Background: an optimization exercise with open tools, aiming at small area, a short achievable clock period and few clock cycles. Do not read the settings as production practice. In this exercise RTL edits were held to simulation tests only and were not proved equivalent to the original. Power is estimated from default activity; no workload was simulated.

==> images/clock_tree.png <==
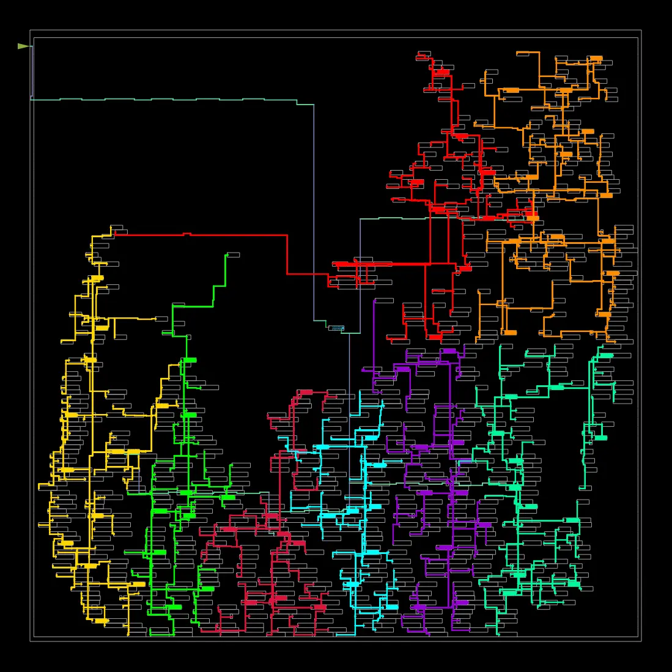
==> images/placement.png <==
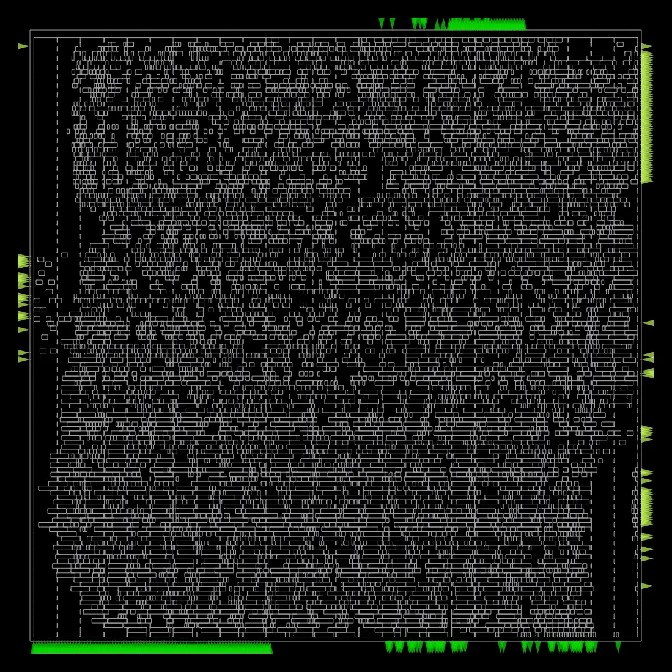
==> images/wires.png <==
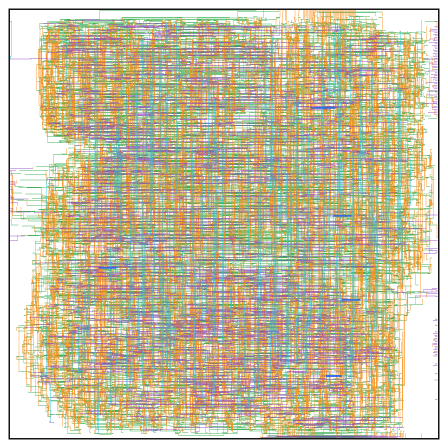
==> images/layer_met4.png <==
Bar = 100 um.
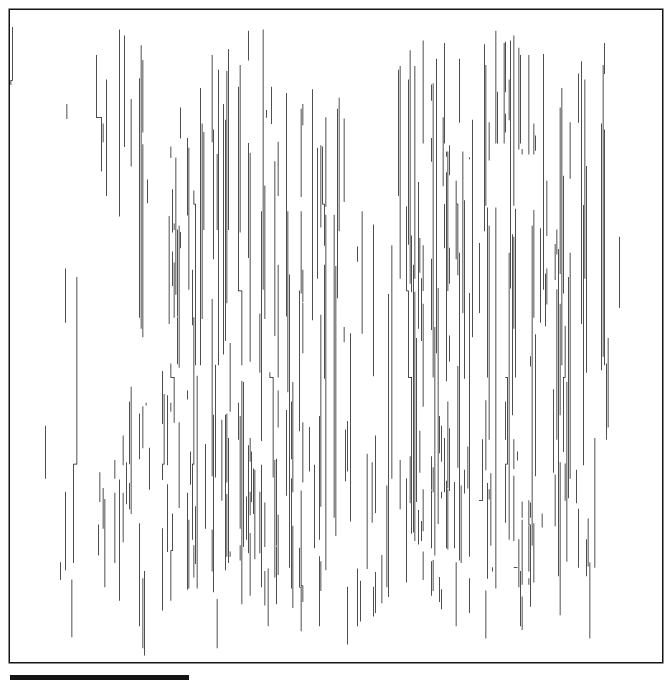
File: flow/config.mk
export PLATFORM = sky130hd
export DESIGN_NAME = ysyx_24120013
export DESIGN_NICKNAME = ysyx_24120013
export VERILOG_FILES = /design/flow/design.v
export SDC_FILE = /design/flow/constraint.sdc
export NUM_CORES = 4
export LEC_CHECK = 0
export CAP_MARGIN = 20
export CORE_MARGIN = 2
export CORE_UTILIZATION = 40
export SLEW_MARGIN = 20
File: flow/constraint.sdc
create_clock -name core_clock -period 17.0 [get_ports {clock}]
set_input_delay 3.4000 -clock core_clock [delete_from_list [all_inputs] [get_ports {clock}]]
set_output_delay 3.4000 -clock core_clock [all_outputs]
set_load 0.01 [all_outputs]
File: flow/design.v
module ysyx_24120013_alu #(ADDR_WIDTH = 5, DATA_WIDTH = 32)(
    input [DATA_WIDTH-1:0] src1,
    input [DATA_WIDTH-1:0] src2,
    input [15-1:0] alu_op,
    output wire [DATA_WIDTH-1:0] alu_result,
    output wire branch_less,
    output wire branch_zero
);
    wire op_add;
    wire op_sub;
    wire op_slt;
    wire op_sltu;
    wire op_and;
    wire op_or;
    wire op_xor;
    wire op_sll;
    wire op_srl;
    wire op_sra;
    wire op_src2;
    wire op_equ;
    wire op_neq;
    wire op_get;
    wire op_getu;
    wire adder_neg;
    wire [DATA_WIDTH-1:0] adder_a;
    wire [DATA_WIDTH-1:0] adder_b;
    wire [DATA_WIDTH-1:0] adder_cin;
    wire [DATA_WIDTH-1:0] adder_result;
    wire adder_cout;
    wire [63:0] sr64_res;
    wire [DATA_WIDTH-1:0] add_sub_res;
    wire [DATA_WIDTH-1:0] slt_res;
    wire [DATA_WIDTH-1:0] sltu_res;
    wire [DATA_WIDTH-1:0] and_res;
    wire [DATA_WIDTH-1:0] or_res;
    wire [DATA_WIDTH-1:0] xor_res;
    wire [DATA_WIDTH-1:0] sll_res;
    wire [DATA_WIDTH-1:0] sr_res;
    wire [DATA_WIDTH-1:0] src2_res;
    wire [DATA_WIDTH-1:0] equ_res;
    wire [DATA_WIDTH-1:0] neq_res;
    wire [DATA_WIDTH-1:0] get_res;
    wire [DATA_WIDTH-1:0] getu_res;
    assign op_add  = alu_op[0];
    assign op_sub  = alu_op[1];
    assign op_slt  = alu_op[2];
    assign op_sltu = alu_op[3];
    assign op_and  = alu_op[4];
    assign op_or   = alu_op[5];
    assign op_xor  = alu_op[6];
    assign op_sll  = alu_op[7];
    assign op_srl  = alu_op[8];
    assign op_sra  = alu_op[9];
    assign op_src2 = alu_op[10];
    assign op_equ  = alu_op[11];
    assign op_neq  = alu_op[12];
    assign op_get  = alu_op[13];
    assign op_getu = alu_op[14];
    assign adder_neg = op_sub | op_slt | op_sltu | op_equ | op_neq | op_get | op_getu;
    assign adder_a   = src1;
    assign adder_b   = (adder_neg) ? ~src2 : src2;
    assign adder_cin = (adder_neg) ? 1     : 0;
    assign {adder_cout, adder_result} = adder_a + adder_b + adder_cin;
    assign add_sub_res = adder_result;
    assign slt_res[DATA_WIDTH-1:1] = {(DATA_WIDTH-1){1'b0}};
    assign slt_res[0] = (src1[DATA_WIDTH-1] & ~src2[DATA_WIDTH-1]) |
                           ((src1[DATA_WIDTH-1] ~^ src2[DATA_WIDTH-1]) & adder_result[DATA_WIDTH-1]);
    assign sltu_res[DATA_WIDTH-1:1] = {(DATA_WIDTH-1){1'b0}};
    assign sltu_res[0] = ~adder_cout;
    assign and_res = src1 & src2;
    assign or_res  = src1 | src2;
    assign xor_res = src1 ^ src2;
    assign sll_res  = src1 << src2[4:0];
    assign sr64_res = {{32{op_sra & src1[31]}}, src1[31:0]} >> src2[4:0];
    assign sr_res   = sr64_res[31:0];
    assign src2_res = src2;
    assign equ_res[DATA_WIDTH-1:1] = {(DATA_WIDTH-1){1'b0}};
    assign equ_res[0] = (adder_result == 0) && (adder_cout == 1);
    assign neq_res[DATA_WIDTH-1:1] = {(DATA_WIDTH-1){1'b0}};
    assign neq_res[0] = ~equ_res[0];
    assign get_res[DATA_WIDTH-1:1] = {(DATA_WIDTH-1){1'b0}};
    assign get_res[0] = ~slt_res[0];
    assign getu_res[DATA_WIDTH-1:1] = {(DATA_WIDTH-1){1'b0}};
    assign getu_res[0] = ~sltu_res[0];
    assign alu_result = ({DATA_WIDTH{op_add | op_sub}}  & add_sub_res) |
                        ({DATA_WIDTH{op_slt }}          & slt_res    ) |
                        ({DATA_WIDTH{op_sltu}}          & sltu_res   ) |
                        ({DATA_WIDTH{op_and }}          & and_res    ) |
                        ({DATA_WIDTH{op_or  }}          & or_res     ) |
                        ({DATA_WIDTH{op_xor }}          & xor_res    ) |
                        ({DATA_WIDTH{op_sll }}          & sll_res    ) |
                        ({DATA_WIDTH{op_srl }}          & sr_res     ) |
                        ({DATA_WIDTH{op_sra }}          & sr_res     ) |
                        ({DATA_WIDTH{op_src2}}          & src2_res   ) |
                        ({DATA_WIDTH{op_equ }}          & equ_res    ) |
                        ({DATA_WIDTH{op_neq }}          & neq_res    ) |
                        ({DATA_WIDTH{op_get }}          & get_res    ) |
                        ({DATA_WIDTH{op_getu}}          & getu_res   );
    assign branch_less = ((op_slt  | op_get ) & slt_res[0] ) |
                         ((op_sltu | op_getu) & sltu_res[0]);
    assign branch_zero = equ_res[0];
endmodule
module ysyx_24120013_bru #(DATA_WIDTH = 32)(
    input clk,
    input rst,
    input branch_less,
    input branch_zero,
    input [8-1:0] branch_op,
    input [DATA_WIDTH-1:0] branch_imm,
    input [DATA_WIDTH-1:0] branch_rs1,
    input [DATA_WIDTH-1:0] branch_pc,
    input ecu_jump_pc_flag,
    input [DATA_WIDTH-1:0] ecu_jump_pc,
    output wire [DATA_WIDTH-1:0] branch_jmp_pc 
);
    wire op_jal;
    wire op_jalr;
    wire op_beq;
    wire op_bne;
    wire op_blt;
    wire op_bltu;
    wire op_bge;
    wire op_bgeu;
    wire is_jmp;
    wire is_nocon_jmp;
    wire is_eq_jmp;
    wire is_neq_jmp;
    wire is_lt_jmp;
    wire is_ltu_jmp;
    wire is_ge_jmp;
    wire is_geu_jmp;
    wire [DATA_WIDTH-1:0] branch_src1;
    wire [DATA_WIDTH-1:0] branch_src2;
    assign op_jal  = branch_op[0];
    assign op_jalr = branch_op[1];
    assign op_beq  = branch_op[2];
    assign op_bne  = branch_op[3];
    assign op_blt  = branch_op[4];
    assign op_bltu = branch_op[5];
    assign op_bge  = branch_op[6];
    assign op_bgeu = branch_op[7];
    assign is_nocon_jmp = (op_jal  | op_jalr     );
    assign is_eq_jmp    = (op_beq  & branch_zero );
    assign is_neq_jmp   = (op_bne  & ~branch_zero);
    assign is_lt_jmp    = (op_blt  & branch_less );
    assign is_ltu_jmp   = (op_bltu & branch_less );
    assign is_ge_jmp    = (op_bge  & ~branch_less);
    assign is_geu_jmp   = (op_bgeu & ~branch_less);
    assign is_jmp = is_nocon_jmp | is_eq_jmp | is_neq_jmp | is_lt_jmp | is_ltu_jmp | is_ge_jmp | is_geu_jmp;
    assign branch_src1 = (is_jmp == 1'b1) ? branch_imm : 4;
    assign branch_src2 = (op_jalr == 1'b1) ? branch_rs1 : branch_pc;
    assign branch_jmp_pc =  (ecu_jump_pc_flag == 1'b1) ? ecu_jump_pc : 
                            (op_jalr == 1'b1) ? (branch_src1 + branch_src2) & (~32'b1) : 
                                               branch_src1 + branch_src2;
endmodule
module ysyx_24120013_PC #(DATA_WIDTH = 32)(
    input clk,
    input rst,
    input [DATA_WIDTH-1:0] pc_jmp_val,
    output reg[DATA_WIDTH-1:0] pc,
    input next_inst_flag
);
always @(posedge clk) begin
    if(rst)
        pc <= 32'h30000000;
    else if(next_inst_flag) begin
        pc <= pc_jmp_val;
    end else begin
        pc <= pc;
    end
end
endmodule
module ysyx_24120013_IFU #(
    MEM_WIDTH = 32,
    DATA_WIDTH = 32,
    SRAM_MMIO_BASE       = 32'h0f00_0000,
    SRAM_MMIO_SIZE       = 32'h0000_2000,
    FLASH_MMIO_BASE      = 32'h3000_0000,
    FLASH_MMIO_SIZE      = 32'h1000_0000,
    SDRAM_MMIO_BASE      = 32'ha000_0000,
    SDRAM_MMIO_SIZE      = 32'h2000_0000
)(
    input clk,
    input rst,
    input [DATA_WIDTH-1:0] pc,
    input next_inst_flag,
    input id_is_ready,
    output wire inst_is_valid,
    output wire [DATA_WIDTH-1:0] IFU_inst,
    output wire simplebus_ifu_mem_rd_req,
    output wire [MEM_WIDTH-1:0] simplebus_ifu_mem_rd_addr,
    output wire [2:0] simplebus_ifu_mem_rd_size,
    output wire [2:0] simplebus_ifu_mem_rd_prot,
    input [DATA_WIDTH-1:0] simplebus_ifu_mem_rd_data,
    input [1:0]  simplebus_ifu_mem_rd_resp,
    input simplebus_ifu_mem_rd_complete
);
    wire [DATA_WIDTH-1:0] inst_fetch;
    reg inst_fetch_enable;
    reg [DATA_WIDTH-1:0] inst_buffer;
    reg inst_buffer_enable;
    always @(posedge clk) begin
        if(rst) begin
            inst_fetch_enable <= 1'b1;
        end 
        else begin
            inst_fetch_enable <= next_inst_flag;
        end
    end
    wire [DATA_WIDTH-1:0] rdata_inst;
    wire rvalid_inst;
    assign simplebus_ifu_mem_rd_req = inst_fetch_enable;
    assign simplebus_ifu_mem_rd_addr = pc;
    assign simplebus_ifu_mem_rd_size = 3'b010;  
    assign simplebus_ifu_mem_rd_prot = 3'b100;
    assign rdata_inst = simplebus_ifu_mem_rd_data;
    assign rvalid_inst = simplebus_ifu_mem_rd_complete;
    assign inst_fetch = rdata_inst;
    assign inst_is_valid = rvalid_inst | inst_buffer_enable;
    always @(posedge clk) begin
        if(rst) begin
            inst_buffer_enable <= 1'b0;
            inst_buffer <= {DATA_WIDTH{1'b0}};
        end
        else if(rvalid_inst & ~next_inst_flag) begin
            inst_buffer_enable <= 1'b1;
            inst_buffer <= inst_fetch;
        end
        else if(next_inst_flag)begin
            inst_buffer_enable <= 1'b0;
            inst_buffer <= {DATA_WIDTH{1'b0}};
        end
    end
    assign IFU_inst = (~inst_is_valid) ? {DATA_WIDTH{1'b0}} : 
                      (inst_buffer_enable) ? inst_buffer : inst_fetch;
endmodule
module ysyx_24120013_IDU #(MEM_WIDTH = 32, ADDR_WIDTH = 5, DATA_WIDTH = 32)(
        input clk,
        input rst,
        input [DATA_WIDTH-1:0] inst,
        input [DATA_WIDTH-1:0] pc,
        input [DATA_WIDTH-1:0] reg_rdata1,
        input [DATA_WIDTH-1:0] reg_rdata2,
        input [DATA_WIDTH-1:0] csr_rdata,
        output wire [ADDR_WIDTH-1:0] reg_raddr1,
        output wire [ADDR_WIDTH-1:0] reg_raddr2,
        output wire [4-1:0] ecu_op,
        output wire [DATA_WIDTH-1:0] ecu_pc,
        output wire [DATA_WIDTH-1:0] ecu_reg_rdata,
        output wire [12-1:0] csr_raddr,
        output wire [12-1:0] ecu_csr_waddr,
        output wire [DATA_WIDTH-1:0] alu_src1,
        output wire [DATA_WIDTH-1:0] alu_src2,
        output wire [15-1:0] alu_op,
        output wire [8-1:0] branch_op,
        output wire [DATA_WIDTH-1:0] branch_imm,
        output wire [DATA_WIDTH-1:0] branch_rs1,
        output wire [DATA_WIDTH-1:0] branch_pc,
        output wire mem_valid,
        output wire mem_ren,
        output wire mem_wen,
        output wire [DATA_WIDTH-1:0] mem_wdata,
        output wire [7:0] mem_wtype,
        output wire [7:0] mem_rtype,
        output wire [4-1:0] mem_zero_width,
        output wire [4-1:0] mem_sext_width,
        output wire [ADDR_WIDTH-1:0] wr_reg_des,
        output wire break_ctrl,
        input inst_is_valid,
        output wire id_is_ready,
        input ex_is_ready, 
        output wire id_is_valid
    );
    assign id_is_ready = ~rst ;
    assign id_is_valid = inst_is_valid;
    parameter OPC_IMM_C  = 7'b0010011;  
    parameter OPC_CALC   = 7'b0110011;
    parameter OPC_LUI    = 7'b0110111;
    parameter OPC_AUIPC  = 7'b0010111;
    parameter OPC_JAL    = 7'b1101111;
    parameter OPC_JALR   = 7'b1100111;
    parameter OPC_BRANCH = 7'b1100011;
    parameter OPC_LOAD   = 7'b0000011;
    parameter OPC_SAVE   = 7'b0100011;
    parameter OPC_CSR    = 7'b1110011; 
    wire [6:0] opcode;
    wire [4:0] rs1;
    wire [4:0] rs2;
    wire [4:0] rd;
    wire [2:0] funct3;
    wire [6:0] funct7;
    wire [11:0] csr;
    wire opcode_is_imm;
    wire opcode_is_calc;
    wire opcode_is_lui;
    wire opcode_is_auipc;
    wire opcode_is_jal;
    wire opcode_is_jalr;
    wire opcode_is_branch;
    wire opcode_is_load;
    wire opcode_is_save;
    wire opcode_is_csr;
    wire [7:0] funct3_one_hot;
    wire is_addi;
    wire is_slti;
    wire is_sltiu;
    wire is_andi;
    wire is_ori;
    wire is_xori;
    wire is_slli;
    wire is_srli;
    wire is_srai;
    wire is_lui;
    wire is_auipc;
    wire is_add;
    wire is_sub;
    wire is_slt;
    wire is_sltu;
    wire is_and;
    wire is_or;
    wire is_xor;
    wire is_sll;
    wire is_srl;
    wire is_sra;
    wire is_jal;
    wire is_jalr;
    wire is_beq;
    wire is_bne;
    wire is_blt;
    wire is_bltu;
    wire is_bge;
    wire is_bgeu;
    wire is_lw;
    wire is_lh;
    wire is_lhu;
    wire is_lb;
    wire is_lbu;
    wire is_sw;
    wire is_sh;
    wire is_sb;
    wire is_ebreak;
    wire is_ecall;
    wire is_csrrw;
    wire is_csrrs;
    wire is_mret;
    wire [DATA_WIDTH-1:0] imm_i;
    wire [DATA_WIDTH-1:0] imm_s;
    wire [DATA_WIDTH-1:0] imm_b;
    wire [DATA_WIDTH-1:0] imm_u;
    wire [DATA_WIDTH-1:0] imm_j;
    wire is_imm_i;
    wire is_imm_s;
    wire is_imm_b;
    wire is_imm_u;
    wire is_imm_j;
    wire [DATA_WIDTH-1:0]imm;
    wire alu_src1_reg;
    wire bru_src1_reg;
    wire ecu_src1_reg;
    wire alu_src1_pc;
    wire alu_src2_reg;
    wire mmu_src2_reg;
    wire alu_src2_imm;
    wire alu_src2_plus4;
    wire alu_src2_csr;
    wire not_wr_reg;
    assign opcode = inst[6:0];
    assign rs1 = inst[19:15];
    assign rs2 = inst[24:20];
    assign rd = inst[11:7];
    assign funct3 = inst[14:12];
    assign funct7 = inst[31:25];
    assign csr = inst[31:20];
    assign opcode_is_imm    = (opcode == OPC_IMM_C);
    assign opcode_is_calc   = (opcode == OPC_CALC);
    assign opcode_is_lui    = (opcode == OPC_LUI);
    assign opcode_is_auipc  = (opcode == OPC_AUIPC);
    assign opcode_is_jal    = (opcode == OPC_JAL);
    assign opcode_is_jalr   = (opcode == OPC_JALR);
    assign opcode_is_branch = (opcode == OPC_BRANCH);
    assign opcode_is_load   = (opcode == OPC_LOAD);
    assign opcode_is_save   = (opcode == OPC_SAVE);
    assign opcode_is_csr    = (opcode == OPC_CSR);
    assign funct3_one_hot = 1'b1 << funct3;
    assign is_addi   = (opcode_is_imm)    & (funct3_one_hot[0]);
    assign is_slti   = (opcode_is_imm)    & (funct3_one_hot[2]);
    assign is_sltiu  = (opcode_is_imm)    & (funct3_one_hot[3]);
    assign is_andi   = (opcode_is_imm)    & (funct3_one_hot[7]);
    assign is_ori    = (opcode_is_imm)    & (funct3_one_hot[6]);
    assign is_xori   = (opcode_is_imm)    & (funct3_one_hot[4]);
    assign is_slli   = (opcode_is_imm)    & (funct3_one_hot[1]) & (~funct7[5]);
    assign is_srli   = (opcode_is_imm)    & (funct3_one_hot[5]) & (~funct7[5]);
    assign is_srai   = (opcode_is_imm)    & (funct3_one_hot[5]) &  (funct7[5]);
    assign is_lui    = (opcode_is_lui);
    assign is_auipc  = (opcode_is_auipc);
    assign is_add    = (opcode_is_calc)   & (funct3_one_hot[0]) & (~funct7[5]);
    assign is_sub    = (opcode_is_calc)   & (funct3_one_hot[0]) &  (funct7[5]);
    assign is_slt    = (opcode_is_calc)   & (funct3_one_hot[2]);
    assign is_sltu   = (opcode_is_calc)   & (funct3_one_hot[3]);
    assign is_and    = (opcode_is_calc)   & (funct3_one_hot[7]);
    assign is_or     = (opcode_is_calc)   & (funct3_one_hot[6]);
    assign is_xor    = (opcode_is_calc)   & (funct3_one_hot[4]);
    assign is_sll    = (opcode_is_calc)   & (funct3_one_hot[1]) & (~funct7[5]);
    assign is_srl    = (opcode_is_calc)   & (funct3_one_hot[5]) & (~funct7[5]);
    assign is_sra    = (opcode_is_calc)   & (funct3_one_hot[5]) &  (funct7[5]);
    assign is_jal    = (opcode_is_jal);
    assign is_jalr   = (opcode_is_jalr)   & (funct3_one_hot[0]);
    assign is_beq    = (opcode_is_branch) & (funct3_one_hot[0]);
    assign is_bne    = (opcode_is_branch) & (funct3_one_hot[1]);
    assign is_blt    = (opcode_is_branch) & (funct3_one_hot[4]);
    assign is_bltu   = (opcode_is_branch) & (funct3_one_hot[6]);
    assign is_bge    = (opcode_is_branch) & (funct3_one_hot[5]);
    assign is_bgeu   = (opcode_is_branch) & (funct3_one_hot[7]);
    assign is_lw     = (opcode_is_load)   & (funct3_one_hot[2]); 
    assign is_lh     = (opcode_is_load)   & (funct3_one_hot[1]);
    assign is_lhu    = (opcode_is_load)   & (funct3_one_hot[5]);
    assign is_lb     = (opcode_is_load)   & (funct3_one_hot[0]);
    assign is_lbu    = (opcode_is_load)   & (funct3_one_hot[4]);
    assign is_sw     = (opcode_is_save)   & (funct3_one_hot[2]);
    assign is_sh     = (opcode_is_save)   & (funct3_one_hot[1]);
    assign is_sb     = (opcode_is_save)   & (funct3_one_hot[0]);
    assign is_ebreak = (opcode_is_csr)   && (rd == 5'b0) && (funct3 == 3'b0) && (inst[31:20] == 12'b1);
    assign is_ecall  = (opcode_is_csr)   && (rd == 5'b0) && (funct3 == 3'b0) && (inst[31:20] == 12'b0);
    assign is_csrrs  = (opcode_is_csr)   && (funct3_one_hot[2]);
    assign is_csrrw  = (opcode_is_csr)   && (funct3_one_hot[1]);
    assign is_mret   = (opcode_is_csr)   && (rd == 5'b0) && (funct3 == 3'b0) && (rs2 == 5'b10) && (funct7 == 7'b0011000); 
    assign alu_op[0]  = is_addi  |             
                        is_add   |
                        is_auipc |
                        is_jal   |
                        is_jalr  |
                        is_lw    |
                        is_lh    |
                        is_lhu   |
                        is_lb    |
                        is_lbu   |
                        is_sw    |
                        is_sh    |
                        is_sb;
    assign alu_op[1]  = is_sub;               
    assign alu_op[2]  = is_slti  | is_slt  |  
                        is_blt;
    assign alu_op[3]  = is_sltiu | is_sltu |  
                        is_bltu;
    assign alu_op[4]  = is_andi  | is_and;    
    assign alu_op[5]  = is_ori   | is_or   |  
                        is_csrrs;
    assign alu_op[6]  = is_xori  | is_xor;    
    assign alu_op[7]  = is_slli  | is_sll;    
    assign alu_op[8]  = is_srli  | is_srl;    
    assign alu_op[9]  = is_srai  | is_sra;    
    assign alu_op[10] = is_lui;               
    assign alu_op[11] = is_beq;               
    assign alu_op[12] = is_bne;               
    assign alu_op[13] = is_bge;               
    assign alu_op[14] = is_bgeu;              
    assign mem_sext_width[4-1:2] = 0;
    assign mem_zero_width[4-1:2] = 0;
    assign mem_wtype[7:3] = 5'b0;
    assign mem_rtype[7:3] = 5'b0;
    assign mem_sext_width[0] = is_lb;  
    assign mem_sext_width[1] = is_lh;  
    assign mem_zero_width[0] = is_lbu;  
    assign mem_zero_width[1] = is_lhu;  
    assign branch_op[0] = is_jal;
    assign branch_op[1] = is_jalr;
    assign branch_op[2] = is_beq;
    assign branch_op[3] = is_bne;
    assign branch_op[4] = is_blt;
    assign branch_op[5] = is_bltu;
    assign branch_op[6] = is_bge;
    assign branch_op[7] = is_bgeu;
    assign branch_imm = (branch_op != 0) ? imm : 0;
    assign branch_rs1 = (branch_op != 0) ? reg_rdata1 : 0;
    assign branch_pc  = pc; 
    assign mem_valid = (opcode_is_save) | (opcode_is_load);
    assign mem_ren   = (opcode_is_load);
    assign mem_wen   = (opcode_is_save);
    assign mem_wdata = reg_rdata2;
    assign mem_wtype[0] = is_sb;
    assign mem_wtype[1] = is_sh;
    assign mem_wtype[2] = is_sw;
    assign mem_rtype[0] = is_lb | is_lbu;
    assign mem_rtype[1] = is_lh | is_lhu;
    assign mem_rtype[2] = is_lw;
    assign ecu_op[0] = (is_csrrs);
    assign ecu_op[1] = (is_csrrw);
    assign ecu_op[2] = (is_ecall);
    assign ecu_op[3] = (is_mret) ;
    assign ecu_pc = pc;
    assign ecu_csr_waddr = csr;
    assign break_ctrl = (is_ebreak == 1'b1) ? 1'b1 : 1'b0;
    assign imm_i = {{20{inst[31]}}, inst[31:20]};
    assign imm_s = {{20{inst[31]}}, inst[31:25], inst[11:7]};
    assign imm_b = {{20{inst[31]}}, inst[7], inst[30:25], inst[11:8], 1'b0};
    assign imm_u = {inst[31:12], 12'b0};
    assign imm_j = {{12{inst[31]}}, inst[19:12], inst[20], inst[30:21], 1'b0};
    assign is_imm_i = (opcode_is_imm) | (opcode_is_jalr) | (opcode_is_load);
    assign is_imm_s = (opcode_is_save);
    assign is_imm_b = (opcode_is_branch);
    assign is_imm_u = (opcode_is_lui) | (opcode_is_auipc);
    assign is_imm_j = (opcode_is_jal);
    assign imm = ({DATA_WIDTH{is_imm_i}} & imm_i) |
                 ({DATA_WIDTH{is_imm_s}} & imm_s) |
                 ({DATA_WIDTH{is_imm_b}} & imm_b) |
                 ({DATA_WIDTH{is_imm_u}} & imm_u) |
                 ({DATA_WIDTH{is_imm_j}} & imm_j);
    assign alu_src1_reg = (opcode_is_imm)    |
                          (opcode_is_calc)   |
                          (opcode_is_branch) |
                          (opcode_is_load)   |
                          (opcode_is_save)   |
                          (is_csrrs);
    assign bru_src1_reg = (opcode_is_jalr); 
    assign ecu_src1_reg = (is_csrrs) | (is_csrrw);
    assign alu_src1_pc  = (opcode_is_auipc)  |
                          (opcode_is_jal  )  |
                          (opcode_is_jalr );
    assign alu_src2_reg = (opcode_is_calc)   |
                          (opcode_is_branch);
    assign mmu_src2_reg = (opcode_is_save);
    assign alu_src2_imm = (opcode_is_imm  )  |
                          (opcode_is_lui  )  |
                          (opcode_is_auipc)  |
                          (opcode_is_load )  |
                          (opcode_is_save );
    assign alu_src2_plus4 = (opcode_is_jal ) |
                            (opcode_is_jalr);
    assign alu_src2_csr = (opcode_is_csr);
    assign not_wr_reg  = (opcode_is_branch) |
                         (opcode_is_save)   |
                         (is_ecall)         |
                         (is_mret);
    assign reg_raddr1 = (alu_src1_reg | bru_src1_reg | ecu_src1_reg == 1'b1) ? rs1[ADDR_WIDTH-1:0] : {ADDR_WIDTH{1'b0}};
    assign reg_raddr2 = (alu_src2_reg | mmu_src2_reg == 1'b1) ? rs2[ADDR_WIDTH-1:0] : {ADDR_WIDTH{1'b0}};
    assign alu_src1 = (alu_src1_pc == 1'b1) ? pc : reg_rdata1;
    assign alu_src2 = (alu_src2_imm == 1'b1) ? imm : 
                      (alu_src2_plus4 == 1'b1) ? 4 : 
                      (alu_src2_csr == 1'b1)? csr_rdata : reg_rdata2;
    assign ecu_reg_rdata = (ecu_src1_reg == 1'b1) ? reg_rdata1 : {DATA_WIDTH{1'b0}};
    assign csr_raddr = ({12{is_csrrs | is_csrrw}} & csr                  ) |
                       ({12{is_ecall}}            & 12'h305 ) |
                       ({12{is_mret }}            & 12'h341  );
    assign wr_reg_des = (not_wr_reg == 1'b1) ? {ADDR_WIDTH{1'b0}} : rd[ADDR_WIDTH-1:0];
endmodule
module ysyx_24120013_RegisterFile #(ADDR_WIDTH = 5, DATA_WIDTH = 32) (
        input clk,
        input rst,
        input [DATA_WIDTH-1:0] wdata,
        input [ADDR_WIDTH-1:0] waddr,
        input wen,
        input [ADDR_WIDTH-1:0] raddr1,
        input [ADDR_WIDTH-1:0] raddr2,
        output wire [DATA_WIDTH-1:0] rdata1,
        output wire [DATA_WIDTH-1:0] rdata2,
        input [DATA_WIDTH-1:0] csr_wdata1,
        input [12-1:0] csr_waddr1,
        input [DATA_WIDTH-1:0] csr_wdata2,
        input [12-1:0] csr_waddr2,
        input [DATA_WIDTH-1:0] csr_wdata3,
        input [12-1:0] csr_waddr3,  
        input csr_wen,
        input [12-1:0] csr_raddr,
        output wire [DATA_WIDTH-1:0] csr_rdata,
        input ex_is_valid,
        output wire wb_is_ready,
        output wire next_inst_flag
    );
    assign wb_is_ready = ~rst;
    assign next_inst_flag = ex_is_valid;
    reg [DATA_WIDTH-1:0] rf [2**ADDR_WIDTH-1:0];
    reg [DATA_WIDTH-1:0] mstatus;
    reg [DATA_WIDTH-1:0] mtvec;
    reg [DATA_WIDTH-1:0] mepc;
    reg [DATA_WIDTH-1:0] mcause;
    reg [DATA_WIDTH-1:0] mvendorid;
    reg [DATA_WIDTH-1:0] marchid;
    wire is_mstatus_r;
    wire is_mtvec_r;
    wire is_mepc_r;
    wire is_mcause_r;
    wire is_mvendorid_r;
    wire is_marchid_r;
    always @(posedge clk) begin
        if(wen) begin
            rf[waddr] <= wdata;
        end 
        rf[0] <= {DATA_WIDTH{1'b0}};
    end
    assign rdata1 = rf[raddr1];
    assign rdata2 = rf[raddr2];
    always @(posedge clk) begin
        if(csr_wen == 1'b1) begin
            if(csr_waddr3 == 12'h300)
                mstatus <= csr_wdata3;
        end
    end
    always @(posedge clk) begin
        if(csr_wen == 1'b1) begin
            if(csr_waddr1 == 12'h305)
                mtvec <= csr_wdata1;
            else if(csr_waddr2 == 12'h305)
                mtvec <= csr_wdata2;
        end
    end
    always @(posedge clk) begin
        if(csr_wen == 1'b1) begin
            if(csr_waddr1 == 12'h341)
                mepc <= csr_wdata1;
            else if(csr_waddr2 == 12'h341)
                mepc <= csr_wdata2;
        end
    end
    always @(posedge clk) begin
        if(csr_wen == 1'b1) begin
            if(csr_waddr1 == 12'h342)
                mcause <= csr_wdata1;
            else if(csr_waddr2 == 12'h342)
                mcause <= csr_wdata2;
        end
    end
    always @(posedge clk) begin
        if(rst) begin
            mvendorid <= 32'h79737978;  
            marchid   <= 32'd24120013;  
        end
    end
    assign is_mstatus_r = (csr_raddr == 12'h300);
    assign is_mtvec_r   = (csr_raddr == 12'h305  );
    assign is_mepc_r    = (csr_raddr == 12'h341   );
    assign is_mcause_r  = (csr_raddr == 12'h342 );
    assign is_mvendorid_r = (csr_raddr == 12'hF11);
    assign is_marchid_r   = (csr_raddr == 12'hF12  );
    assign csr_rdata = ({DATA_WIDTH{is_mstatus_r}} & mstatus ) |
                       ({DATA_WIDTH{is_mtvec_r}}   & mtvec   ) |
                       ({DATA_WIDTH{is_mepc_r}}    & mepc    ) |
                       ({DATA_WIDTH{is_mcause_r}}  & mcause  ) |
                       ({DATA_WIDTH{is_mvendorid_r}}  & mvendorid ) |
                       ({DATA_WIDTH{is_marchid_r}}    & marchid );
endmodule
module ysyx_24120013_ECU #(ADDR_WIDTH = 5, DATA_WIDTH = 32)(
        input clk,
        input rst,
        input [4-1:0] ecu_op,
        input [DATA_WIDTH-1:0] ecu_pc,
        input [12-1:0] ecu_csr_waddr,
        input [DATA_WIDTH-1:0] alu_csr_rdata,
        input [DATA_WIDTH-1:0] csr_rdata,
        input [DATA_WIDTH-1:0] ecu_reg_rdata,
        output wire [DATA_WIDTH-1:0] ecu_reg_wdata,
        output wire csr_wen,
        output wire [12-1:0] csr_waddr1,
        output wire [12-1:0] csr_waddr2,
        output wire [12-1:0] csr_waddr3,
        output wire [DATA_WIDTH-1:0] csr_wdata1,
        output wire [DATA_WIDTH-1:0] csr_wdata2,
        output wire [DATA_WIDTH-1:0] csr_wdata3,
        output wire ecu_jump_pc_flag,
        output wire [DATA_WIDTH-1:0] ecu_jump_pc
    );
    wire ecu_is_wreg;
    wire ecu_is_w_mstatus;
    assign ecu_is_wreg = (ecu_op[0] | ecu_op[1]);
    assign ecu_reg_wdata = (ecu_is_wreg) ? csr_rdata : {DATA_WIDTH{1'b0}};
    assign csr_wen = ecu_op[0] | ecu_op[1] | ecu_op[2];
    assign ecu_is_w_mstatus = (ecu_op[0] == 1'b1 && ecu_csr_waddr == 12'h300) |
                              (ecu_op[1] == 1'b1 && ecu_csr_waddr == 12'h300) | 
                              (ecu_op[2] == 1'b1);
    assign csr_waddr1 = ({12{ecu_op[0] | ecu_op[1]}} & ecu_csr_waddr        ) |
                        ({12{ecu_op[2]}}             & 12'h341  );
    assign csr_waddr2 = ({12{ecu_op[2]}}             & 12'h342);
    assign csr_waddr3 = (ecu_is_w_mstatus == 1'b1) ? 12'h300 : {12{1'b0}};
    assign csr_wdata1 = ({DATA_WIDTH{ecu_op[0]}} & alu_csr_rdata) |
                        ({DATA_WIDTH{ecu_op[1]}} & ecu_reg_rdata) |
                        ({DATA_WIDTH{ecu_op[2]}} & ecu_pc       );  
    assign csr_wdata2 = ({DATA_WIDTH{ecu_op[2]}} & 32'hb        );  
    assign csr_wdata3 = (ecu_is_w_mstatus == 1'b1) ? 32'h1800 : {DATA_WIDTH{1'b0}} ;  
    assign ecu_jump_pc_flag = (ecu_op[2] | ecu_op[3]);
    assign ecu_jump_pc = (ecu_jump_pc_flag) ? csr_rdata : {DATA_WIDTH{1'b0}};  
endmodule
module ysyx_24120013_lsu #(MEM_WIDTH = 32, DATA_WIDTH = 32)(
    input clk,
    input rst,
    input mem_valid,
    input mem_ren,
    input mem_wen,
    input [DATA_WIDTH-1:0] alu_result,
    input [7:0] mem_wtype,
    input [7:0] mem_rtype,
    input [4-1:0] mem_zero_width,
    input [4-1:0] mem_sext_width,
    input [DATA_WIDTH-1:0] mem_wdata,
    output wire [DATA_WIDTH-1:0] mem_wreg,
    output wire mem_wcomplete,
    output wire mem_rvalid,
    output wire mem_access_flag,
    output wire simplebus_lsu_mem_wr_req,
    output wire [MEM_WIDTH-1:0] simplebus_lsu_mem_wr_addr,
    output wire [DATA_WIDTH-1:0] simplebus_lsu_mem_wr_data,
    output wire [3:0] simplebus_lsu_mem_wr_mask,
    output wire [2:0] simplebus_lsu_mem_wr_size,
    output wire [2:0] simplebus_lsu_mem_wr_prot,
    input [1:0]  simplebus_lsu_mem_wr_resp,
    input simplebus_lsu_mem_wr_complete,
    output wire simplebus_lsu_mem_rd_req,
    output wire [MEM_WIDTH-1:0] simplebus_lsu_mem_rd_addr,
    output wire [2:0] simplebus_lsu_mem_rd_size,
    output wire [2:0] simplebus_lsu_mem_rd_prot,
    input [DATA_WIDTH-1:0] simplebus_lsu_mem_rd_data,
    input [1:0]  simplebus_lsu_mem_rd_resp,
    input simplebus_lsu_mem_rd_complete
    );
    wire [DATA_WIDTH-1:0] mem_rdata;
    wire [MEM_WIDTH-1:0] mem_waddr;
    wire [MEM_WIDTH-1:0] mem_raddr;
    wire is_sb_mem;
    wire is_sh_align_mem;
    wire is_sw_align_mem;
    wire [DATA_WIDTH-1:0] sh_maskd_data;
    wire [DATA_WIDTH-1:0] sb_maskd_data;
    (* keep *) wire [DATA_WIDTH-1:0] mem_wdata_align;
    assign is_sb_mem = (mem_wtype[0] == 1'b1);
    assign is_sh_align_mem = (mem_wtype[1] == 1'b1 && mem_waddr[0] == 1'b0);
    assign is_sw_align_mem = (mem_wtype[2] == 1'b1 && mem_waddr[1:0] == 2'b0);
    assign mem_waddr = (mem_valid == 1'b1 && mem_wen == 1'b1) ? alu_result : 0;
    assign mem_raddr = (mem_valid == 1'b1 && mem_ren == 1'b1) ? alu_result : 0;
    assign sh_maskd_data = mem_wdata << {mem_waddr[1:0], 3'b000};
    assign sb_maskd_data = mem_wdata << {mem_waddr[1:0], 3'b000};
    assign mem_wdata_align = ({DATA_WIDTH{is_sw_align_mem}} & mem_wdata) |
                             ({DATA_WIDTH{is_sh_align_mem}} & (sh_maskd_data)) |
                             ({DATA_WIDTH{is_sb_mem}} & (sb_maskd_data));
    wire mem_sext_flag;
    wire [DATA_WIDTH-1:0] mem_sext_res;
    wire [DATA_WIDTH-1:0] mem_sext_8_32bit;
    wire [DATA_WIDTH-1:0] mem_sext_16_32bit;
    wire mem_zero_flag;
    wire [DATA_WIDTH-1:0] mem_zero_res;
    wire [DATA_WIDTH-1:0] mem_zero_8_32bit;
    wire [DATA_WIDTH-1:0] mem_zero_16_32bit;
    wire [7:0] mem_rdata_maskd_8bit;
    wire [15:0] mem_rdata_maskd_16bit;
    wire mem_not_ex;
    wire [7:0]  byte0 = mem_rdata[7:0];
    wire [7:0]  byte1 = mem_rdata[15:8];
    wire [7:0]  byte2 = mem_rdata[23:16];
    wire [7:0]  byte3 = mem_rdata[31:24];
    assign mem_rdata_maskd_8bit = 
        ({8{mem_rmask[0]}} & byte0) |
        ({8{mem_rmask[1]}} & byte1) |
        ({8{mem_rmask[2]}} & byte2) |
        ({8{mem_rmask[3]}} & byte3);
    assign mem_rdata_maskd_16bit = 
        (mem_rmask[1] & mem_rmask[0]) ? {byte1, byte0} :  
        (mem_rmask[3] & mem_rmask[2]) ? {byte3, byte2} :  
        16'b0;
    assign mem_sext_flag = (mem_sext_width != 0);
    assign mem_sext_8_32bit  = {{24{mem_rdata_maskd_8bit[7]}},  mem_rdata_maskd_8bit};
    assign mem_sext_16_32bit = {{16{mem_rdata_maskd_16bit[15]}}, mem_rdata_maskd_16bit};
    assign mem_sext_res = ({DATA_WIDTH{mem_sext_width[0]}} & mem_sext_8_32bit)  |
                          ({DATA_WIDTH{mem_sext_width[1]}} & mem_sext_16_32bit);
    assign mem_zero_flag = (mem_zero_width != 0);
    assign mem_zero_8_32bit  = {{24{1'b0}}, mem_rdata_maskd_8bit};
    assign mem_zero_16_32bit = {{16{1'b0}}, mem_rdata_maskd_16bit};
    assign mem_zero_res = ({DATA_WIDTH{mem_zero_width[0]}} & mem_zero_8_32bit)  |
                          ({DATA_WIDTH{mem_zero_width[1]}} & mem_zero_16_32bit);
    assign mem_not_ex = (~mem_sext_flag & ~mem_zero_flag);
    assign mem_wreg = ({DATA_WIDTH{mem_sext_flag}} & mem_sext_res) |
                      ({DATA_WIDTH{mem_zero_flag}} & mem_zero_res) |
                      ({DATA_WIDTH{mem_not_ex   }} & mem_rdata);
    wire [7:0] mem_wmask_8bit;
    assign mem_wmask_8bit = (is_sw_align_mem) ? 8'b00001111 : 
                            (is_sh_align_mem) ? 8'b00000011 << mem_waddr[1:0] : 
                            (is_sb_mem) ? 8'b00000001 << mem_waddr[1:0] : 8'b0;
    wire [7:0] mem_rmask_8bit;
    assign mem_rmask_8bit = (mem_rtype[2] == 1'b1) ? 8'b00001111 : 
                            (mem_rtype[1] == 1'b1) ? 8'b00000011 << mem_raddr[1:0] : 
                            (mem_rtype[0] == 1'b1) ? 8'b00000001 << mem_raddr[1:0] : 8'b0;
    wire [3:0] mem_wmask;
    assign mem_wmask = mem_wmask_8bit[3:0];
    wire [3:0] mem_rmask;
    assign mem_rmask = mem_rmask_8bit[3:0];
    reg mem_wen_r1;
    reg mem_ren_r1;
    always @(posedge clk) begin
        if(rst)
            mem_wen_r1 <= 1'b0;
        else
            mem_wen_r1 <= mem_wen;
    end
    always @(posedge clk) begin
        if(rst)
            mem_ren_r1 <= 1'b0;
        else
            mem_ren_r1 <= mem_ren;
    end
    wire mem_wen_pos;
    wire mem_ren_pos;
    assign mem_wen_pos = mem_wen & ~mem_wen_r1;
    assign mem_ren_pos = mem_ren & ~mem_ren_r1;
    assign mem_access_flag = mem_wen_pos | mem_ren_pos;
    assign simplebus_lsu_mem_wr_req = mem_wen_pos;
    assign simplebus_lsu_mem_wr_addr = mem_waddr;
    assign simplebus_lsu_mem_wr_data = mem_wdata_align;
    assign simplebus_lsu_mem_wr_mask = mem_wmask;
    assign simplebus_lsu_mem_wr_size = (mem_wtype[0]) ? 3'b000 :
                                       (mem_wtype[1]) ? 3'b001 :
                                       (mem_wtype[2]) ? 3'b010 : 3'b111;  
    assign simplebus_lsu_mem_wr_prot = 3'b000;
    assign mem_wcomplete = simplebus_lsu_mem_wr_complete;
    assign simplebus_lsu_mem_rd_req = mem_ren_pos;
    assign simplebus_lsu_mem_rd_addr = mem_raddr;
    assign simplebus_lsu_mem_rd_size = (mem_rtype[0]) ? 3'b000 :
                                       (mem_rtype[1]) ? 3'b001 :
                                       (mem_rtype[2]) ? 3'b010 : 3'b111;  
    assign simplebus_lsu_mem_rd_prot = 3'b000;
    assign mem_rdata = simplebus_lsu_mem_rd_data;
    assign mem_rvalid = simplebus_lsu_mem_rd_complete;
endmodule
module ysyx_24120013_EXU #(MEM_WIDTH = 32, ADDR_WIDTH = 5, DATA_WIDTH = 32)(
        input clk,
        input rst,
        input [DATA_WIDTH-1:0] alu_src1,
        input [DATA_WIDTH-1:0] alu_src2,
        input [15-1:0] alu_op,
        input [DATA_WIDTH-1:0] branch_imm,
        input [DATA_WIDTH-1:0] branch_rs1,
        input [DATA_WIDTH-1:0] branch_pc,
        input [8-1:0] branch_op,
        input mem_valid,
        input mem_ren,
        input mem_wen,
        input [DATA_WIDTH-1:0] mem_wdata,
        input [7:0] mem_wtype,
        input [7:0] mem_rtype,
        input [4-1:0] mem_zero_width,
        input [4-1:0] mem_sext_width,
        output wire mem_access_flag,
        input [4-1:0] ecu_op,
        input [DATA_WIDTH-1:0] ecu_pc,
        input [DATA_WIDTH-1:0] ecu_reg_rdata,
        input [12-1:0] ecu_csr_waddr,
        input [DATA_WIDTH-1:0] csr_rdata,
        input break_ctrl,
        input [ADDR_WIDTH-1:0] wr_reg_des,
        output wire reg_wen,
        output wire [ADDR_WIDTH-1:0] reg_waddr,
        output wire [DATA_WIDTH-1:0] reg_wdata,
        output wire csr_wen,
        output wire [12-1:0] csr_waddr1,
        output wire [DATA_WIDTH-1:0] csr_wdata1,
        output wire [12-1:0] csr_waddr2,
        output wire [DATA_WIDTH-1:0] csr_wdata2,
        output wire [12-1:0] csr_waddr3,
        output wire [DATA_WIDTH-1:0] csr_wdata3,
        output wire [DATA_WIDTH-1:0] branch_jmp_pc,
        input id_is_valid,
        output wire ex_is_ready,
        input wb_is_ready,
        output wire ex_is_valid,
        output wire simplebus_lsu_mem_wr_req,
        output wire [MEM_WIDTH-1:0] simplebus_lsu_mem_wr_addr,
        output wire [DATA_WIDTH-1:0] simplebus_lsu_mem_wr_data,
        output wire [3:0] simplebus_lsu_mem_wr_mask,
        output wire [2:0] simplebus_lsu_mem_wr_size,
        output wire [2:0] simplebus_lsu_mem_wr_prot,
        input [1:0] simplebus_lsu_mem_wr_resp,
        input simplebus_lsu_mem_wr_complete,
        output wire simplebus_lsu_mem_rd_req,
        output wire [MEM_WIDTH-1:0] simplebus_lsu_mem_rd_addr,
        output wire [2:0] simplebus_lsu_mem_rd_size,
        output wire [2:0] simplebus_lsu_mem_rd_prot,
        input [DATA_WIDTH-1:0] simplebus_lsu_mem_rd_data,
        input [1:0]  simplebus_lsu_mem_rd_resp,
        input simplebus_lsu_mem_rd_complete
    );
    wire ex_shakehand;
    wire mem_rvalid;
    wire mem_wcomplete;
    assign ex_is_ready = ~rst;
    assign ex_is_valid = (id_is_valid == 1'b1) && ((mem_ren == 1'b1) ? mem_rvalid : 1'b1) 
                        && ((mem_wen == 1'b1) ? mem_wcomplete : 1'b1);
    assign ex_shakehand = id_is_valid & ex_is_ready;
    wire [DATA_WIDTH-1:0] alu_result;
    wire mem_valid_shaked;
    wire [DATA_WIDTH-1:0] mem_wreg;
    assign mem_valid_shaked = mem_valid & ex_shakehand;
    assign reg_wen = (wr_reg_des == 0 || ex_is_valid == 1'b0) ? 1'b0 : 1'b1;
    assign reg_waddr = (wr_reg_des == 0 || ex_is_valid == 1'b0) ? {ADDR_WIDTH{1'b0}} : wr_reg_des;
    assign reg_wdata = (wr_reg_des == 0 || ex_is_valid == 1'b0) ? {DATA_WIDTH{1'b0}} : 
                       (mem_valid & mem_ren == 1'b1) ? mem_wreg : alu_result;
    wire ecu_csr_wen;
    assign csr_wen = ecu_csr_wen & ex_shakehand;
    wire branch_less;
    wire branch_zero;
ysyx_24120013_alu #(
    .ADDR_WIDTH(ADDR_WIDTH),
    .DATA_WIDTH(DATA_WIDTH)
)u_ysyx_24120013_alu(
    .src1       	(alu_src1       ),
    .src2       	(alu_src2       ),
    .alu_op    	    (alu_op         ),
    .alu_result 	(alu_result     ),
    .branch_less    (branch_less    ),
    .branch_zero    (branch_zero    )
);
ysyx_24120013_bru #(
    .DATA_WIDTH(DATA_WIDTH)
)u_ysyx_24120013_bru(
    .clk           	  (clk              ),
    .rst           	  (rst              ),
    .branch_less      (branch_less      ),
    .branch_zero      (branch_zero      ),
    .branch_op   	  (branch_op        ),
    .branch_imm    	  (branch_imm       ),
    .branch_rs1    	  (branch_rs1       ),
    .branch_pc     	  (branch_pc        ),
    .ecu_jump_pc_flag (ecu_jump_pc_flag ),
    .ecu_jump_pc      (ecu_jump_pc      ),
    .branch_jmp_pc 	  (branch_jmp_pc    )
);
ysyx_24120013_lsu #(
    .MEM_WIDTH(MEM_WIDTH),
    .DATA_WIDTH(DATA_WIDTH)
)u_ysyx_24120013_lsu(
    .clk       	    (clk             ),
    .rst       	    (rst             ),
    .mem_valid 	    (mem_valid_shaked),
    .mem_ren        (mem_ren         ),
    .mem_wen   	    (mem_wen         ),
    .alu_result     (alu_result      ),
    .mem_wtype      (mem_wtype       ),
    .mem_rtype      (mem_rtype       ),
    .mem_zero_width (mem_zero_width  ),
    .mem_sext_width (mem_sext_width  ),
    .mem_wdata  	(mem_wdata       ),
    .mem_wreg       (mem_wreg        ),
    .mem_wcomplete  (mem_wcomplete   ),
    .mem_rvalid     (mem_rvalid      ),
    .mem_access_flag(mem_access_flag ),
    .simplebus_lsu_mem_wr_req     (simplebus_lsu_mem_wr_req     ),
    .simplebus_lsu_mem_wr_addr    (simplebus_lsu_mem_wr_addr    ),
    .simplebus_lsu_mem_wr_data    (simplebus_lsu_mem_wr_data    ),
    .simplebus_lsu_mem_wr_mask    (simplebus_lsu_mem_wr_mask    ),
    .simplebus_lsu_mem_wr_size    (simplebus_lsu_mem_wr_size    ),
    .simplebus_lsu_mem_wr_prot    (simplebus_lsu_mem_wr_prot    ),
    .simplebus_lsu_mem_wr_resp    (simplebus_lsu_mem_wr_resp    ),
    .simplebus_lsu_mem_wr_complete(simplebus_lsu_mem_wr_complete),
    .simplebus_lsu_mem_rd_req     (simplebus_lsu_mem_rd_req     ),
    .simplebus_lsu_mem_rd_addr    (simplebus_lsu_mem_rd_addr    ),
    .simplebus_lsu_mem_rd_size    (simplebus_lsu_mem_rd_size    ),
    .simplebus_lsu_mem_rd_prot    (simplebus_lsu_mem_rd_prot    ),
    .simplebus_lsu_mem_rd_data    (simplebus_lsu_mem_rd_data    ),
    .simplebus_lsu_mem_rd_resp    (simplebus_lsu_mem_rd_resp    ),
    .simplebus_lsu_mem_rd_complete(simplebus_lsu_mem_rd_complete)
);
wire [ADDR_WIDTH-1:0] ecu_reg_waddr;
wire [DATA_WIDTH-1:0] ecu_reg_wdata;
wire ecu_jump_pc_flag;
wire [DATA_WIDTH-1:0] ecu_jump_pc;
ysyx_24120013_ECU #(
    .ADDR_WIDTH(ADDR_WIDTH),
    .DATA_WIDTH(DATA_WIDTH)
) u_ysyx_24120013_ECU(
    .clk              	(clk               ),
    .rst              	(rst               ),
    .ecu_op           	(ecu_op            ),
    .ecu_pc           	(ecu_pc            ),
    .ecu_csr_waddr      (ecu_csr_waddr     ),
    .alu_csr_rdata    	(alu_result        ),
    .csr_rdata        	(csr_rdata         ),
    .ecu_reg_rdata      (ecu_reg_rdata     ),
    .ecu_reg_wdata    	(ecu_reg_wdata     ),
    .csr_wen            (ecu_csr_wen       ),
    .csr_waddr1       	(csr_waddr1        ),
    .csr_waddr2       	(csr_waddr2        ),
    .csr_waddr3       	(csr_waddr3        ),
    .csr_wdata1       	(csr_wdata1        ),
    .csr_wdata2       	(csr_wdata2        ),
    .csr_wdata3       	(csr_wdata3        ),
    .ecu_jump_pc_flag 	(ecu_jump_pc_flag  ),
    .ecu_jump_pc      	(ecu_jump_pc       )
);
endmodule
module ysyx_24120013_simplebus2axi4 #(MEM_WIDTH = 32, DATA_WIDTH = 32) (
    input clk,
    input rst,
    input wire simplebus_wr_req,
    input wire [MEM_WIDTH-1:0] simplebus_wr_addr,
    input wire [DATA_WIDTH-1:0] simplebus_wr_data,
    input wire [3:0] simplebus_wr_mask,
    input wire [2:0] simplebus_wr_size,
    input wire [2:0] simplebus_wr_prot,
    output wire [1:0]  simplebus_wr_resp,
    output wire simplebus_wr_complete,
    input wire  simplebus_rd_req,
    input wire  [MEM_WIDTH-1:0] simplebus_rd_addr,
    input wire [2:0] simplebus_rd_size,
    input wire [2:0] simplebus_rd_prot,
    output wire [DATA_WIDTH-1:0] simplebus_rd_data,
    output wire [1:0]  simplebus_rd_resp,
    output wire simplebus_rd_complete,
    output reg m_axi_awvalid,
    input wire s_axi_awready,
    output reg [MEM_WIDTH-1:0] m_axi_awaddr,
    output reg [2:0] m_axi_awsize,
    output reg [2:0] m_axi_awprot,
    output reg m_axi_wvalid,
    input wire s_axi_wready,
    output reg [DATA_WIDTH-1:0] m_axi_wdata,
    output reg [3:0] m_axi_wstrb,
    input wire s_axi_bvalid,
    output reg m_axi_bready,
    input wire [1:0] s_axi_bresp,
    output reg m_axi_arvalid,
    input wire s_axi_arready,
    output reg [MEM_WIDTH-1:0] m_axi_araddr,
    output reg [2:0] m_axi_arsize,
    output reg [2:0] m_axi_arprot,
    input wire s_axi_rvalid,
    output reg m_axi_rready,
    input wire [DATA_WIDTH-1:0] s_axi_rdata,
    input wire [1:0] s_axi_rresp
);
    wire awshakehand;
    wire wshakehand;
    wire bshakehand;
    assign awshakehand = m_axi_awvalid & s_axi_awready;
    assign wshakehand  = m_axi_wvalid  & s_axi_wready;
    assign bshakehand  = s_axi_bvalid  & m_axi_bready;
    always @(posedge clk) begin
        if(rst) begin
            m_axi_awvalid <= 1'b0;
            m_axi_awaddr  <= {MEM_WIDTH{1'b0}};
            m_axi_awsize  <= 3'b0;
            m_axi_awprot  <= 3'b0;
        end else if(simplebus_wr_req) begin
            m_axi_awvalid <= 1'b1;
            m_axi_awaddr  <= simplebus_wr_addr;
            m_axi_awsize  <= simplebus_wr_size;
            m_axi_awprot  <= simplebus_wr_prot;
        end else if(awshakehand) begin
            m_axi_awvalid <= 1'b0;
            m_axi_awaddr  <= {MEM_WIDTH{1'b0}};
            m_axi_awsize  <= 3'b0;
            m_axi_awprot  <= 3'b0;
        end
    end
    always @(posedge clk) begin
        if(rst) begin
            m_axi_wvalid <= 1'b0;
            m_axi_wdata  <= {DATA_WIDTH{1'b0}};
            m_axi_wstrb  <= 4'b0;
        end else if(awshakehand) begin
            m_axi_wvalid <= 1'b1;
            m_axi_wdata  <= simplebus_wr_data;
            m_axi_wstrb  <= simplebus_wr_mask;
        end else if(wshakehand) begin
            m_axi_wvalid <= 1'b0;
            m_axi_wdata  <= {DATA_WIDTH{1'b0}};
            m_axi_wstrb  <= 4'b0;
        end
    end
    always @(posedge clk) begin
        if(rst) begin
            m_axi_bready <= 1'b0;
        end else begin
            m_axi_bready <= 1'b1;
        end
    end
    assign simplebus_wr_resp = s_axi_bresp;
    assign simplebus_rd_resp = s_axi_rresp;
    assign simplebus_wr_complete = bshakehand;
    wire arshakehand;
    reg arcomplete;
    wire rshakehand;
    assign arshakehand = m_axi_arvalid & s_axi_arready;
    assign rshakehand  = s_axi_rvalid  & m_axi_rready;
    always @(posedge clk) begin
        if(rst) begin
            arcomplete <= 1'b0;
        end else if(arshakehand) begin
            arcomplete <= 1'b1;
        end else if(rshakehand) begin
            arcomplete <= 1'b0;
        end
    end
    always @(posedge clk) begin
        if(rst) begin
            m_axi_arvalid <= 1'b0;
            m_axi_araddr  <= {MEM_WIDTH{1'b0}};
            m_axi_arsize  <= 3'b0;
            m_axi_arprot  <= 3'b0;
        end else if(simplebus_rd_req) begin
            m_axi_arvalid <= 1'b1;
            m_axi_araddr  <= simplebus_rd_addr;
            m_axi_arsize  <= simplebus_rd_size;
            m_axi_arprot  <= simplebus_rd_prot;
        end else if(arshakehand) begin
            m_axi_arvalid <= 1'b0;
            m_axi_araddr  <= {MEM_WIDTH{1'b0}};
            m_axi_arsize  <= 3'b0;
            m_axi_arprot  <= 3'b0;
        end
    end
    always @(posedge clk) begin
        if(rst) begin
            m_axi_rready <= 1'b0;
        end else begin
            m_axi_rready <= 1'b1;
        end
    end
    assign simplebus_rd_data     = (rshakehand) ? s_axi_rdata : {DATA_WIDTH{1'b0}};
    assign simplebus_rd_complete = rshakehand;
endmodule
module ysyx_24120013_CLINT #(
        MEM_WIDTH = 32, 
        DATA_WIDTH = 32,
        CLINT_MMIO_BASE = 32'h0200_0000,
        CLINT_MMIO_SIZE = 32'h0001_0000
    )(
        input aclk,
        input areset_n,
        input wire m_arvalid,
        output reg s_arready,
        input [MEM_WIDTH-1:0] m_araddr,
        input [2:0] m_arprot,
        output reg s_rvalid,
        input m_rready,
        output reg [DATA_WIDTH-1:0] s_rdata,
        output reg [1:0] s_rresp
    );
    reg [63:0] clint_mtime;
    always @(posedge aclk) begin
        if(areset_n) begin
            clint_mtime <= 64'b0;
        end else if(clint_rreq) begin
            clint_mtime[31:0]  <= 32'b0;
            clint_mtime[63:32] <= 32'b0;
        end
    end
    parameter RESP_OKAY = 2'b00;
    wire arshakehand;
    reg arcomplete;
    wire rshakehand;
    assign arshakehand = m_arvalid & s_arready;
    assign rshakehand = s_rvalid & m_rready;
    always @(posedge aclk) begin
        if(areset_n)
            arcomplete <= 1'b0;
        else if(arshakehand)
            arcomplete <= 1'b1;
        else if(rshakehand)
            arcomplete <= 1'b0;
    end
    always @(posedge aclk) begin
        if(areset_n) begin
            s_arready <= 1'b0;
        end else if(arshakehand) begin
            s_arready <= 1'b0;
        end else if(m_arvalid) begin
            s_arready <= 1'b1;
        end
    end
    wire clint_rreq;
    wire clint_rready;
    reg [MEM_WIDTH-1:0] clint_raddr_buff;
    wire [MEM_WIDTH-1:0] clint_raddr;
    assign clint_rreq = arshakehand;
    assign clint_rready = arshakehand | arcomplete;
    always @(posedge aclk) begin
        if(areset_n) begin
            clint_raddr_buff <= {MEM_WIDTH{1'b0}};
        end else if(clint_rreq) begin
            clint_raddr_buff <= m_araddr;
        end else if(rshakehand) begin
            clint_raddr_buff <= {MEM_WIDTH{1'b0}};
        end
    end
    assign clint_raddr = (~clint_rready) ? {MEM_WIDTH{1'b0}} :
                        (clint_rreq) ? m_araddr : clint_raddr_buff;
    wire clint_is_read_down;
    wire clint_is_read_upper;
    assign clint_is_read_down  = (clint_raddr >= CLINT_MMIO_BASE && 
                                  clint_raddr < CLINT_MMIO_BASE + 32'h4);
    assign clint_is_read_upper = (clint_raddr >= CLINT_MMIO_BASE + 4 &&     
                                  clint_raddr < CLINT_MMIO_BASE + 32'h8);
    always @(posedge aclk) begin
        if(areset_n) begin
            s_rvalid <= 1'b0;
            s_rdata <= {DATA_WIDTH{1'b0}};
            s_rresp <= 2'b0;
        end else if(clint_rreq) begin
            s_rvalid <= 1'b1;
            s_rresp <= RESP_OKAY;
            if(clint_is_read_down) begin
                s_rdata <= clint_mtime[31:0];
            end else if(clint_is_read_upper) begin
                s_rdata <= clint_mtime[63:32];
            end
        end else if(rshakehand) begin
            s_rvalid <= 1'b0;
            s_rdata <= {DATA_WIDTH{1'b0}};
            s_rresp <= 2'b0;
        end
    end
endmodule
module ysyx_24120013_axi_bridge
    #(
        MEM_WIDTH = 32, 
        DATA_WIDTH = 32,
        MROM_MMIO_BASE       = 32'h2000_0000,
        MROM_MMIO_SIZE       = 32'h0000_1000,
        UART16550_MMIO_BASE  = 32'h1000_0000,
        UART16550_MMIO_SIZE  = 32'h0000_1000,
        SPI_MASTER_MMIO_BASE = 32'h1000_1000,
        SPI_MASTER_MMIO_SIZE = 32'h0000_1000,
        GPIO_CTRL_MMIO_BASE  = 32'h1000_2000,
        GPIO_CTRL_MMIO_SIZE  = 32'h0000_0010,
        PS2_CTRL_MMIO_BASE   = 32'h1001_1000,
        PS2_CTRL_MMIO_SIZE   = 32'h0000_0008,
        VGA_MMIO_BASE        = 32'h2100_0000,
        VGA_MMIO_SIZE        = 32'h0020_0000,
        SRAM_MMIO_BASE       = 32'h0f00_0000,
        SRAM_MMIO_SIZE       = 32'h0000_2000,
        FLASH_MMIO_BASE      = 32'h3000_0000,
        FLASH_MMIO_SIZE      = 32'h1000_0000,
        PSRAM_MMIO_BASE      = 32'h8000_0000,
        PSRAM_MMIO_SIZE      = 32'ha000_0000,
        SDRAM_MMIO_BASE      = 32'ha000_0000,
        SDRAM_MMIO_SIZE      = 32'h2000_0000,
        CLINT_MMIO_BASE      = 32'h0200_0000,
        CLINT_MMIO_SIZE      = 32'h0001_0000
      )(
        input aclk,
        input areset,
        input  wire        m_axi_lsu_mem_awvalid,
        output wire        s_axi_lsu_mem_awready,
        input  wire [MEM_WIDTH-1:0] m_axi_lsu_mem_awaddr,
        input  wire [2:0]  m_axi_lsu_mem_awsize,
        input  wire [2:0]  m_axi_lsu_mem_awprot,
        input  wire        m_axi_lsu_mem_wvalid,
        output wire        s_axi_lsu_mem_wready,
        input  wire [DATA_WIDTH-1:0] m_axi_lsu_mem_wdata,
        input  wire [3:0]  m_axi_lsu_mem_wstrb,
        output wire        s_axi_lsu_mem_bvalid,
        input  wire        m_axi_lsu_mem_bready,
        output wire [1:0]  s_axi_lsu_mem_bresp,
        input  wire        m_axi_lsu_mem_arvalid,
        output wire        s_axi_lsu_mem_arready,
        input  wire [MEM_WIDTH-1:0] m_axi_lsu_mem_araddr,
        input  wire [2:0]  m_axi_lsu_mem_arsize,
        input  wire [2:0]  m_axi_lsu_mem_arprot,
        output wire        s_axi_lsu_mem_rvalid,
        input  wire        m_axi_lsu_mem_rready,
        output wire [DATA_WIDTH-1:0] s_axi_lsu_mem_rdata,
        output wire [1:0]  s_axi_lsu_mem_rresp,
        input  wire        m_axi_ifu_mem_arvalid,
        output wire        s_axi_ifu_mem_arready,
        input  wire [MEM_WIDTH-1:0] m_axi_ifu_mem_araddr,
        input  wire [2:0]  m_axi_ifu_mem_arsize,
        input  wire [2:0]  m_axi_ifu_mem_arprot,
        output wire        s_axi_ifu_mem_rvalid,
        input  wire        m_axi_ifu_mem_rready,
        output wire [DATA_WIDTH-1:0] s_axi_ifu_mem_rdata,
        output wire [1:0]  s_axi_ifu_mem_rresp,
        input  wire                     io_master_awready,
        output wire                     io_master_awvalid,
        output wire [MEM_WIDTH-1:0]     io_master_awaddr,
        output wire [3:0]               io_master_awid,
        output wire [7:0]               io_master_awlen,
        output wire [2:0]               io_master_awsize,
        output wire [1:0]               io_master_awburst,
        output wire [2:0]               io_master_awprot, 
        input  wire                     io_master_wready,
        output wire                     io_master_wvalid,
        output wire [DATA_WIDTH-1:0]    io_master_wdata,
        output wire [3:0]               io_master_wstrb,
        output wire                     io_master_wlast,
        output wire                     io_master_bready,
        input  wire                     io_master_bvalid,
        input  wire [1:0]               io_master_bresp,
        input  wire [3:0]               io_master_bid,
        input  wire                     io_master_arready,
        output wire                     io_master_arvalid,
        output wire [MEM_WIDTH-1:0]     io_master_araddr,
        output wire [3:0]               io_master_arid,
        output wire [7:0]               io_master_arlen,
        output wire [2:0]               io_master_arsize,
        output wire [1:0]               io_master_arburst,
        output wire [2:0]               io_master_arprot, 
        output wire                     io_master_rready,
        input  wire                     io_master_rvalid,
        input  wire [1:0]               io_master_rresp,
        input  wire [DATA_WIDTH-1:0]    io_master_rdata,
        input  wire                     io_master_rlast,
        input  wire [3:0]               io_master_rid,
        output wire   m_axi_clint_arvalid,
        input         s_axi_clint_arready,
        output wire [MEM_WIDTH-1:0] m_axi_clint_araddr,
        output wire [2:0]  m_axi_clint_arprot,
        input         s_axi_clint_rvalid,
        output wire   m_axi_clint_rready,
        input  [DATA_WIDTH-1:0] s_axi_clint_rdata,
        input  [1:0]  s_axi_clint_rresp,
        input inst_fetch_flag,
        input mem_access_flag
    );
    localparam ARBITER_PMEM_IDLE = 2'b00;
    localparam ARBITER_PMEM_INST = 2'b01;
    localparam ARBITER_PMEM_MEM  = 2'b10;
    reg [1:0] arbiter_pmem_state;
    always @(posedge aclk) begin
        if(areset) begin
            arbiter_pmem_state <= ARBITER_PMEM_IDLE;
        end else begin
            case(arbiter_pmem_state)
                ARBITER_PMEM_IDLE :
                    arbiter_pmem_state <= ARBITER_PMEM_INST;
                ARBITER_PMEM_INST :
                    if(mem_access_flag) begin
                        arbiter_pmem_state <= ARBITER_PMEM_MEM;
                    end else if(inst_fetch_flag) begin
                        arbiter_pmem_state <= ARBITER_PMEM_INST;
                    end
                ARBITER_PMEM_MEM :
                    if(inst_fetch_flag) begin
                        arbiter_pmem_state <= ARBITER_PMEM_INST;
                    end else if(mem_access_flag) begin
                        arbiter_pmem_state <= ARBITER_PMEM_MEM;
                    end
                default :
                    arbiter_pmem_state <= ARBITER_PMEM_IDLE;
            endcase
        end
    end
    wire arbiter_allow_lsu;
    wire arbiter_allow_ifu;
    assign arbiter_allow_lsu = (arbiter_pmem_state == ARBITER_PMEM_MEM);
    assign arbiter_allow_ifu = (arbiter_pmem_state == ARBITER_PMEM_INST);
    wire m_awvalid;
    wire s_awready;
    wire [MEM_WIDTH-1:0] m_awaddr;
    wire [2:0] m_awsize;
    wire [2:0] m_awprot;
    wire m_wvalid;
    wire s_wready;
    wire [DATA_WIDTH-1:0] m_wdata;
    wire [3:0] m_wstrb;
    wire s_bvalid;
    wire m_bready;
    wire [1:0] s_bresp;
    wire m_arvalid;
    wire s_arready;
    wire [MEM_WIDTH-1:0] m_araddr;
    wire [2:0] m_arsize;
    wire [2:0] m_arprot;
    wire s_rvalid;
    wire m_rready;
    wire [DATA_WIDTH-1:0] s_rdata;
    wire [1:0] s_rresp;
    assign m_awvalid = (arbiter_allow_lsu) ? m_axi_lsu_mem_awvalid :
                       (arbiter_allow_ifu) ? 1'b0 : 1'b0;
    assign s_axi_lsu_mem_awready = (arbiter_allow_lsu) ? s_awready : 1'b0;
    assign m_awaddr = (arbiter_allow_lsu) ? m_axi_lsu_mem_awaddr :
                      (arbiter_allow_ifu) ? {MEM_WIDTH{1'b0}} : {MEM_WIDTH{1'b0}};
    assign m_awsize = (arbiter_allow_lsu) ? m_axi_lsu_mem_awsize :
                      (arbiter_allow_ifu) ? 3'b0 : 3'b0;
    assign m_awprot = (arbiter_allow_lsu) ? m_axi_lsu_mem_awprot :
                      (arbiter_allow_ifu) ? 3'b0 : 3'b0;
    assign m_wvalid = (arbiter_allow_lsu) ? m_axi_lsu_mem_wvalid :
                      (arbiter_allow_ifu) ? 1'b0 : 1'b0;
    assign s_axi_lsu_mem_wready = (arbiter_allow_lsu) ? s_wready : 1'b0;
    assign m_wdata = (arbiter_allow_lsu) ? m_axi_lsu_mem_wdata :
                     (arbiter_allow_ifu) ? {DATA_WIDTH{1'b0}} : {DATA_WIDTH{1'b0}};
    assign m_wstrb = (arbiter_allow_lsu) ? m_axi_lsu_mem_wstrb :
                     (arbiter_allow_ifu) ? 4'b0 : 4'b0;
    assign s_axi_lsu_mem_bvalid = (arbiter_allow_lsu) ? s_bvalid : 1'b0;
    assign m_bready = (arbiter_allow_lsu) ? m_axi_lsu_mem_bready :
                      (arbiter_allow_ifu) ? 1'b0 : 1'b0;
    assign s_axi_lsu_mem_bresp = (arbiter_allow_lsu) ? s_bresp : 2'b0;
    assign m_arvalid = (arbiter_allow_lsu) ? m_axi_lsu_mem_arvalid :
                       (arbiter_allow_ifu) ? m_axi_ifu_mem_arvalid : 1'b0;
    assign s_axi_lsu_mem_arready = (arbiter_allow_lsu) ? s_arready : 1'b0;
    assign s_axi_ifu_mem_arready = (arbiter_allow_ifu) ? s_arready : 1'b0;
    assign m_araddr = (arbiter_allow_lsu) ? m_axi_lsu_mem_araddr :
                      (arbiter_allow_ifu) ? m_axi_ifu_mem_araddr : {MEM_WIDTH{1'b0}};
    assign m_arsize = (arbiter_allow_lsu) ? m_axi_lsu_mem_arsize :
                      (arbiter_allow_ifu) ? m_axi_ifu_mem_arsize : 3'b0;
    assign m_arprot = (arbiter_allow_lsu) ? m_axi_lsu_mem_arprot :
                      (arbiter_allow_ifu) ? m_axi_ifu_mem_arprot : 3'b0;
    assign s_axi_lsu_mem_rvalid = (arbiter_allow_lsu) ? s_rvalid : 1'b0;
    assign s_axi_ifu_mem_rvalid = (arbiter_allow_ifu) ? s_rvalid : 1'b0;
    assign m_rready = (arbiter_allow_lsu) ? m_axi_lsu_mem_rready :
                      (arbiter_allow_ifu) ? m_axi_ifu_mem_rready : 1'b0;
    assign s_axi_lsu_mem_rdata = (arbiter_allow_lsu) ? s_rdata : {DATA_WIDTH{1'b0}};
    assign s_axi_ifu_mem_rdata = (arbiter_allow_ifu) ? s_rdata : {DATA_WIDTH{1'b0}};
    assign s_axi_lsu_mem_rresp = (arbiter_allow_lsu) ? s_rresp : 2'b0;
    assign s_axi_ifu_mem_rresp = (arbiter_allow_ifu) ? s_rresp : 2'b0;
    wire xbar_device_soc;
    wire xbar_device_clint;
    reg  xbar_soc_buff;
    reg  xbar_clint_buff;
    wire xbar_slave_soc;
    wire xbar_slave_clint;
    wire xbar_device_rd_soc_mmom;
    wire xbar_device_wr_soc_uart16550;
    wire xbar_device_rd_soc_uart16550;
    wire xbar_device_wr_soc_spimaster;
    wire xbar_device_rd_soc_spimaster;
    wire xbar_device_wr_soc_gpio_ctrl;
    wire xbar_device_rd_soc_gpio_ctrl;
    wire xbar_device_wr_soc_ps2_ctrl;
    wire xbar_device_rd_soc_ps2_ctrl;
    wire xbar_device_wr_soc_vga;
    wire xbar_device_rd_soc_vga;
    wire xbar_device_wr_soc_sram;
    wire xbar_device_rd_soc_sram;
    wire xbar_device_wr_soc_flash;
    wire xbar_device_rd_soc_flash;
    wire xbar_device_wr_soc_psram;
    wire xbar_device_rd_soc_psram;
    wire xbar_device_wr_soc_sdram;
    wire xbar_device_rd_soc_sdram;
    wire xbar_device_rd_clint;
    assign xbar_device_rd_soc_mmom = (m_arvalid) ? (m_araddr >= MROM_MMIO_BASE && 
                                  m_araddr < MROM_MMIO_BASE + MROM_MMIO_SIZE) : 1'b0;
    assign xbar_device_wr_soc_uart16550 = (m_awvalid) ? (m_awaddr >= UART16550_MMIO_BASE && 
                                           m_awaddr < UART16550_MMIO_BASE + UART16550_MMIO_SIZE) : 1'b0;
    assign xbar_device_rd_soc_uart16550 = (m_arvalid) ? (m_araddr >= UART16550_MMIO_BASE && 
                                           m_araddr < UART16550_MMIO_BASE + UART16550_MMIO_SIZE) : 1'b0;
    assign xbar_device_wr_soc_spimaster = (m_awvalid) ? (m_awaddr >= SPI_MASTER_MMIO_BASE && 
                                           m_awaddr < SPI_MASTER_MMIO_BASE + SPI_MASTER_MMIO_SIZE) : 1'b0;
    assign xbar_device_rd_soc_spimaster = (m_arvalid) ? (m_araddr >= SPI_MASTER_MMIO_BASE && 
                                           m_araddr < SPI_MASTER_MMIO_BASE + SPI_MASTER_MMIO_SIZE) : 1'b0;
    assign xbar_device_wr_soc_gpio_ctrl = (m_awvalid) ? (m_awaddr >= GPIO_CTRL_MMIO_BASE && 
                                        m_awaddr < GPIO_CTRL_MMIO_BASE + GPIO_CTRL_MMIO_SIZE) : 1'b0;
    assign xbar_device_rd_soc_gpio_ctrl = (m_arvalid) ? (m_araddr >= GPIO_CTRL_MMIO_BASE && 
                                        m_araddr < GPIO_CTRL_MMIO_BASE + GPIO_CTRL_MMIO_SIZE) : 1'b0;
    assign xbar_device_wr_soc_ps2_ctrl = (m_awvalid) ? (m_awaddr >= PS2_CTRL_MMIO_BASE && 
                                        m_awaddr < PS2_CTRL_MMIO_BASE + PS2_CTRL_MMIO_SIZE) : 1'b0;
    assign xbar_device_rd_soc_ps2_ctrl = (m_arvalid) ? (m_araddr >= PS2_CTRL_MMIO_BASE && 
                                        m_araddr < PS2_CTRL_MMIO_BASE + PS2_CTRL_MMIO_SIZE) : 1'b0;
    assign xbar_device_wr_soc_vga = (m_awvalid) ? (m_awaddr >= VGA_MMIO_BASE && 
                                        m_awaddr < VGA_MMIO_BASE + VGA_MMIO_SIZE) : 1'b0;
    assign xbar_device_rd_soc_vga = (m_arvalid) ? (m_araddr >= VGA_MMIO_BASE && 
                                        m_araddr < VGA_MMIO_BASE + VGA_MMIO_SIZE) : 1'b0;
    assign xbar_device_wr_soc_sram = (m_awvalid) ? (m_awaddr >= SRAM_MMIO_BASE && 
                                        m_awaddr < SRAM_MMIO_BASE + SRAM_MMIO_SIZE) : 1'b0;
    assign xbar_device_rd_soc_sram = (m_arvalid) ? (m_araddr >= SRAM_MMIO_BASE && 
                                        m_araddr < SRAM_MMIO_BASE + SRAM_MMIO_SIZE) : 1'b0;
    assign xbar_device_wr_soc_flash = (m_awvalid) ? (m_awaddr >= FLASH_MMIO_BASE && 
                                        m_awaddr < FLASH_MMIO_BASE + FLASH_MMIO_SIZE) : 1'b0;
    assign xbar_device_rd_soc_flash = (m_arvalid) ? (m_araddr >= FLASH_MMIO_BASE && 
                                        m_araddr < FLASH_MMIO_BASE + FLASH_MMIO_SIZE) : 1'b0;
    assign xbar_device_wr_soc_psram = (m_awvalid) ? (m_awaddr >= PSRAM_MMIO_BASE && 
                                        m_awaddr < PSRAM_MMIO_BASE + PSRAM_MMIO_SIZE) : 1'b0;
    assign xbar_device_rd_soc_psram = (m_arvalid) ? (m_araddr >= PSRAM_MMIO_BASE && 
                                        m_araddr < PSRAM_MMIO_BASE + PSRAM_MMIO_SIZE) : 1'b0;
    assign xbar_device_wr_soc_sdram = (m_awvalid) ? (m_awaddr >= SDRAM_MMIO_BASE && 
                                        m_awaddr < SDRAM_MMIO_BASE + SDRAM_MMIO_SIZE) : 1'b0;
    assign xbar_device_rd_soc_sdram = (m_arvalid) ? (m_araddr >= SDRAM_MMIO_BASE && 
                                        m_araddr < SDRAM_MMIO_BASE + SDRAM_MMIO_SIZE) : 1'b0;
    assign xbar_device_rd_clint = (m_arvalid) ? (m_araddr >= CLINT_MMIO_BASE && 
                                  m_araddr < CLINT_MMIO_BASE + CLINT_MMIO_SIZE) : 1'b0;
    assign xbar_device_soc = xbar_device_rd_soc_mmom | xbar_device_wr_soc_uart16550 | xbar_device_rd_soc_uart16550 |
                            xbar_device_wr_soc_spimaster | xbar_device_rd_soc_spimaster |
                            xbar_device_wr_soc_gpio_ctrl | xbar_device_rd_soc_gpio_ctrl |
                            xbar_device_wr_soc_ps2_ctrl  | xbar_device_rd_soc_ps2_ctrl  |
                            xbar_device_wr_soc_vga   | xbar_device_rd_soc_vga   |
                            xbar_device_wr_soc_sram  | xbar_device_rd_soc_sram  | 
                            xbar_device_wr_soc_flash | xbar_device_rd_soc_flash |
                            xbar_device_wr_soc_psram | xbar_device_rd_soc_psram |
                            xbar_device_wr_soc_sdram | xbar_device_rd_soc_sdram;
    assign xbar_device_clint = xbar_device_rd_clint;
    always @(posedge aclk) begin
        if (areset) begin
            xbar_soc_buff <= 1'b0;
        end else if ((io_master_bvalid && io_master_bready) || (io_master_rvalid && io_master_rready)) begin
            xbar_soc_buff <= 1'b0;
        end else if (xbar_device_soc) begin
            xbar_soc_buff <= 1'b1;
        end
    end
    always @(posedge aclk) begin
        if (areset) begin
            xbar_clint_buff <= 1'b0;
        end else if ((s_axi_clint_rvalid && m_axi_clint_rready)) begin  
            xbar_clint_buff <= 1'b0;
        end else if (xbar_device_clint) begin
            xbar_clint_buff <= 1'b1;
        end
    end
    assign xbar_slave_soc   = xbar_device_soc   | xbar_soc_buff;
    assign xbar_slave_clint = xbar_device_clint | xbar_clint_buff;
    assign io_master_awvalid  = xbar_slave_soc   ? m_awvalid : 1'b0;
    assign io_master_awaddr   = xbar_slave_soc   ? m_awaddr  : {MEM_WIDTH{1'b0}};
    assign io_master_awsize   = xbar_slave_soc   ? m_awsize  : 3'b0;
    assign io_master_awprot   = xbar_slave_soc   ? m_awprot  : 3'b0;
    assign s_awready          = xbar_slave_soc   ? io_master_awready : 1'b0;
    assign io_master_wvalid   = xbar_slave_soc   ? m_wvalid  : 1'b0;
    assign io_master_wdata    = xbar_slave_soc   ? m_wdata   : {DATA_WIDTH{1'b0}};
    assign io_master_wstrb    = xbar_slave_soc   ? m_wstrb   : 4'b0;
    assign s_wready           = xbar_slave_soc   ? io_master_wready  : 1'b0;
    assign io_master_bready   = xbar_slave_soc   ? m_bready  : 1'b0;
    assign s_bvalid           = xbar_slave_soc   ? io_master_bvalid  : 1'b0;
    assign s_bresp            = xbar_slave_soc   ? io_master_bresp   : 2'b0;
    assign io_master_arvalid  = xbar_slave_soc   ? m_arvalid : 1'b0;
    assign io_master_araddr   = xbar_slave_soc   ? m_araddr  : {MEM_WIDTH{1'b0}};
    assign io_master_arsize   = xbar_slave_soc   ? m_arsize  : 3'b0;
    assign io_master_arprot   = xbar_slave_soc   ? m_arprot  : 3'b0;
    assign m_axi_clint_arvalid = xbar_slave_clint ? m_arvalid : 1'b0;
    assign m_axi_clint_araddr  = xbar_slave_clint ? m_araddr  : {MEM_WIDTH{1'b0}};
    assign m_axi_clint_arprot  = xbar_slave_clint ? m_arprot  : 3'b0;
    assign s_arready          = xbar_slave_soc   ? io_master_arready :
                                xbar_slave_clint ? s_axi_clint_arready : 1'b0;
    assign io_master_rready   = xbar_slave_soc   ? m_rready  : 1'b0;
    assign m_axi_clint_rready  = xbar_slave_clint ? m_rready  : 1'b0;
    assign s_rvalid           = xbar_slave_soc   ? io_master_rvalid :
                                xbar_slave_clint ? s_axi_clint_rvalid : 1'b0;
    assign s_rdata            = xbar_slave_soc   ? io_master_rdata :
                                xbar_slave_clint ? s_axi_clint_rdata : {DATA_WIDTH{1'b0}};
    assign s_rresp            = xbar_slave_soc   ? io_master_rresp :
                                xbar_slave_clint ? s_axi_clint_rresp : 2'b0;
    assign io_master_awid    = 4'b0000;   
    assign io_master_awlen   = 8'b0;      
    assign io_master_awburst = 2'b01;     
    assign io_master_wlast   = io_master_wvalid;
    assign io_master_arid    = 4'b0000;
    assign io_master_arlen   = 8'b0;      
    assign io_master_arburst = 2'b01;     
endmodule
module ysyx_24120013 (
    input clock,
    input reset,
    input io_interrupt,
    input  wire                     io_master_awready,
    output wire                     io_master_awvalid,
    output wire [MEM_WIDTH-1:0]     io_master_awaddr,
    output wire [3:0]               io_master_awid,
    output wire [7:0]               io_master_awlen,
    output wire [2:0]               io_master_awsize,
    output wire [1:0]               io_master_awburst,
    input  wire                     io_master_wready,
    output wire                     io_master_wvalid,
    output wire [DATA_WIDTH-1:0]    io_master_wdata,
    output wire [3:0]               io_master_wstrb,
    output wire                     io_master_wlast,
    output wire                     io_master_bready,
    input  wire                     io_master_bvalid,
    input  wire [1:0]               io_master_bresp,
    input  wire [3:0]               io_master_bid,
    input  wire                     io_master_arready,
    output wire                     io_master_arvalid,
    output wire [MEM_WIDTH-1:0]     io_master_araddr,
    output wire [3:0]               io_master_arid,
    output wire [7:0]               io_master_arlen,
    output wire [2:0]               io_master_arsize,
    output wire [1:0]               io_master_arburst,
    output wire                     io_master_rready,
    input  wire                     io_master_rvalid,
    input  wire [1:0]               io_master_rresp,
    input  wire [DATA_WIDTH-1:0]    io_master_rdata,
    input  wire                     io_master_rlast,
    input  wire [3:0]               io_master_rid,
    output wire                     io_slave_awready,
    input  wire                     io_slave_awvalid,
    input  wire [MEM_WIDTH-1:0]     io_slave_awaddr,
    input  wire [3:0]               io_slave_awid,
    input  wire [7:0]               io_slave_awlen,
    input  wire [2:0]               io_slave_awsize,
    input  wire [1:0]               io_slave_awburst,
    output wire                     io_slave_wready,
    input  wire                     io_slave_wvalid,
    input  wire [DATA_WIDTH-1:0]    io_slave_wdata,
    input  wire [3:0]               io_slave_wstrb,
    input  wire                     io_slave_wlast,
    input  wire                     io_slave_bready,
    output wire                     io_slave_bvalid,
    output wire [1:0]               io_slave_bresp,
    output wire [3:0]               io_slave_bid,
    output wire                     io_slave_arready,
    input  wire                     io_slave_arvalid,
    input  wire [MEM_WIDTH-1:0]     io_slave_araddr,
    input  wire [3:0]               io_slave_arid,
    input  wire [7:0]               io_slave_arlen,
    input  wire [2:0]               io_slave_arsize,
    input  wire [1:0]               io_slave_arburst,
    input  wire                     io_slave_rready,
    output wire                     io_slave_rvalid,
    output wire [1:0]               io_slave_rresp,
    output wire [DATA_WIDTH-1:0]    io_slave_rdata,
    output wire                     io_slave_rlast,
    output wire [3:0]               io_slave_rid
    );
parameter MEM_WIDTH = 32;
parameter ADDR_WIDTH = 4;
parameter DATA_WIDTH = 32;
parameter MROM_MMIO_BASE      = 32'h2000_0000;
parameter MROM_MMIO_SIZE      = 32'h0000_1000;
parameter UART16550_MMIO_BASE = 32'h1000_0000;
parameter UART16550_MMIO_SIZE = 32'h0000_1000;
parameter SPI_MASTER_MMIO_BASE= 32'h1000_1000;
parameter SPI_MASTER_MMIO_SIZE= 32'h0000_1000;
parameter GPIO_CTRL_MMIO_BASE = 32'h1000_2000;
parameter GPIO_CTRL_MMIO_SIZE = 32'h0000_0010;
parameter PS2_CTRL_MMIO_BASE  = 32'h1001_1000;
parameter PS2_CTRL_MMIO_SIZE  = 32'h0000_0008;
parameter VGA_MMIO_BASE       = 32'h2100_0000;
parameter VGA_MMIO_SIZE       = 32'h0020_0000;
parameter SRAM_MMIO_BASE      = 32'h0f00_0000;
parameter SRAM_MMIO_SIZE      = 32'h0000_2000;
parameter FLASH_MMIO_BASE     = 32'h3000_0000;
parameter FLASH_MMIO_SIZE     = 32'h1000_0000;
parameter PSRAM_MMIO_BASE     = 32'h8000_0000;
parameter PSRAM_MMIO_SIZE     = 32'h2000_0000;
parameter SDRAM_MMIO_BASE     = 32'ha000_0000;
parameter SDRAM_MMIO_SIZE     = 32'h2000_0000;
parameter CLINT_MMIO_BASE     = 32'h0200_0000;
parameter CLINT_MMIO_SIZE     = 32'h0001_0000;
wire pc_jmp_en;
wire [DATA_WIDTH-1:0] pc;
wire [DATA_WIDTH-1:0] branch_jmp_pc;
ysyx_24120013_PC #(
    .DATA_WIDTH(DATA_WIDTH)
)u_ysyx_24120013_PC(
    .clk        	  (clock         ),
    .rst        	  (reset         ),
    .pc_jmp_val 	  (branch_jmp_pc ),
    .pc         	  (pc            ),
    .next_inst_flag   (next_inst_flag)
);
wire [DATA_WIDTH-1:0]inst;
wire inst_is_valid;
wire        simplebus_ifu_mem_rd_req;
wire [MEM_WIDTH-1:0] simplebus_ifu_mem_rd_addr;
wire [2:0]  simplebus_ifu_mem_rd_size;
wire [2:0]  simplebus_ifu_mem_rd_prot;
wire [DATA_WIDTH-1:0] simplebus_ifu_mem_rd_data;
wire [1:0]  simplebus_ifu_mem_rd_resp;
wire        simplebus_ifu_mem_rd_complete;
ysyx_24120013_IFU #(
    .MEM_WIDTH  (MEM_WIDTH ),
    .DATA_WIDTH (DATA_WIDTH),
    .SRAM_MMIO_BASE     (SRAM_MMIO_BASE    ),
    .SRAM_MMIO_SIZE     (SRAM_MMIO_SIZE    ),
    .FLASH_MMIO_BASE    (FLASH_MMIO_BASE    ),
    .FLASH_MMIO_SIZE    (FLASH_MMIO_SIZE    ),
    .SDRAM_MMIO_BASE    (SDRAM_MMIO_BASE    ),
    .SDRAM_MMIO_SIZE    (SDRAM_MMIO_SIZE    )
) u_ysyx_24120013_IFU(
    .clk      	                  (clock                    ),
    .rst      	                  (reset                    ),
    .pc                           (pc                       ),
    .next_inst_flag               (next_inst_flag           ),
    .id_is_ready                  (id_is_ready              ),
    .inst_is_valid                (inst_is_valid            ),
    .IFU_inst                     (inst                     ),
    .simplebus_ifu_mem_rd_req     (simplebus_ifu_mem_rd_req ),
    .simplebus_ifu_mem_rd_addr    (simplebus_ifu_mem_rd_addr),
    .simplebus_ifu_mem_rd_size    (simplebus_ifu_mem_rd_size),
    .simplebus_ifu_mem_rd_prot    (simplebus_ifu_mem_rd_prot),
    .simplebus_ifu_mem_rd_data    (simplebus_ifu_mem_rd_data),
    .simplebus_ifu_mem_rd_resp    (simplebus_ifu_mem_rd_resp),
    .simplebus_ifu_mem_rd_complete(simplebus_ifu_mem_rd_complete)
);
wire        m_axi_ifu_mem_arvalid;
wire        s_axi_ifu_mem_arready; 
wire [MEM_WIDTH-1:0] m_axi_ifu_mem_araddr;
wire [2:0]  m_axi_ifu_mem_arsize;
wire [2:0]  m_axi_ifu_mem_arprot;
wire        s_axi_ifu_mem_rvalid;
wire        m_axi_ifu_mem_rready;
wire [DATA_WIDTH-1:0] s_axi_ifu_mem_rdata;
wire [1:0]  s_axi_ifu_mem_rresp;
ysyx_24120013_simplebus2axi4 #(
    .MEM_WIDTH  (MEM_WIDTH ),
    .DATA_WIDTH (DATA_WIDTH)
) u_ysyx_24120013_simplebus2axi4_ifu2axibridge(
    .clk                  (clock                        ),
    .rst                  (reset                        ),
    .simplebus_wr_req     (1'b0                         ),
    .simplebus_wr_addr    ({MEM_WIDTH{1'b0}}            ),
    .simplebus_wr_data    ({DATA_WIDTH{1'b0}}           ),
    .simplebus_wr_mask    (4'b0000                      ),
    .simplebus_wr_size    (3'b000                       ),
    .simplebus_wr_prot    (3'b000                       ),
    .simplebus_wr_resp    () ,
    .simplebus_wr_complete() ,
    .simplebus_rd_req     (simplebus_ifu_mem_rd_req     ),
    .simplebus_rd_addr    (simplebus_ifu_mem_rd_addr    ),
    .simplebus_rd_size    (simplebus_ifu_mem_rd_size    ),
    .simplebus_rd_prot    (simplebus_ifu_mem_rd_prot    ),
    .simplebus_rd_data    (simplebus_ifu_mem_rd_data    ),
    .simplebus_rd_resp    (simplebus_ifu_mem_rd_resp    ),
    .simplebus_rd_complete(simplebus_ifu_mem_rd_complete),
    .m_axi_awvalid        () ,
    .s_axi_awready        (1'b0                         ),
    .m_axi_awaddr         () ,
    .m_axi_awsize         () ,
    .m_axi_awprot         () ,
    .m_axi_wvalid         () ,
    .s_axi_wready         (1'b0                         ),
    .m_axi_wdata          () ,
    .m_axi_wstrb          () ,
    .s_axi_bvalid         (1'b0                         ),
    .m_axi_bready         () ,
    .s_axi_bresp          (2'b00                        ),
    .m_axi_arvalid        (m_axi_ifu_mem_arvalid        ),
    .s_axi_arready        (s_axi_ifu_mem_arready        ),
    .m_axi_araddr         (m_axi_ifu_mem_araddr         ),
    .m_axi_arsize         (m_axi_ifu_mem_arsize         ),
    .m_axi_arprot         (m_axi_ifu_mem_arprot         ),
    .s_axi_rvalid         (s_axi_ifu_mem_rvalid         ),
    .m_axi_rready         (m_axi_ifu_mem_rready         ),
    .s_axi_rdata          (s_axi_ifu_mem_rdata          ),
    .s_axi_rresp          (s_axi_ifu_mem_rresp          ) 
);
wire [ADDR_WIDTH-1:0] reg_raddr1;
wire [ADDR_WIDTH-1:0] reg_raddr2;
wire [12-1:0] ecu_csr_waddr;
wire [DATA_WIDTH-1:0] ecu_pc;
wire [DATA_WIDTH-1:0] ecu_reg_rdata;
wire [DATA_WIDTH-1:0] alu_src1;
wire [DATA_WIDTH-1:0] alu_src2;
wire [ADDR_WIDTH-1:0] wr_reg_des;
wire [15-1:0] alu_op;
wire [DATA_WIDTH-1:0] branch_imm;
wire [DATA_WIDTH-1:0] branch_rs1;
wire [DATA_WIDTH-1:0] branch_pc;
wire [8-1:0] branch_op;
wire mem_valid;
wire mem_ren;
wire mem_wen;
wire [DATA_WIDTH-1:0] mem_wdata;
wire [7:0] mem_wtype;
wire [7:0] mem_rtype;
wire [4-1:0] mem_zero_width;
wire [4-1:0] mem_sext_width;
wire [4-1:0] ecu_op;
wire break_ctrl;
wire id_is_ready;
wire id_is_valid;
ysyx_24120013_IDU #(
    .MEM_WIDTH  (MEM_WIDTH ),
    .ADDR_WIDTH (ADDR_WIDTH),
    .DATA_WIDTH (DATA_WIDTH)
)u_ysyx_24120013_IDU(
    .clk         	(clock           ),
    .rst         	(reset           ),
    .inst        	(inst            ),
    .pc             (pc              ),
    .reg_rdata1     (reg_rdata1      ),
    .reg_rdata2     (reg_rdata2      ),
    .csr_rdata      (csr_rdata       ),
    .reg_raddr1  	(reg_raddr1      ),
    .reg_raddr2  	(reg_raddr2      ),
    .ecu_op         (ecu_op          ),
    .ecu_pc         (ecu_pc          ),
    .ecu_reg_rdata  (ecu_reg_rdata   ), 
    .csr_raddr      (csr_raddr       ),
    .ecu_csr_waddr  (ecu_csr_waddr   ),
    .alu_src1    	(alu_src1        ),
    .alu_src2    	(alu_src2        ),
    .alu_op         (alu_op          ),
    .branch_op      (branch_op       ),
    .branch_imm     (branch_imm      ),
    .branch_rs1     (branch_rs1      ),
    .branch_pc      (branch_pc       ),
    .mem_valid      (mem_valid       ),
    .mem_ren        (mem_ren         ),
    .mem_wen        (mem_wen         ),
    .mem_wdata      (mem_wdata       ),
    .mem_wtype      (mem_wtype       ),
    .mem_rtype      (mem_rtype       ),
    .mem_zero_width (mem_zero_width  ),
    .mem_sext_width (mem_sext_width  ),
    .wr_reg_des     (wr_reg_des      ),
    .break_ctrl     (break_ctrl      ),
    .inst_is_valid  (inst_is_valid   ),
    .id_is_ready    (id_is_ready     ),
    .ex_is_ready    (ex_is_ready     ),
    .id_is_valid    (id_is_valid     )
);
wire [DATA_WIDTH-1:0] reg_rdata1;
wire [DATA_WIDTH-1:0] reg_rdata2;
wire [12-1:0] csr_raddr;
wire [DATA_WIDTH-1:0] csr_rdata;
wire csr_wen;
wire [12-1:0] csr_waddr1;
wire [DATA_WIDTH-1:0] csr_wdata1;
wire [12-1:0] csr_waddr2;
wire [DATA_WIDTH-1:0] csr_wdata2;
wire [12-1:0] csr_waddr3;
wire [DATA_WIDTH-1:0] csr_wdata3;
wire wb_is_ready;
wire next_inst_flag;
ysyx_24120013_RegisterFile #(
    .ADDR_WIDTH (ADDR_WIDTH),
    .DATA_WIDTH (DATA_WIDTH)
)u_ysyx_24120013_RegisterFile(
    .clk    	     (clock           ),
    .rst    	     (reset           ),
    .wdata           (reg_wdata       ),
    .waddr  	     (reg_waddr       ),
    .wen             (reg_wen         ),
    .raddr1 	     (reg_raddr1      ),
    .raddr2 	     (reg_raddr2      ),
    .rdata1          (reg_rdata1      ),
    .rdata2 	     (reg_rdata2      ),
    .csr_waddr1      (csr_waddr1      ),
    .csr_wdata1      (csr_wdata1      ),
    .csr_waddr2      (csr_waddr2      ),
    .csr_wdata2      (csr_wdata2      ),
    .csr_waddr3      (csr_waddr3      ),
    .csr_wdata3      (csr_wdata3      ),
    .csr_wen         (csr_wen         ), 
    .csr_raddr       (csr_raddr       ),
    .csr_rdata       (csr_rdata       ),
    .ex_is_valid     (ex_is_valid     ),
    .wb_is_ready     (wb_is_ready     ),
    .next_inst_flag  (next_inst_flag  )
);
wire reg_wen;
wire [ADDR_WIDTH-1:0] reg_waddr;
wire [DATA_WIDTH-1:0] reg_wdata;
wire ex_is_ready;
wire ex_is_valid;
wire mem_access_flag;
wire        simplebus_lsu_mem_wr_req;
wire [MEM_WIDTH-1:0] simplebus_lsu_mem_wr_addr;
wire [DATA_WIDTH-1:0] simplebus_lsu_mem_wr_data;
wire [3:0]  simplebus_lsu_mem_wr_mask;
wire [2:0]  simplebus_lsu_mem_wr_size;
wire [2:0]  simplebus_lsu_mem_wr_prot;
wire [1:0]  simplebus_lsu_mem_wr_resp;
wire        simplebus_lsu_mem_wr_complete;
wire        simplebus_lsu_mem_rd_req;
wire [MEM_WIDTH-1:0] simplebus_lsu_mem_rd_addr;
wire [2:0]  simplebus_lsu_mem_rd_size;
wire [2:0]  simplebus_lsu_mem_rd_prot;
wire [DATA_WIDTH-1:0] simplebus_lsu_mem_rd_data;
wire [1:0]  simplebus_lsu_mem_rd_resp;
wire        simplebus_lsu_mem_rd_complete;
ysyx_24120013_EXU #(
    .MEM_WIDTH (MEM_WIDTH),
    .ADDR_WIDTH (ADDR_WIDTH),
    .DATA_WIDTH (DATA_WIDTH)
)u_ysyx_24120013_EXU(
    .clk       	    (clock         ),
    .rst       	    (reset         ),
    .alu_src1      	(alu_src1      ),
    .alu_src2      	(alu_src2      ),
    .alu_op         (alu_op        ),
    .branch_imm     (branch_imm    ),
    .branch_rs1     (branch_rs1    ),
    .branch_pc      (branch_pc     ),
    .branch_op      (branch_op     ),
    .mem_valid      (mem_valid     ),
    .mem_ren        (mem_ren       ),
    .mem_wen        (mem_wen       ),
    .mem_wdata      (mem_wdata     ),
    .mem_wtype      (mem_wtype     ),
    .mem_rtype      (mem_rtype     ),
    .mem_zero_width (mem_zero_width),
    .mem_sext_width (mem_sext_width),
    .mem_access_flag(mem_access_flag),
    .ecu_op         (ecu_op        ),
    .ecu_pc         (ecu_pc        ),
    .ecu_reg_rdata  (ecu_reg_rdata ),
    .ecu_csr_waddr  (ecu_csr_waddr ),
    .csr_rdata      (csr_rdata     ),
    .break_ctrl     (break_ctrl    ),
    .wr_reg_des     (wr_reg_des    ),
    .reg_wen   	    (reg_wen       ),
    .reg_waddr 	    (reg_waddr     ),
    .reg_wdata 	    (reg_wdata     ),
    .csr_wen        (csr_wen       ),
    .csr_waddr1     (csr_waddr1    ),
    .csr_wdata1     (csr_wdata1    ),
    .csr_waddr2     (csr_waddr2    ),
    .csr_wdata2     (csr_wdata2    ),
    .csr_waddr3     (csr_waddr3    ),
    .csr_wdata3     (csr_wdata3    ),
    .branch_jmp_pc  (branch_jmp_pc ),
    .id_is_valid     (id_is_valid  ),
    .ex_is_ready     (ex_is_ready  ),
    .wb_is_ready     (wb_is_ready  ),
    .ex_is_valid     (ex_is_valid  ),
    .simplebus_lsu_mem_wr_req       (simplebus_lsu_mem_wr_req       ),
    .simplebus_lsu_mem_wr_addr      (simplebus_lsu_mem_wr_addr      ),
    .simplebus_lsu_mem_wr_data      (simplebus_lsu_mem_wr_data      ),
    .simplebus_lsu_mem_wr_mask      (simplebus_lsu_mem_wr_mask      ),
    .simplebus_lsu_mem_wr_size      (simplebus_lsu_mem_wr_size      ),
    .simplebus_lsu_mem_wr_prot      (simplebus_lsu_mem_wr_prot      ),
    .simplebus_lsu_mem_wr_resp      (simplebus_lsu_mem_wr_resp      ),
    .simplebus_lsu_mem_wr_complete  (simplebus_lsu_mem_wr_complete  ),
    .simplebus_lsu_mem_rd_req       (simplebus_lsu_mem_rd_req       ),
    .simplebus_lsu_mem_rd_addr      (simplebus_lsu_mem_rd_addr      ),
    .simplebus_lsu_mem_rd_size      (simplebus_lsu_mem_rd_size      ),
    .simplebus_lsu_mem_rd_prot      (simplebus_lsu_mem_rd_prot      ),
    .simplebus_lsu_mem_rd_data      (simplebus_lsu_mem_rd_data      ),
    .simplebus_lsu_mem_rd_resp      (simplebus_lsu_mem_rd_resp      ),
    .simplebus_lsu_mem_rd_complete  (simplebus_lsu_mem_rd_complete  )
);
wire        m_axi_lsu_mem_awvalid;
wire        s_axi_lsu_mem_awready;
wire [MEM_WIDTH-1:0] m_axi_lsu_mem_awaddr;
wire [2:0]  m_axi_lsu_mem_awsize;
wire [2:0]  m_axi_lsu_mem_awprot;
wire        m_axi_lsu_mem_wvalid;
wire        s_axi_lsu_mem_wready;
wire [DATA_WIDTH-1:0] m_axi_lsu_mem_wdata;
wire [3:0]  m_axi_lsu_mem_wstrb;
wire        s_axi_lsu_mem_bvalid;
wire        m_axi_lsu_mem_bready;
wire [1:0]  s_axi_lsu_mem_bresp;
wire        m_axi_lsu_mem_arvalid;
wire        s_axi_lsu_mem_arready;
wire [MEM_WIDTH-1:0] m_axi_lsu_mem_araddr;
wire [2:0]  m_axi_lsu_mem_arsize;
wire [2:0]  m_axi_lsu_mem_arprot;
wire        s_axi_lsu_mem_rvalid;
wire        m_axi_lsu_mem_rready;
wire [DATA_WIDTH-1:0] s_axi_lsu_mem_rdata;
wire [1:0]  s_axi_lsu_mem_rresp;
ysyx_24120013_simplebus2axi4 #(
    .MEM_WIDTH (MEM_WIDTH),
    .DATA_WIDTH (DATA_WIDTH)
) u_ysyx_24120013_simplebus2axi4_lsu2axibridge(
    .clk                  (clock                        ),
    .rst                  (reset                        ),
    .simplebus_wr_req     (simplebus_lsu_mem_wr_req     ),
    .simplebus_wr_addr    (simplebus_lsu_mem_wr_addr    ),
    .simplebus_wr_data    (simplebus_lsu_mem_wr_data    ),
    .simplebus_wr_mask    (simplebus_lsu_mem_wr_mask    ),
    .simplebus_wr_prot    (simplebus_lsu_mem_wr_prot    ),
    .simplebus_wr_size    (simplebus_lsu_mem_wr_size    ),
    .simplebus_wr_resp    (simplebus_lsu_mem_wr_resp    ),
    .simplebus_wr_complete(simplebus_lsu_mem_wr_complete),
    .simplebus_rd_req     (simplebus_lsu_mem_rd_req     ),
    .simplebus_rd_addr    (simplebus_lsu_mem_rd_addr    ),
    .simplebus_rd_prot    (simplebus_lsu_mem_rd_prot    ),
    .simplebus_rd_size    (simplebus_lsu_mem_rd_size    ),
    .simplebus_rd_data    (simplebus_lsu_mem_rd_data    ),
    .simplebus_rd_resp    (simplebus_lsu_mem_rd_resp    ),
    .simplebus_rd_complete(simplebus_lsu_mem_rd_complete),
    .m_axi_awvalid        (m_axi_lsu_mem_awvalid        ),
    .s_axi_awready        (s_axi_lsu_mem_awready        ),
    .m_axi_awaddr         (m_axi_lsu_mem_awaddr         ),
    .m_axi_awsize         (m_axi_lsu_mem_awsize         ),
    .m_axi_awprot         (m_axi_lsu_mem_awprot         ),
    .m_axi_wvalid         (m_axi_lsu_mem_wvalid         ),
    .s_axi_wready         (s_axi_lsu_mem_wready         ),
    .m_axi_wdata          (m_axi_lsu_mem_wdata          ),
    .m_axi_wstrb          (m_axi_lsu_mem_wstrb          ),
    .s_axi_bvalid         (s_axi_lsu_mem_bvalid         ),
    .m_axi_bready         (m_axi_lsu_mem_bready         ),
    .s_axi_bresp          (s_axi_lsu_mem_bresp          ),
    .m_axi_arvalid        (m_axi_lsu_mem_arvalid        ),
    .s_axi_arready        (s_axi_lsu_mem_arready        ),
    .m_axi_arsize         (m_axi_lsu_mem_arsize         ),
    .m_axi_araddr         (m_axi_lsu_mem_araddr         ),
    .m_axi_arprot         (m_axi_lsu_mem_arprot         ),
    .s_axi_rvalid         (s_axi_lsu_mem_rvalid         ),
    .m_axi_rready         (m_axi_lsu_mem_rready         ),
    .s_axi_rdata          (s_axi_lsu_mem_rdata          ),
    .s_axi_rresp          (s_axi_lsu_mem_rresp          )
);
wire        m_axi_clint_arvalid;
wire        s_axi_clint_arready;
wire [MEM_WIDTH-1:0] m_axi_clint_araddr;
wire [2:0]  m_axi_clint_arprot;
wire        s_axi_clint_rvalid;
wire        m_axi_clint_rready;
wire [DATA_WIDTH-1:0] s_axi_clint_rdata;
wire [1:0]  s_axi_clint_rresp;
ysyx_24120013_CLINT #(
    .MEM_WIDTH 	    (MEM_WIDTH      ),
    .DATA_WIDTH     (DATA_WIDTH     ),
    .CLINT_MMIO_BASE(CLINT_MMIO_BASE),
    .CLINT_MMIO_SIZE(CLINT_MMIO_SIZE)
)u_ysyx_24120013_CLINT(
    .aclk     (clock              ),
    .areset_n (reset              ),
    .m_arvalid(m_axi_clint_arvalid),
    .s_arready(s_axi_clint_arready),
    .m_araddr (m_axi_clint_araddr ),
    .m_arprot (m_axi_clint_arprot ),
    .s_rvalid (s_axi_clint_rvalid ),
    .m_rready (m_axi_clint_rready ),
    .s_rdata  (s_axi_clint_rdata  ),
    .s_rresp  (s_axi_clint_rresp  )
);
ysyx_24120013_axi_bridge #(
    .MEM_WIDTH          (MEM_WIDTH          ),
    .DATA_WIDTH         (DATA_WIDTH         ),
    .MROM_MMIO_BASE     (MROM_MMIO_BASE     ),
    .MROM_MMIO_SIZE     (MROM_MMIO_SIZE     ),
    .UART16550_MMIO_BASE(UART16550_MMIO_BASE),
    .UART16550_MMIO_SIZE(UART16550_MMIO_SIZE),
    .SPI_MASTER_MMIO_BASE(SPI_MASTER_MMIO_BASE),
    .SPI_MASTER_MMIO_SIZE(SPI_MASTER_MMIO_SIZE),
    .GPIO_CTRL_MMIO_BASE(GPIO_CTRL_MMIO_BASE),
    .GPIO_CTRL_MMIO_SIZE(GPIO_CTRL_MMIO_SIZE),
    .PS2_CTRL_MMIO_BASE (PS2_CTRL_MMIO_BASE),
    .PS2_CTRL_MMIO_SIZE (PS2_CTRL_MMIO_SIZE),
    .VGA_MMIO_BASE      (VGA_MMIO_BASE      ),
    .VGA_MMIO_SIZE      (VGA_MMIO_SIZE      ),
    .SRAM_MMIO_BASE     (SRAM_MMIO_BASE    ),
    .SRAM_MMIO_SIZE     (SRAM_MMIO_SIZE    ),
    .FLASH_MMIO_BASE    (FLASH_MMIO_BASE    ),
    .FLASH_MMIO_SIZE    (FLASH_MMIO_SIZE    ),
    .PSRAM_MMIO_BASE    (PSRAM_MMIO_BASE    ),
    .PSRAM_MMIO_SIZE    (PSRAM_MMIO_SIZE    ),
    .SDRAM_MMIO_BASE    (SDRAM_MMIO_BASE    ),
    .SDRAM_MMIO_SIZE    (SDRAM_MMIO_SIZE    ),
    .CLINT_MMIO_BASE    (CLINT_MMIO_BASE    ),
    .CLINT_MMIO_SIZE    (CLINT_MMIO_SIZE    )
)u_ysyx_24120013_axi_bridge(
    .aclk                 (clock                  ),
    .areset               (reset                  ),
    .m_axi_lsu_mem_awvalid(m_axi_lsu_mem_awvalid  ),
    .s_axi_lsu_mem_awready(s_axi_lsu_mem_awready  ),
    .m_axi_lsu_mem_awaddr (m_axi_lsu_mem_awaddr   ),
    .m_axi_lsu_mem_awsize (m_axi_lsu_mem_awsize   ),
    .m_axi_lsu_mem_awprot (m_axi_lsu_mem_awprot   ),
    .m_axi_lsu_mem_wvalid (m_axi_lsu_mem_wvalid   ),
    .s_axi_lsu_mem_wready (s_axi_lsu_mem_wready   ),
    .m_axi_lsu_mem_wdata  (m_axi_lsu_mem_wdata    ),
    .m_axi_lsu_mem_wstrb  (m_axi_lsu_mem_wstrb    ),
    .s_axi_lsu_mem_bvalid (s_axi_lsu_mem_bvalid   ),
    .m_axi_lsu_mem_bready (m_axi_lsu_mem_bready   ),
    .s_axi_lsu_mem_bresp  (s_axi_lsu_mem_bresp    ),
    .m_axi_lsu_mem_arvalid(m_axi_lsu_mem_arvalid  ),
    .s_axi_lsu_mem_arready(s_axi_lsu_mem_arready  ),
    .m_axi_lsu_mem_araddr (m_axi_lsu_mem_araddr   ),
    .m_axi_lsu_mem_arsize (m_axi_lsu_mem_arsize   ),
    .m_axi_lsu_mem_arprot (m_axi_lsu_mem_arprot   ),
    .s_axi_lsu_mem_rvalid (s_axi_lsu_mem_rvalid   ),
    .m_axi_lsu_mem_rready (m_axi_lsu_mem_rready   ),
    .s_axi_lsu_mem_rdata  (s_axi_lsu_mem_rdata    ),
    .s_axi_lsu_mem_rresp  (s_axi_lsu_mem_rresp    ),
    .m_axi_ifu_mem_arvalid(m_axi_ifu_mem_arvalid  ),
    .s_axi_ifu_mem_arready(s_axi_ifu_mem_arready  ),
    .m_axi_ifu_mem_araddr (m_axi_ifu_mem_araddr   ),
    .m_axi_ifu_mem_arsize (m_axi_ifu_mem_arsize   ),
    .m_axi_ifu_mem_arprot (m_axi_ifu_mem_arprot   ),
    .s_axi_ifu_mem_rvalid (s_axi_ifu_mem_rvalid   ),
    .m_axi_ifu_mem_rready (m_axi_ifu_mem_rready   ),
    .s_axi_ifu_mem_rdata  (s_axi_ifu_mem_rdata    ),
    .s_axi_ifu_mem_rresp  (s_axi_ifu_mem_rresp    ),
    .io_master_awvalid    (io_master_awvalid      ),
    .io_master_awready    (io_master_awready      ),
    .io_master_awaddr     (io_master_awaddr       ),
    .io_master_awid       (io_master_awid         ),
    .io_master_awlen      (io_master_awlen        ),
    .io_master_awsize     (io_master_awsize       ),
    .io_master_awburst    (io_master_awburst      ),
    .io_master_awprot     ( ), 
    .io_master_wready     (io_master_wready       ),
    .io_master_wvalid     (io_master_wvalid       ),
    .io_master_wdata      (io_master_wdata        ),
    .io_master_wstrb      (io_master_wstrb        ),
    .io_master_wlast      (io_master_wlast        ),
    .io_master_bready     (io_master_bready       ),
    .io_master_bvalid     (io_master_bvalid       ),
    .io_master_bresp      (io_master_bresp        ),
    .io_master_bid        (io_master_bid          ),
    .io_master_arready    (io_master_arready      ),
    .io_master_arvalid    (io_master_arvalid      ),
    .io_master_araddr     (io_master_araddr       ),
    .io_master_arid       (io_master_arid         ),
    .io_master_arlen      (io_master_arlen        ),
    .io_master_arsize     (io_master_arsize       ),
    .io_master_arburst    (io_master_arburst      ),
    .io_master_arprot     ( ),
    .io_master_rready     (io_master_rready       ),
    .io_master_rvalid     (io_master_rvalid       ),
    .io_master_rresp      (io_master_rresp        ),
    .io_master_rdata      (io_master_rdata        ),
    .io_master_rlast      (io_master_rlast        ),
    .io_master_rid        (io_master_rid          ),
    .m_axi_clint_arvalid  (m_axi_clint_arvalid    ),
    .s_axi_clint_arready  (s_axi_clint_arready    ),
    .m_axi_clint_araddr   (m_axi_clint_araddr     ),
    .m_axi_clint_arprot   (m_axi_clint_arprot     ),
    .s_axi_clint_rvalid   (s_axi_clint_rvalid     ),
    .m_axi_clint_rready   (m_axi_clint_rready     ),
    .s_axi_clint_rdata    (s_axi_clint_rdata      ),
    .s_axi_clint_rresp    (s_axi_clint_rresp      ),
    .inst_fetch_flag      (next_inst_flag         ),
    .mem_access_flag      (mem_access_flag        )
);
assign io_slave_awready = 1'b0;
assign io_slave_wready  = 1'b0;
assign io_slave_bvalid  = 1'b0;
assign io_slave_bresp   = 2'b00;
assign io_slave_bid     = 4'h0;
assign io_slave_arready = 1'b0;
assign io_slave_rvalid  = 1'b0;
assign io_slave_rresp   = 2'b00;
assign io_slave_rdata   = {DATA_WIDTH{1'b0}};
assign io_slave_rlast   = 1'b0;
assign io_slave_rid     = 4'h0;
endmodule
File: flow/run.sh
#!/bin/bash
# synth_recipe.tcl (not shown) runs the flow's synth.tcl, then flattens the netlist and writes it again
# the make line also repeats each setting of config.mk as NAME=value (left out here)
make -C /OpenROAD-flow-scripts/flow DESIGN_CONFIG=/design/flow/config.mk WORK_HOME=/design/flow/orfs CLKGATE_MAP_FILE= SYNTH_SCRIPT=/design/flow/synth_recipe.tcl finish
==> impl_metrics.ini <==
[clocking]
clock_tree.buffer_depth = 3
worstSkewPairLatency_ns = 0.73
clock-root-buffer = sky130_fd_sc_hd__clkbuf_16
clk_transition_reported_paths_ns = 0.06
tritoncts = done

[power]
pwr-share-clk_pct = 46.9
internal_power_mw = 3.216
p_sw_mw = 0.9720
cellPowerDensity_nw_per_um2 = 64.26
worst_ir_drop_vdd_mv = 0.07024
pwr-share-seq_pct = 49.2
power_leakage_nw = 24.43
netSwitchingFraction_pct = 23.21

[global_routing]
number_of_global_route_vias_before_repair = 50710
number_of_antenna_violations_at_the_first_check_in_global_routing = 22
grt_use_met2_pct = 58.74
use_met1_pct = 57.09
global_route.usage.met3_pct = 14.11
grt_most_used_layer = met2
grt.overflow.total = 0
grt_first_pass_wirelength_um = 395600
grt_start_max_net_pins = 74

[place]
preCtsSetupSlack_ns = -1.288
io_port_bufs = 150
placed_cell_area_um2 = 61970

[setup_path]
crit_start = io_master_rvalid
reg2reg_slack_ns = 1.39
critical-path-slowest-cell = sky130_fd_sc_hd__clkdlybuf4s50_1
critPathMaxFanout = 20
critical_path.reg2reg.endpoint = u_ysyx_24120013_PC.pc[31]
path_common_cell = sky130_fd_sc_hd__buf_4
cpLargestDelayFamily = compound AO/OA/AOI/OAI gates
crit_arrival_ns = 16.97
data_required_time_of_the_critical_path_ns = 17.54
path_buf_inv = 16
criticalPathCategory = in -> reg
capture_point_of_the_critical_path = u_ysyx_24120013_PC.pc[31]
critPathCaptureType = flip-flop

[floorplan]
placement_rows = 131
boundaryPins = 383
floorplan.initialDensity_pct = 40.41
fp.dieH_um = 363.6
horizontal_die_dimension_um = 363.6
die-area_um2 = 132200

[timing]
max_freq_mhz = 60.86
setup_viol = 0
finalWorstPathRequiredPeriod_ns = 16.43
timing.clock.skew_ns = 0.06789
final.setup.tns_ns = 0
final_hold_viol_count = 0
slew-limit-headroom_pct = 14.89
timing_max_transition_violations_final = 0
tightest_slew_ns = 1.277
post-route-period-util_pct = 96.66
worst_slack_ns = 0.5683

[detailed_routing]
viasPerCell = 6.584
routed_length_on_met1_um = 113300
drt_iter0_drc = 9036
met2_length_um = 114400
met3RoutedLength_um = 40660
detail-route-antenna-nets = 0
maxUsedRoutingLayer = met5
drc_errors = 0

[logic_synthesis]
area_of_the_mapped_netlist_um2 = 51730

[layout]
drive_gt1_share_pct = 20.98
area.growth.synth_to_final_pct = 25.98
mostFrequentLayoutCells = sky130_fd_sc_hd__buf_4 (994), sky130_fd_sc_hd__nand2_1 (797), sky130_fd_sc_hd__edfxtp_1 (577), sky130_fd_sc_hd__nor2_1 (514), sky130_fd_sc_hd__a21oi_1 (347)
num-fill-cells = 11970
stdcell_area_um2 = 65170
layout.nets = 6967

[hold_path]
min_path_type = reg -> reg

[outcome]
outcome = finished clean

[flow_run]
timing.max_cap.violations = 0
Testbench counts, summed over its fixed seeds: cycles 99,119.
-- clock_tree.png (at the start) --
maximum level of the CTS H-tree: 3
total clock sinks: 794
total CTS buffers: 88

-- placement.png (at the start) --
fraction of standard cell area that is sequential: 33.25%
num tapcells: 1729
Final Core Density: 50.91%
area inside the core boundary: 128000 um^2

-- wires.png (at the start) --
Purple is metal 3, wire length 40.7 mm. Blue is metal 5, wire length 72.7 um. Green is metal 1, wire length 113 mm. Orange is metal 2, wire length 114 mm. Cyan is metal 4, wire length 19900 um.
WL/cell: 34.13 um
via count: 55640
Routed WL: 288400 um
overall track demand over capacity in global routing: 42.30%

-- layer_met4.png (at the start) --
The longest straight run is 212 um. The layer carries 19900 um of wire.

==> state kept, by name, summed over array words and instances (netlist names), 3 cells and up <==
name,flops
u_ysyx_24120013_RegisterFile.mcause,32
u_ysyx_24120013_IFU.inst_buffer,32
u_ysyx_24120013_simplebus2axi4_lsu2axibridge.m_axi_arsize,3
u_ysyx_24120013_simplebus2axi4_lsu2axibridge.m_axi_wstrb,4
u_ysyx_24120013_RegisterFile.mtvec,32
u_ysyx_24120013_simplebus2axi4_lsu2axibridge.m_axi_awaddr,32
u_ysyx_24120013_RegisterFile.rf,480
u_ysyx_24120013_simplebus2axi4_lsu2axibridge.m_axi_araddr,32
u_ysyx_24120013_RegisterFile.mepc,32
u_ysyx_24120013_simplebus2axi4_ifu2axibridge.m_axi_araddr,32
u_ysyx_24120013_simplebus2axi4_lsu2axibridge.m_axi_wdata,32
u_ysyx_24120013_simplebus2axi4_lsu2axibridge.m_axi_awsize,3
u_ysyx_24120013_PC.pc,32
==> power by group through the flow <==
| stage | Clock (mW) | Combinational [mW] | Sequential, mW |
|---|---|---|---|
| after detailed placement | 0 | 0.152 | 2.10 |
| final | 1.96 | 0.161 | 2.06 |
| after global placement | 0 | 0.152 | 2.10 |
| after global routing | 2.03 | 0.166 | 2.06 |
| after CTS | 1.96 | 0.153 | 2.06 |
| after floorplan | 0 | 0.0861 | 2.10 |
==> metrics by stage <==
| stage | std cells | utilization [%] | power [mW] | hold WS [ns] |
|---|---|---|---|---|
| after global placement | 8269 | 48.40 | 2.256 | 0.4367 |
| after detailed placement | 8270 | 48.41 | 2.256 | 0.4444 |
| after CTS | 8432 | 50.73 | 4.177 | 0.4547 |
| final | 8450 | 50.91 | 4.188 | 0.4558 |
| after global routing | 8437 | 50.88 | 4.258 | 0.4795 |
| after floorplan | 5881 | - | 2.185 | 0.4168 |
==> timing repair <==
item                                    CTS  global route
endpoints found under the setup margin    8            13
setup buffers                             1             4
hold buffers                              0             0
gates resized for setup                  12            41
pin swaps                                 1            19
==> cell type report <==
type | count | area, um^2 | share of cell area, %
multi-input combinational | 4421 | 28110 | 43.13
clock inverter | 47 | 501.7 | 0.7699
tap | 1729 | 2163 | 3.320
antenna | 14 | 35.03 | 0.05376
timing repair buffer | 1182 | 9726 | 14.92
inverter | 149 | 559.3 | 0.8582
sequential | 794 | 21670 | 33.25
clock buffer | 114 | 2402 | 3.686

[static timing again, ports no longer ideal]
The results above use ideal ports. As a check the final layout listed here was re-extracted and re-timed, cells and wires unchanged.
Step 1: set_driving_cell puts a clkbuf_16 on clock and a buf_2 on each other input, an assumption about the parent block.
Step 2 moves the port delays by t, midway between the first and last clock arrival at a register: inputs arrive t later, outputs are due t later. That takes back most of the time a late clock gives input paths.
Slacks: no drivers / after step 1 / after step 2; pairs: no drivers / after step 1.
t (ns): 0.784
setup WS [ns]: 0.568 / 0.623 / -0.161
worst hold slack (ns): 0.456 / 0.456 / 0.456
worst register clock-pin slew, ns: 0.09 / 0.09
cell pins on the clock port's net: 1
Met with ideal ports but missed after step 2: setup timing in this run. For this run, drivers alone change the setup slack by +0.055 ns; drivers and shift together by -0.729 ns.
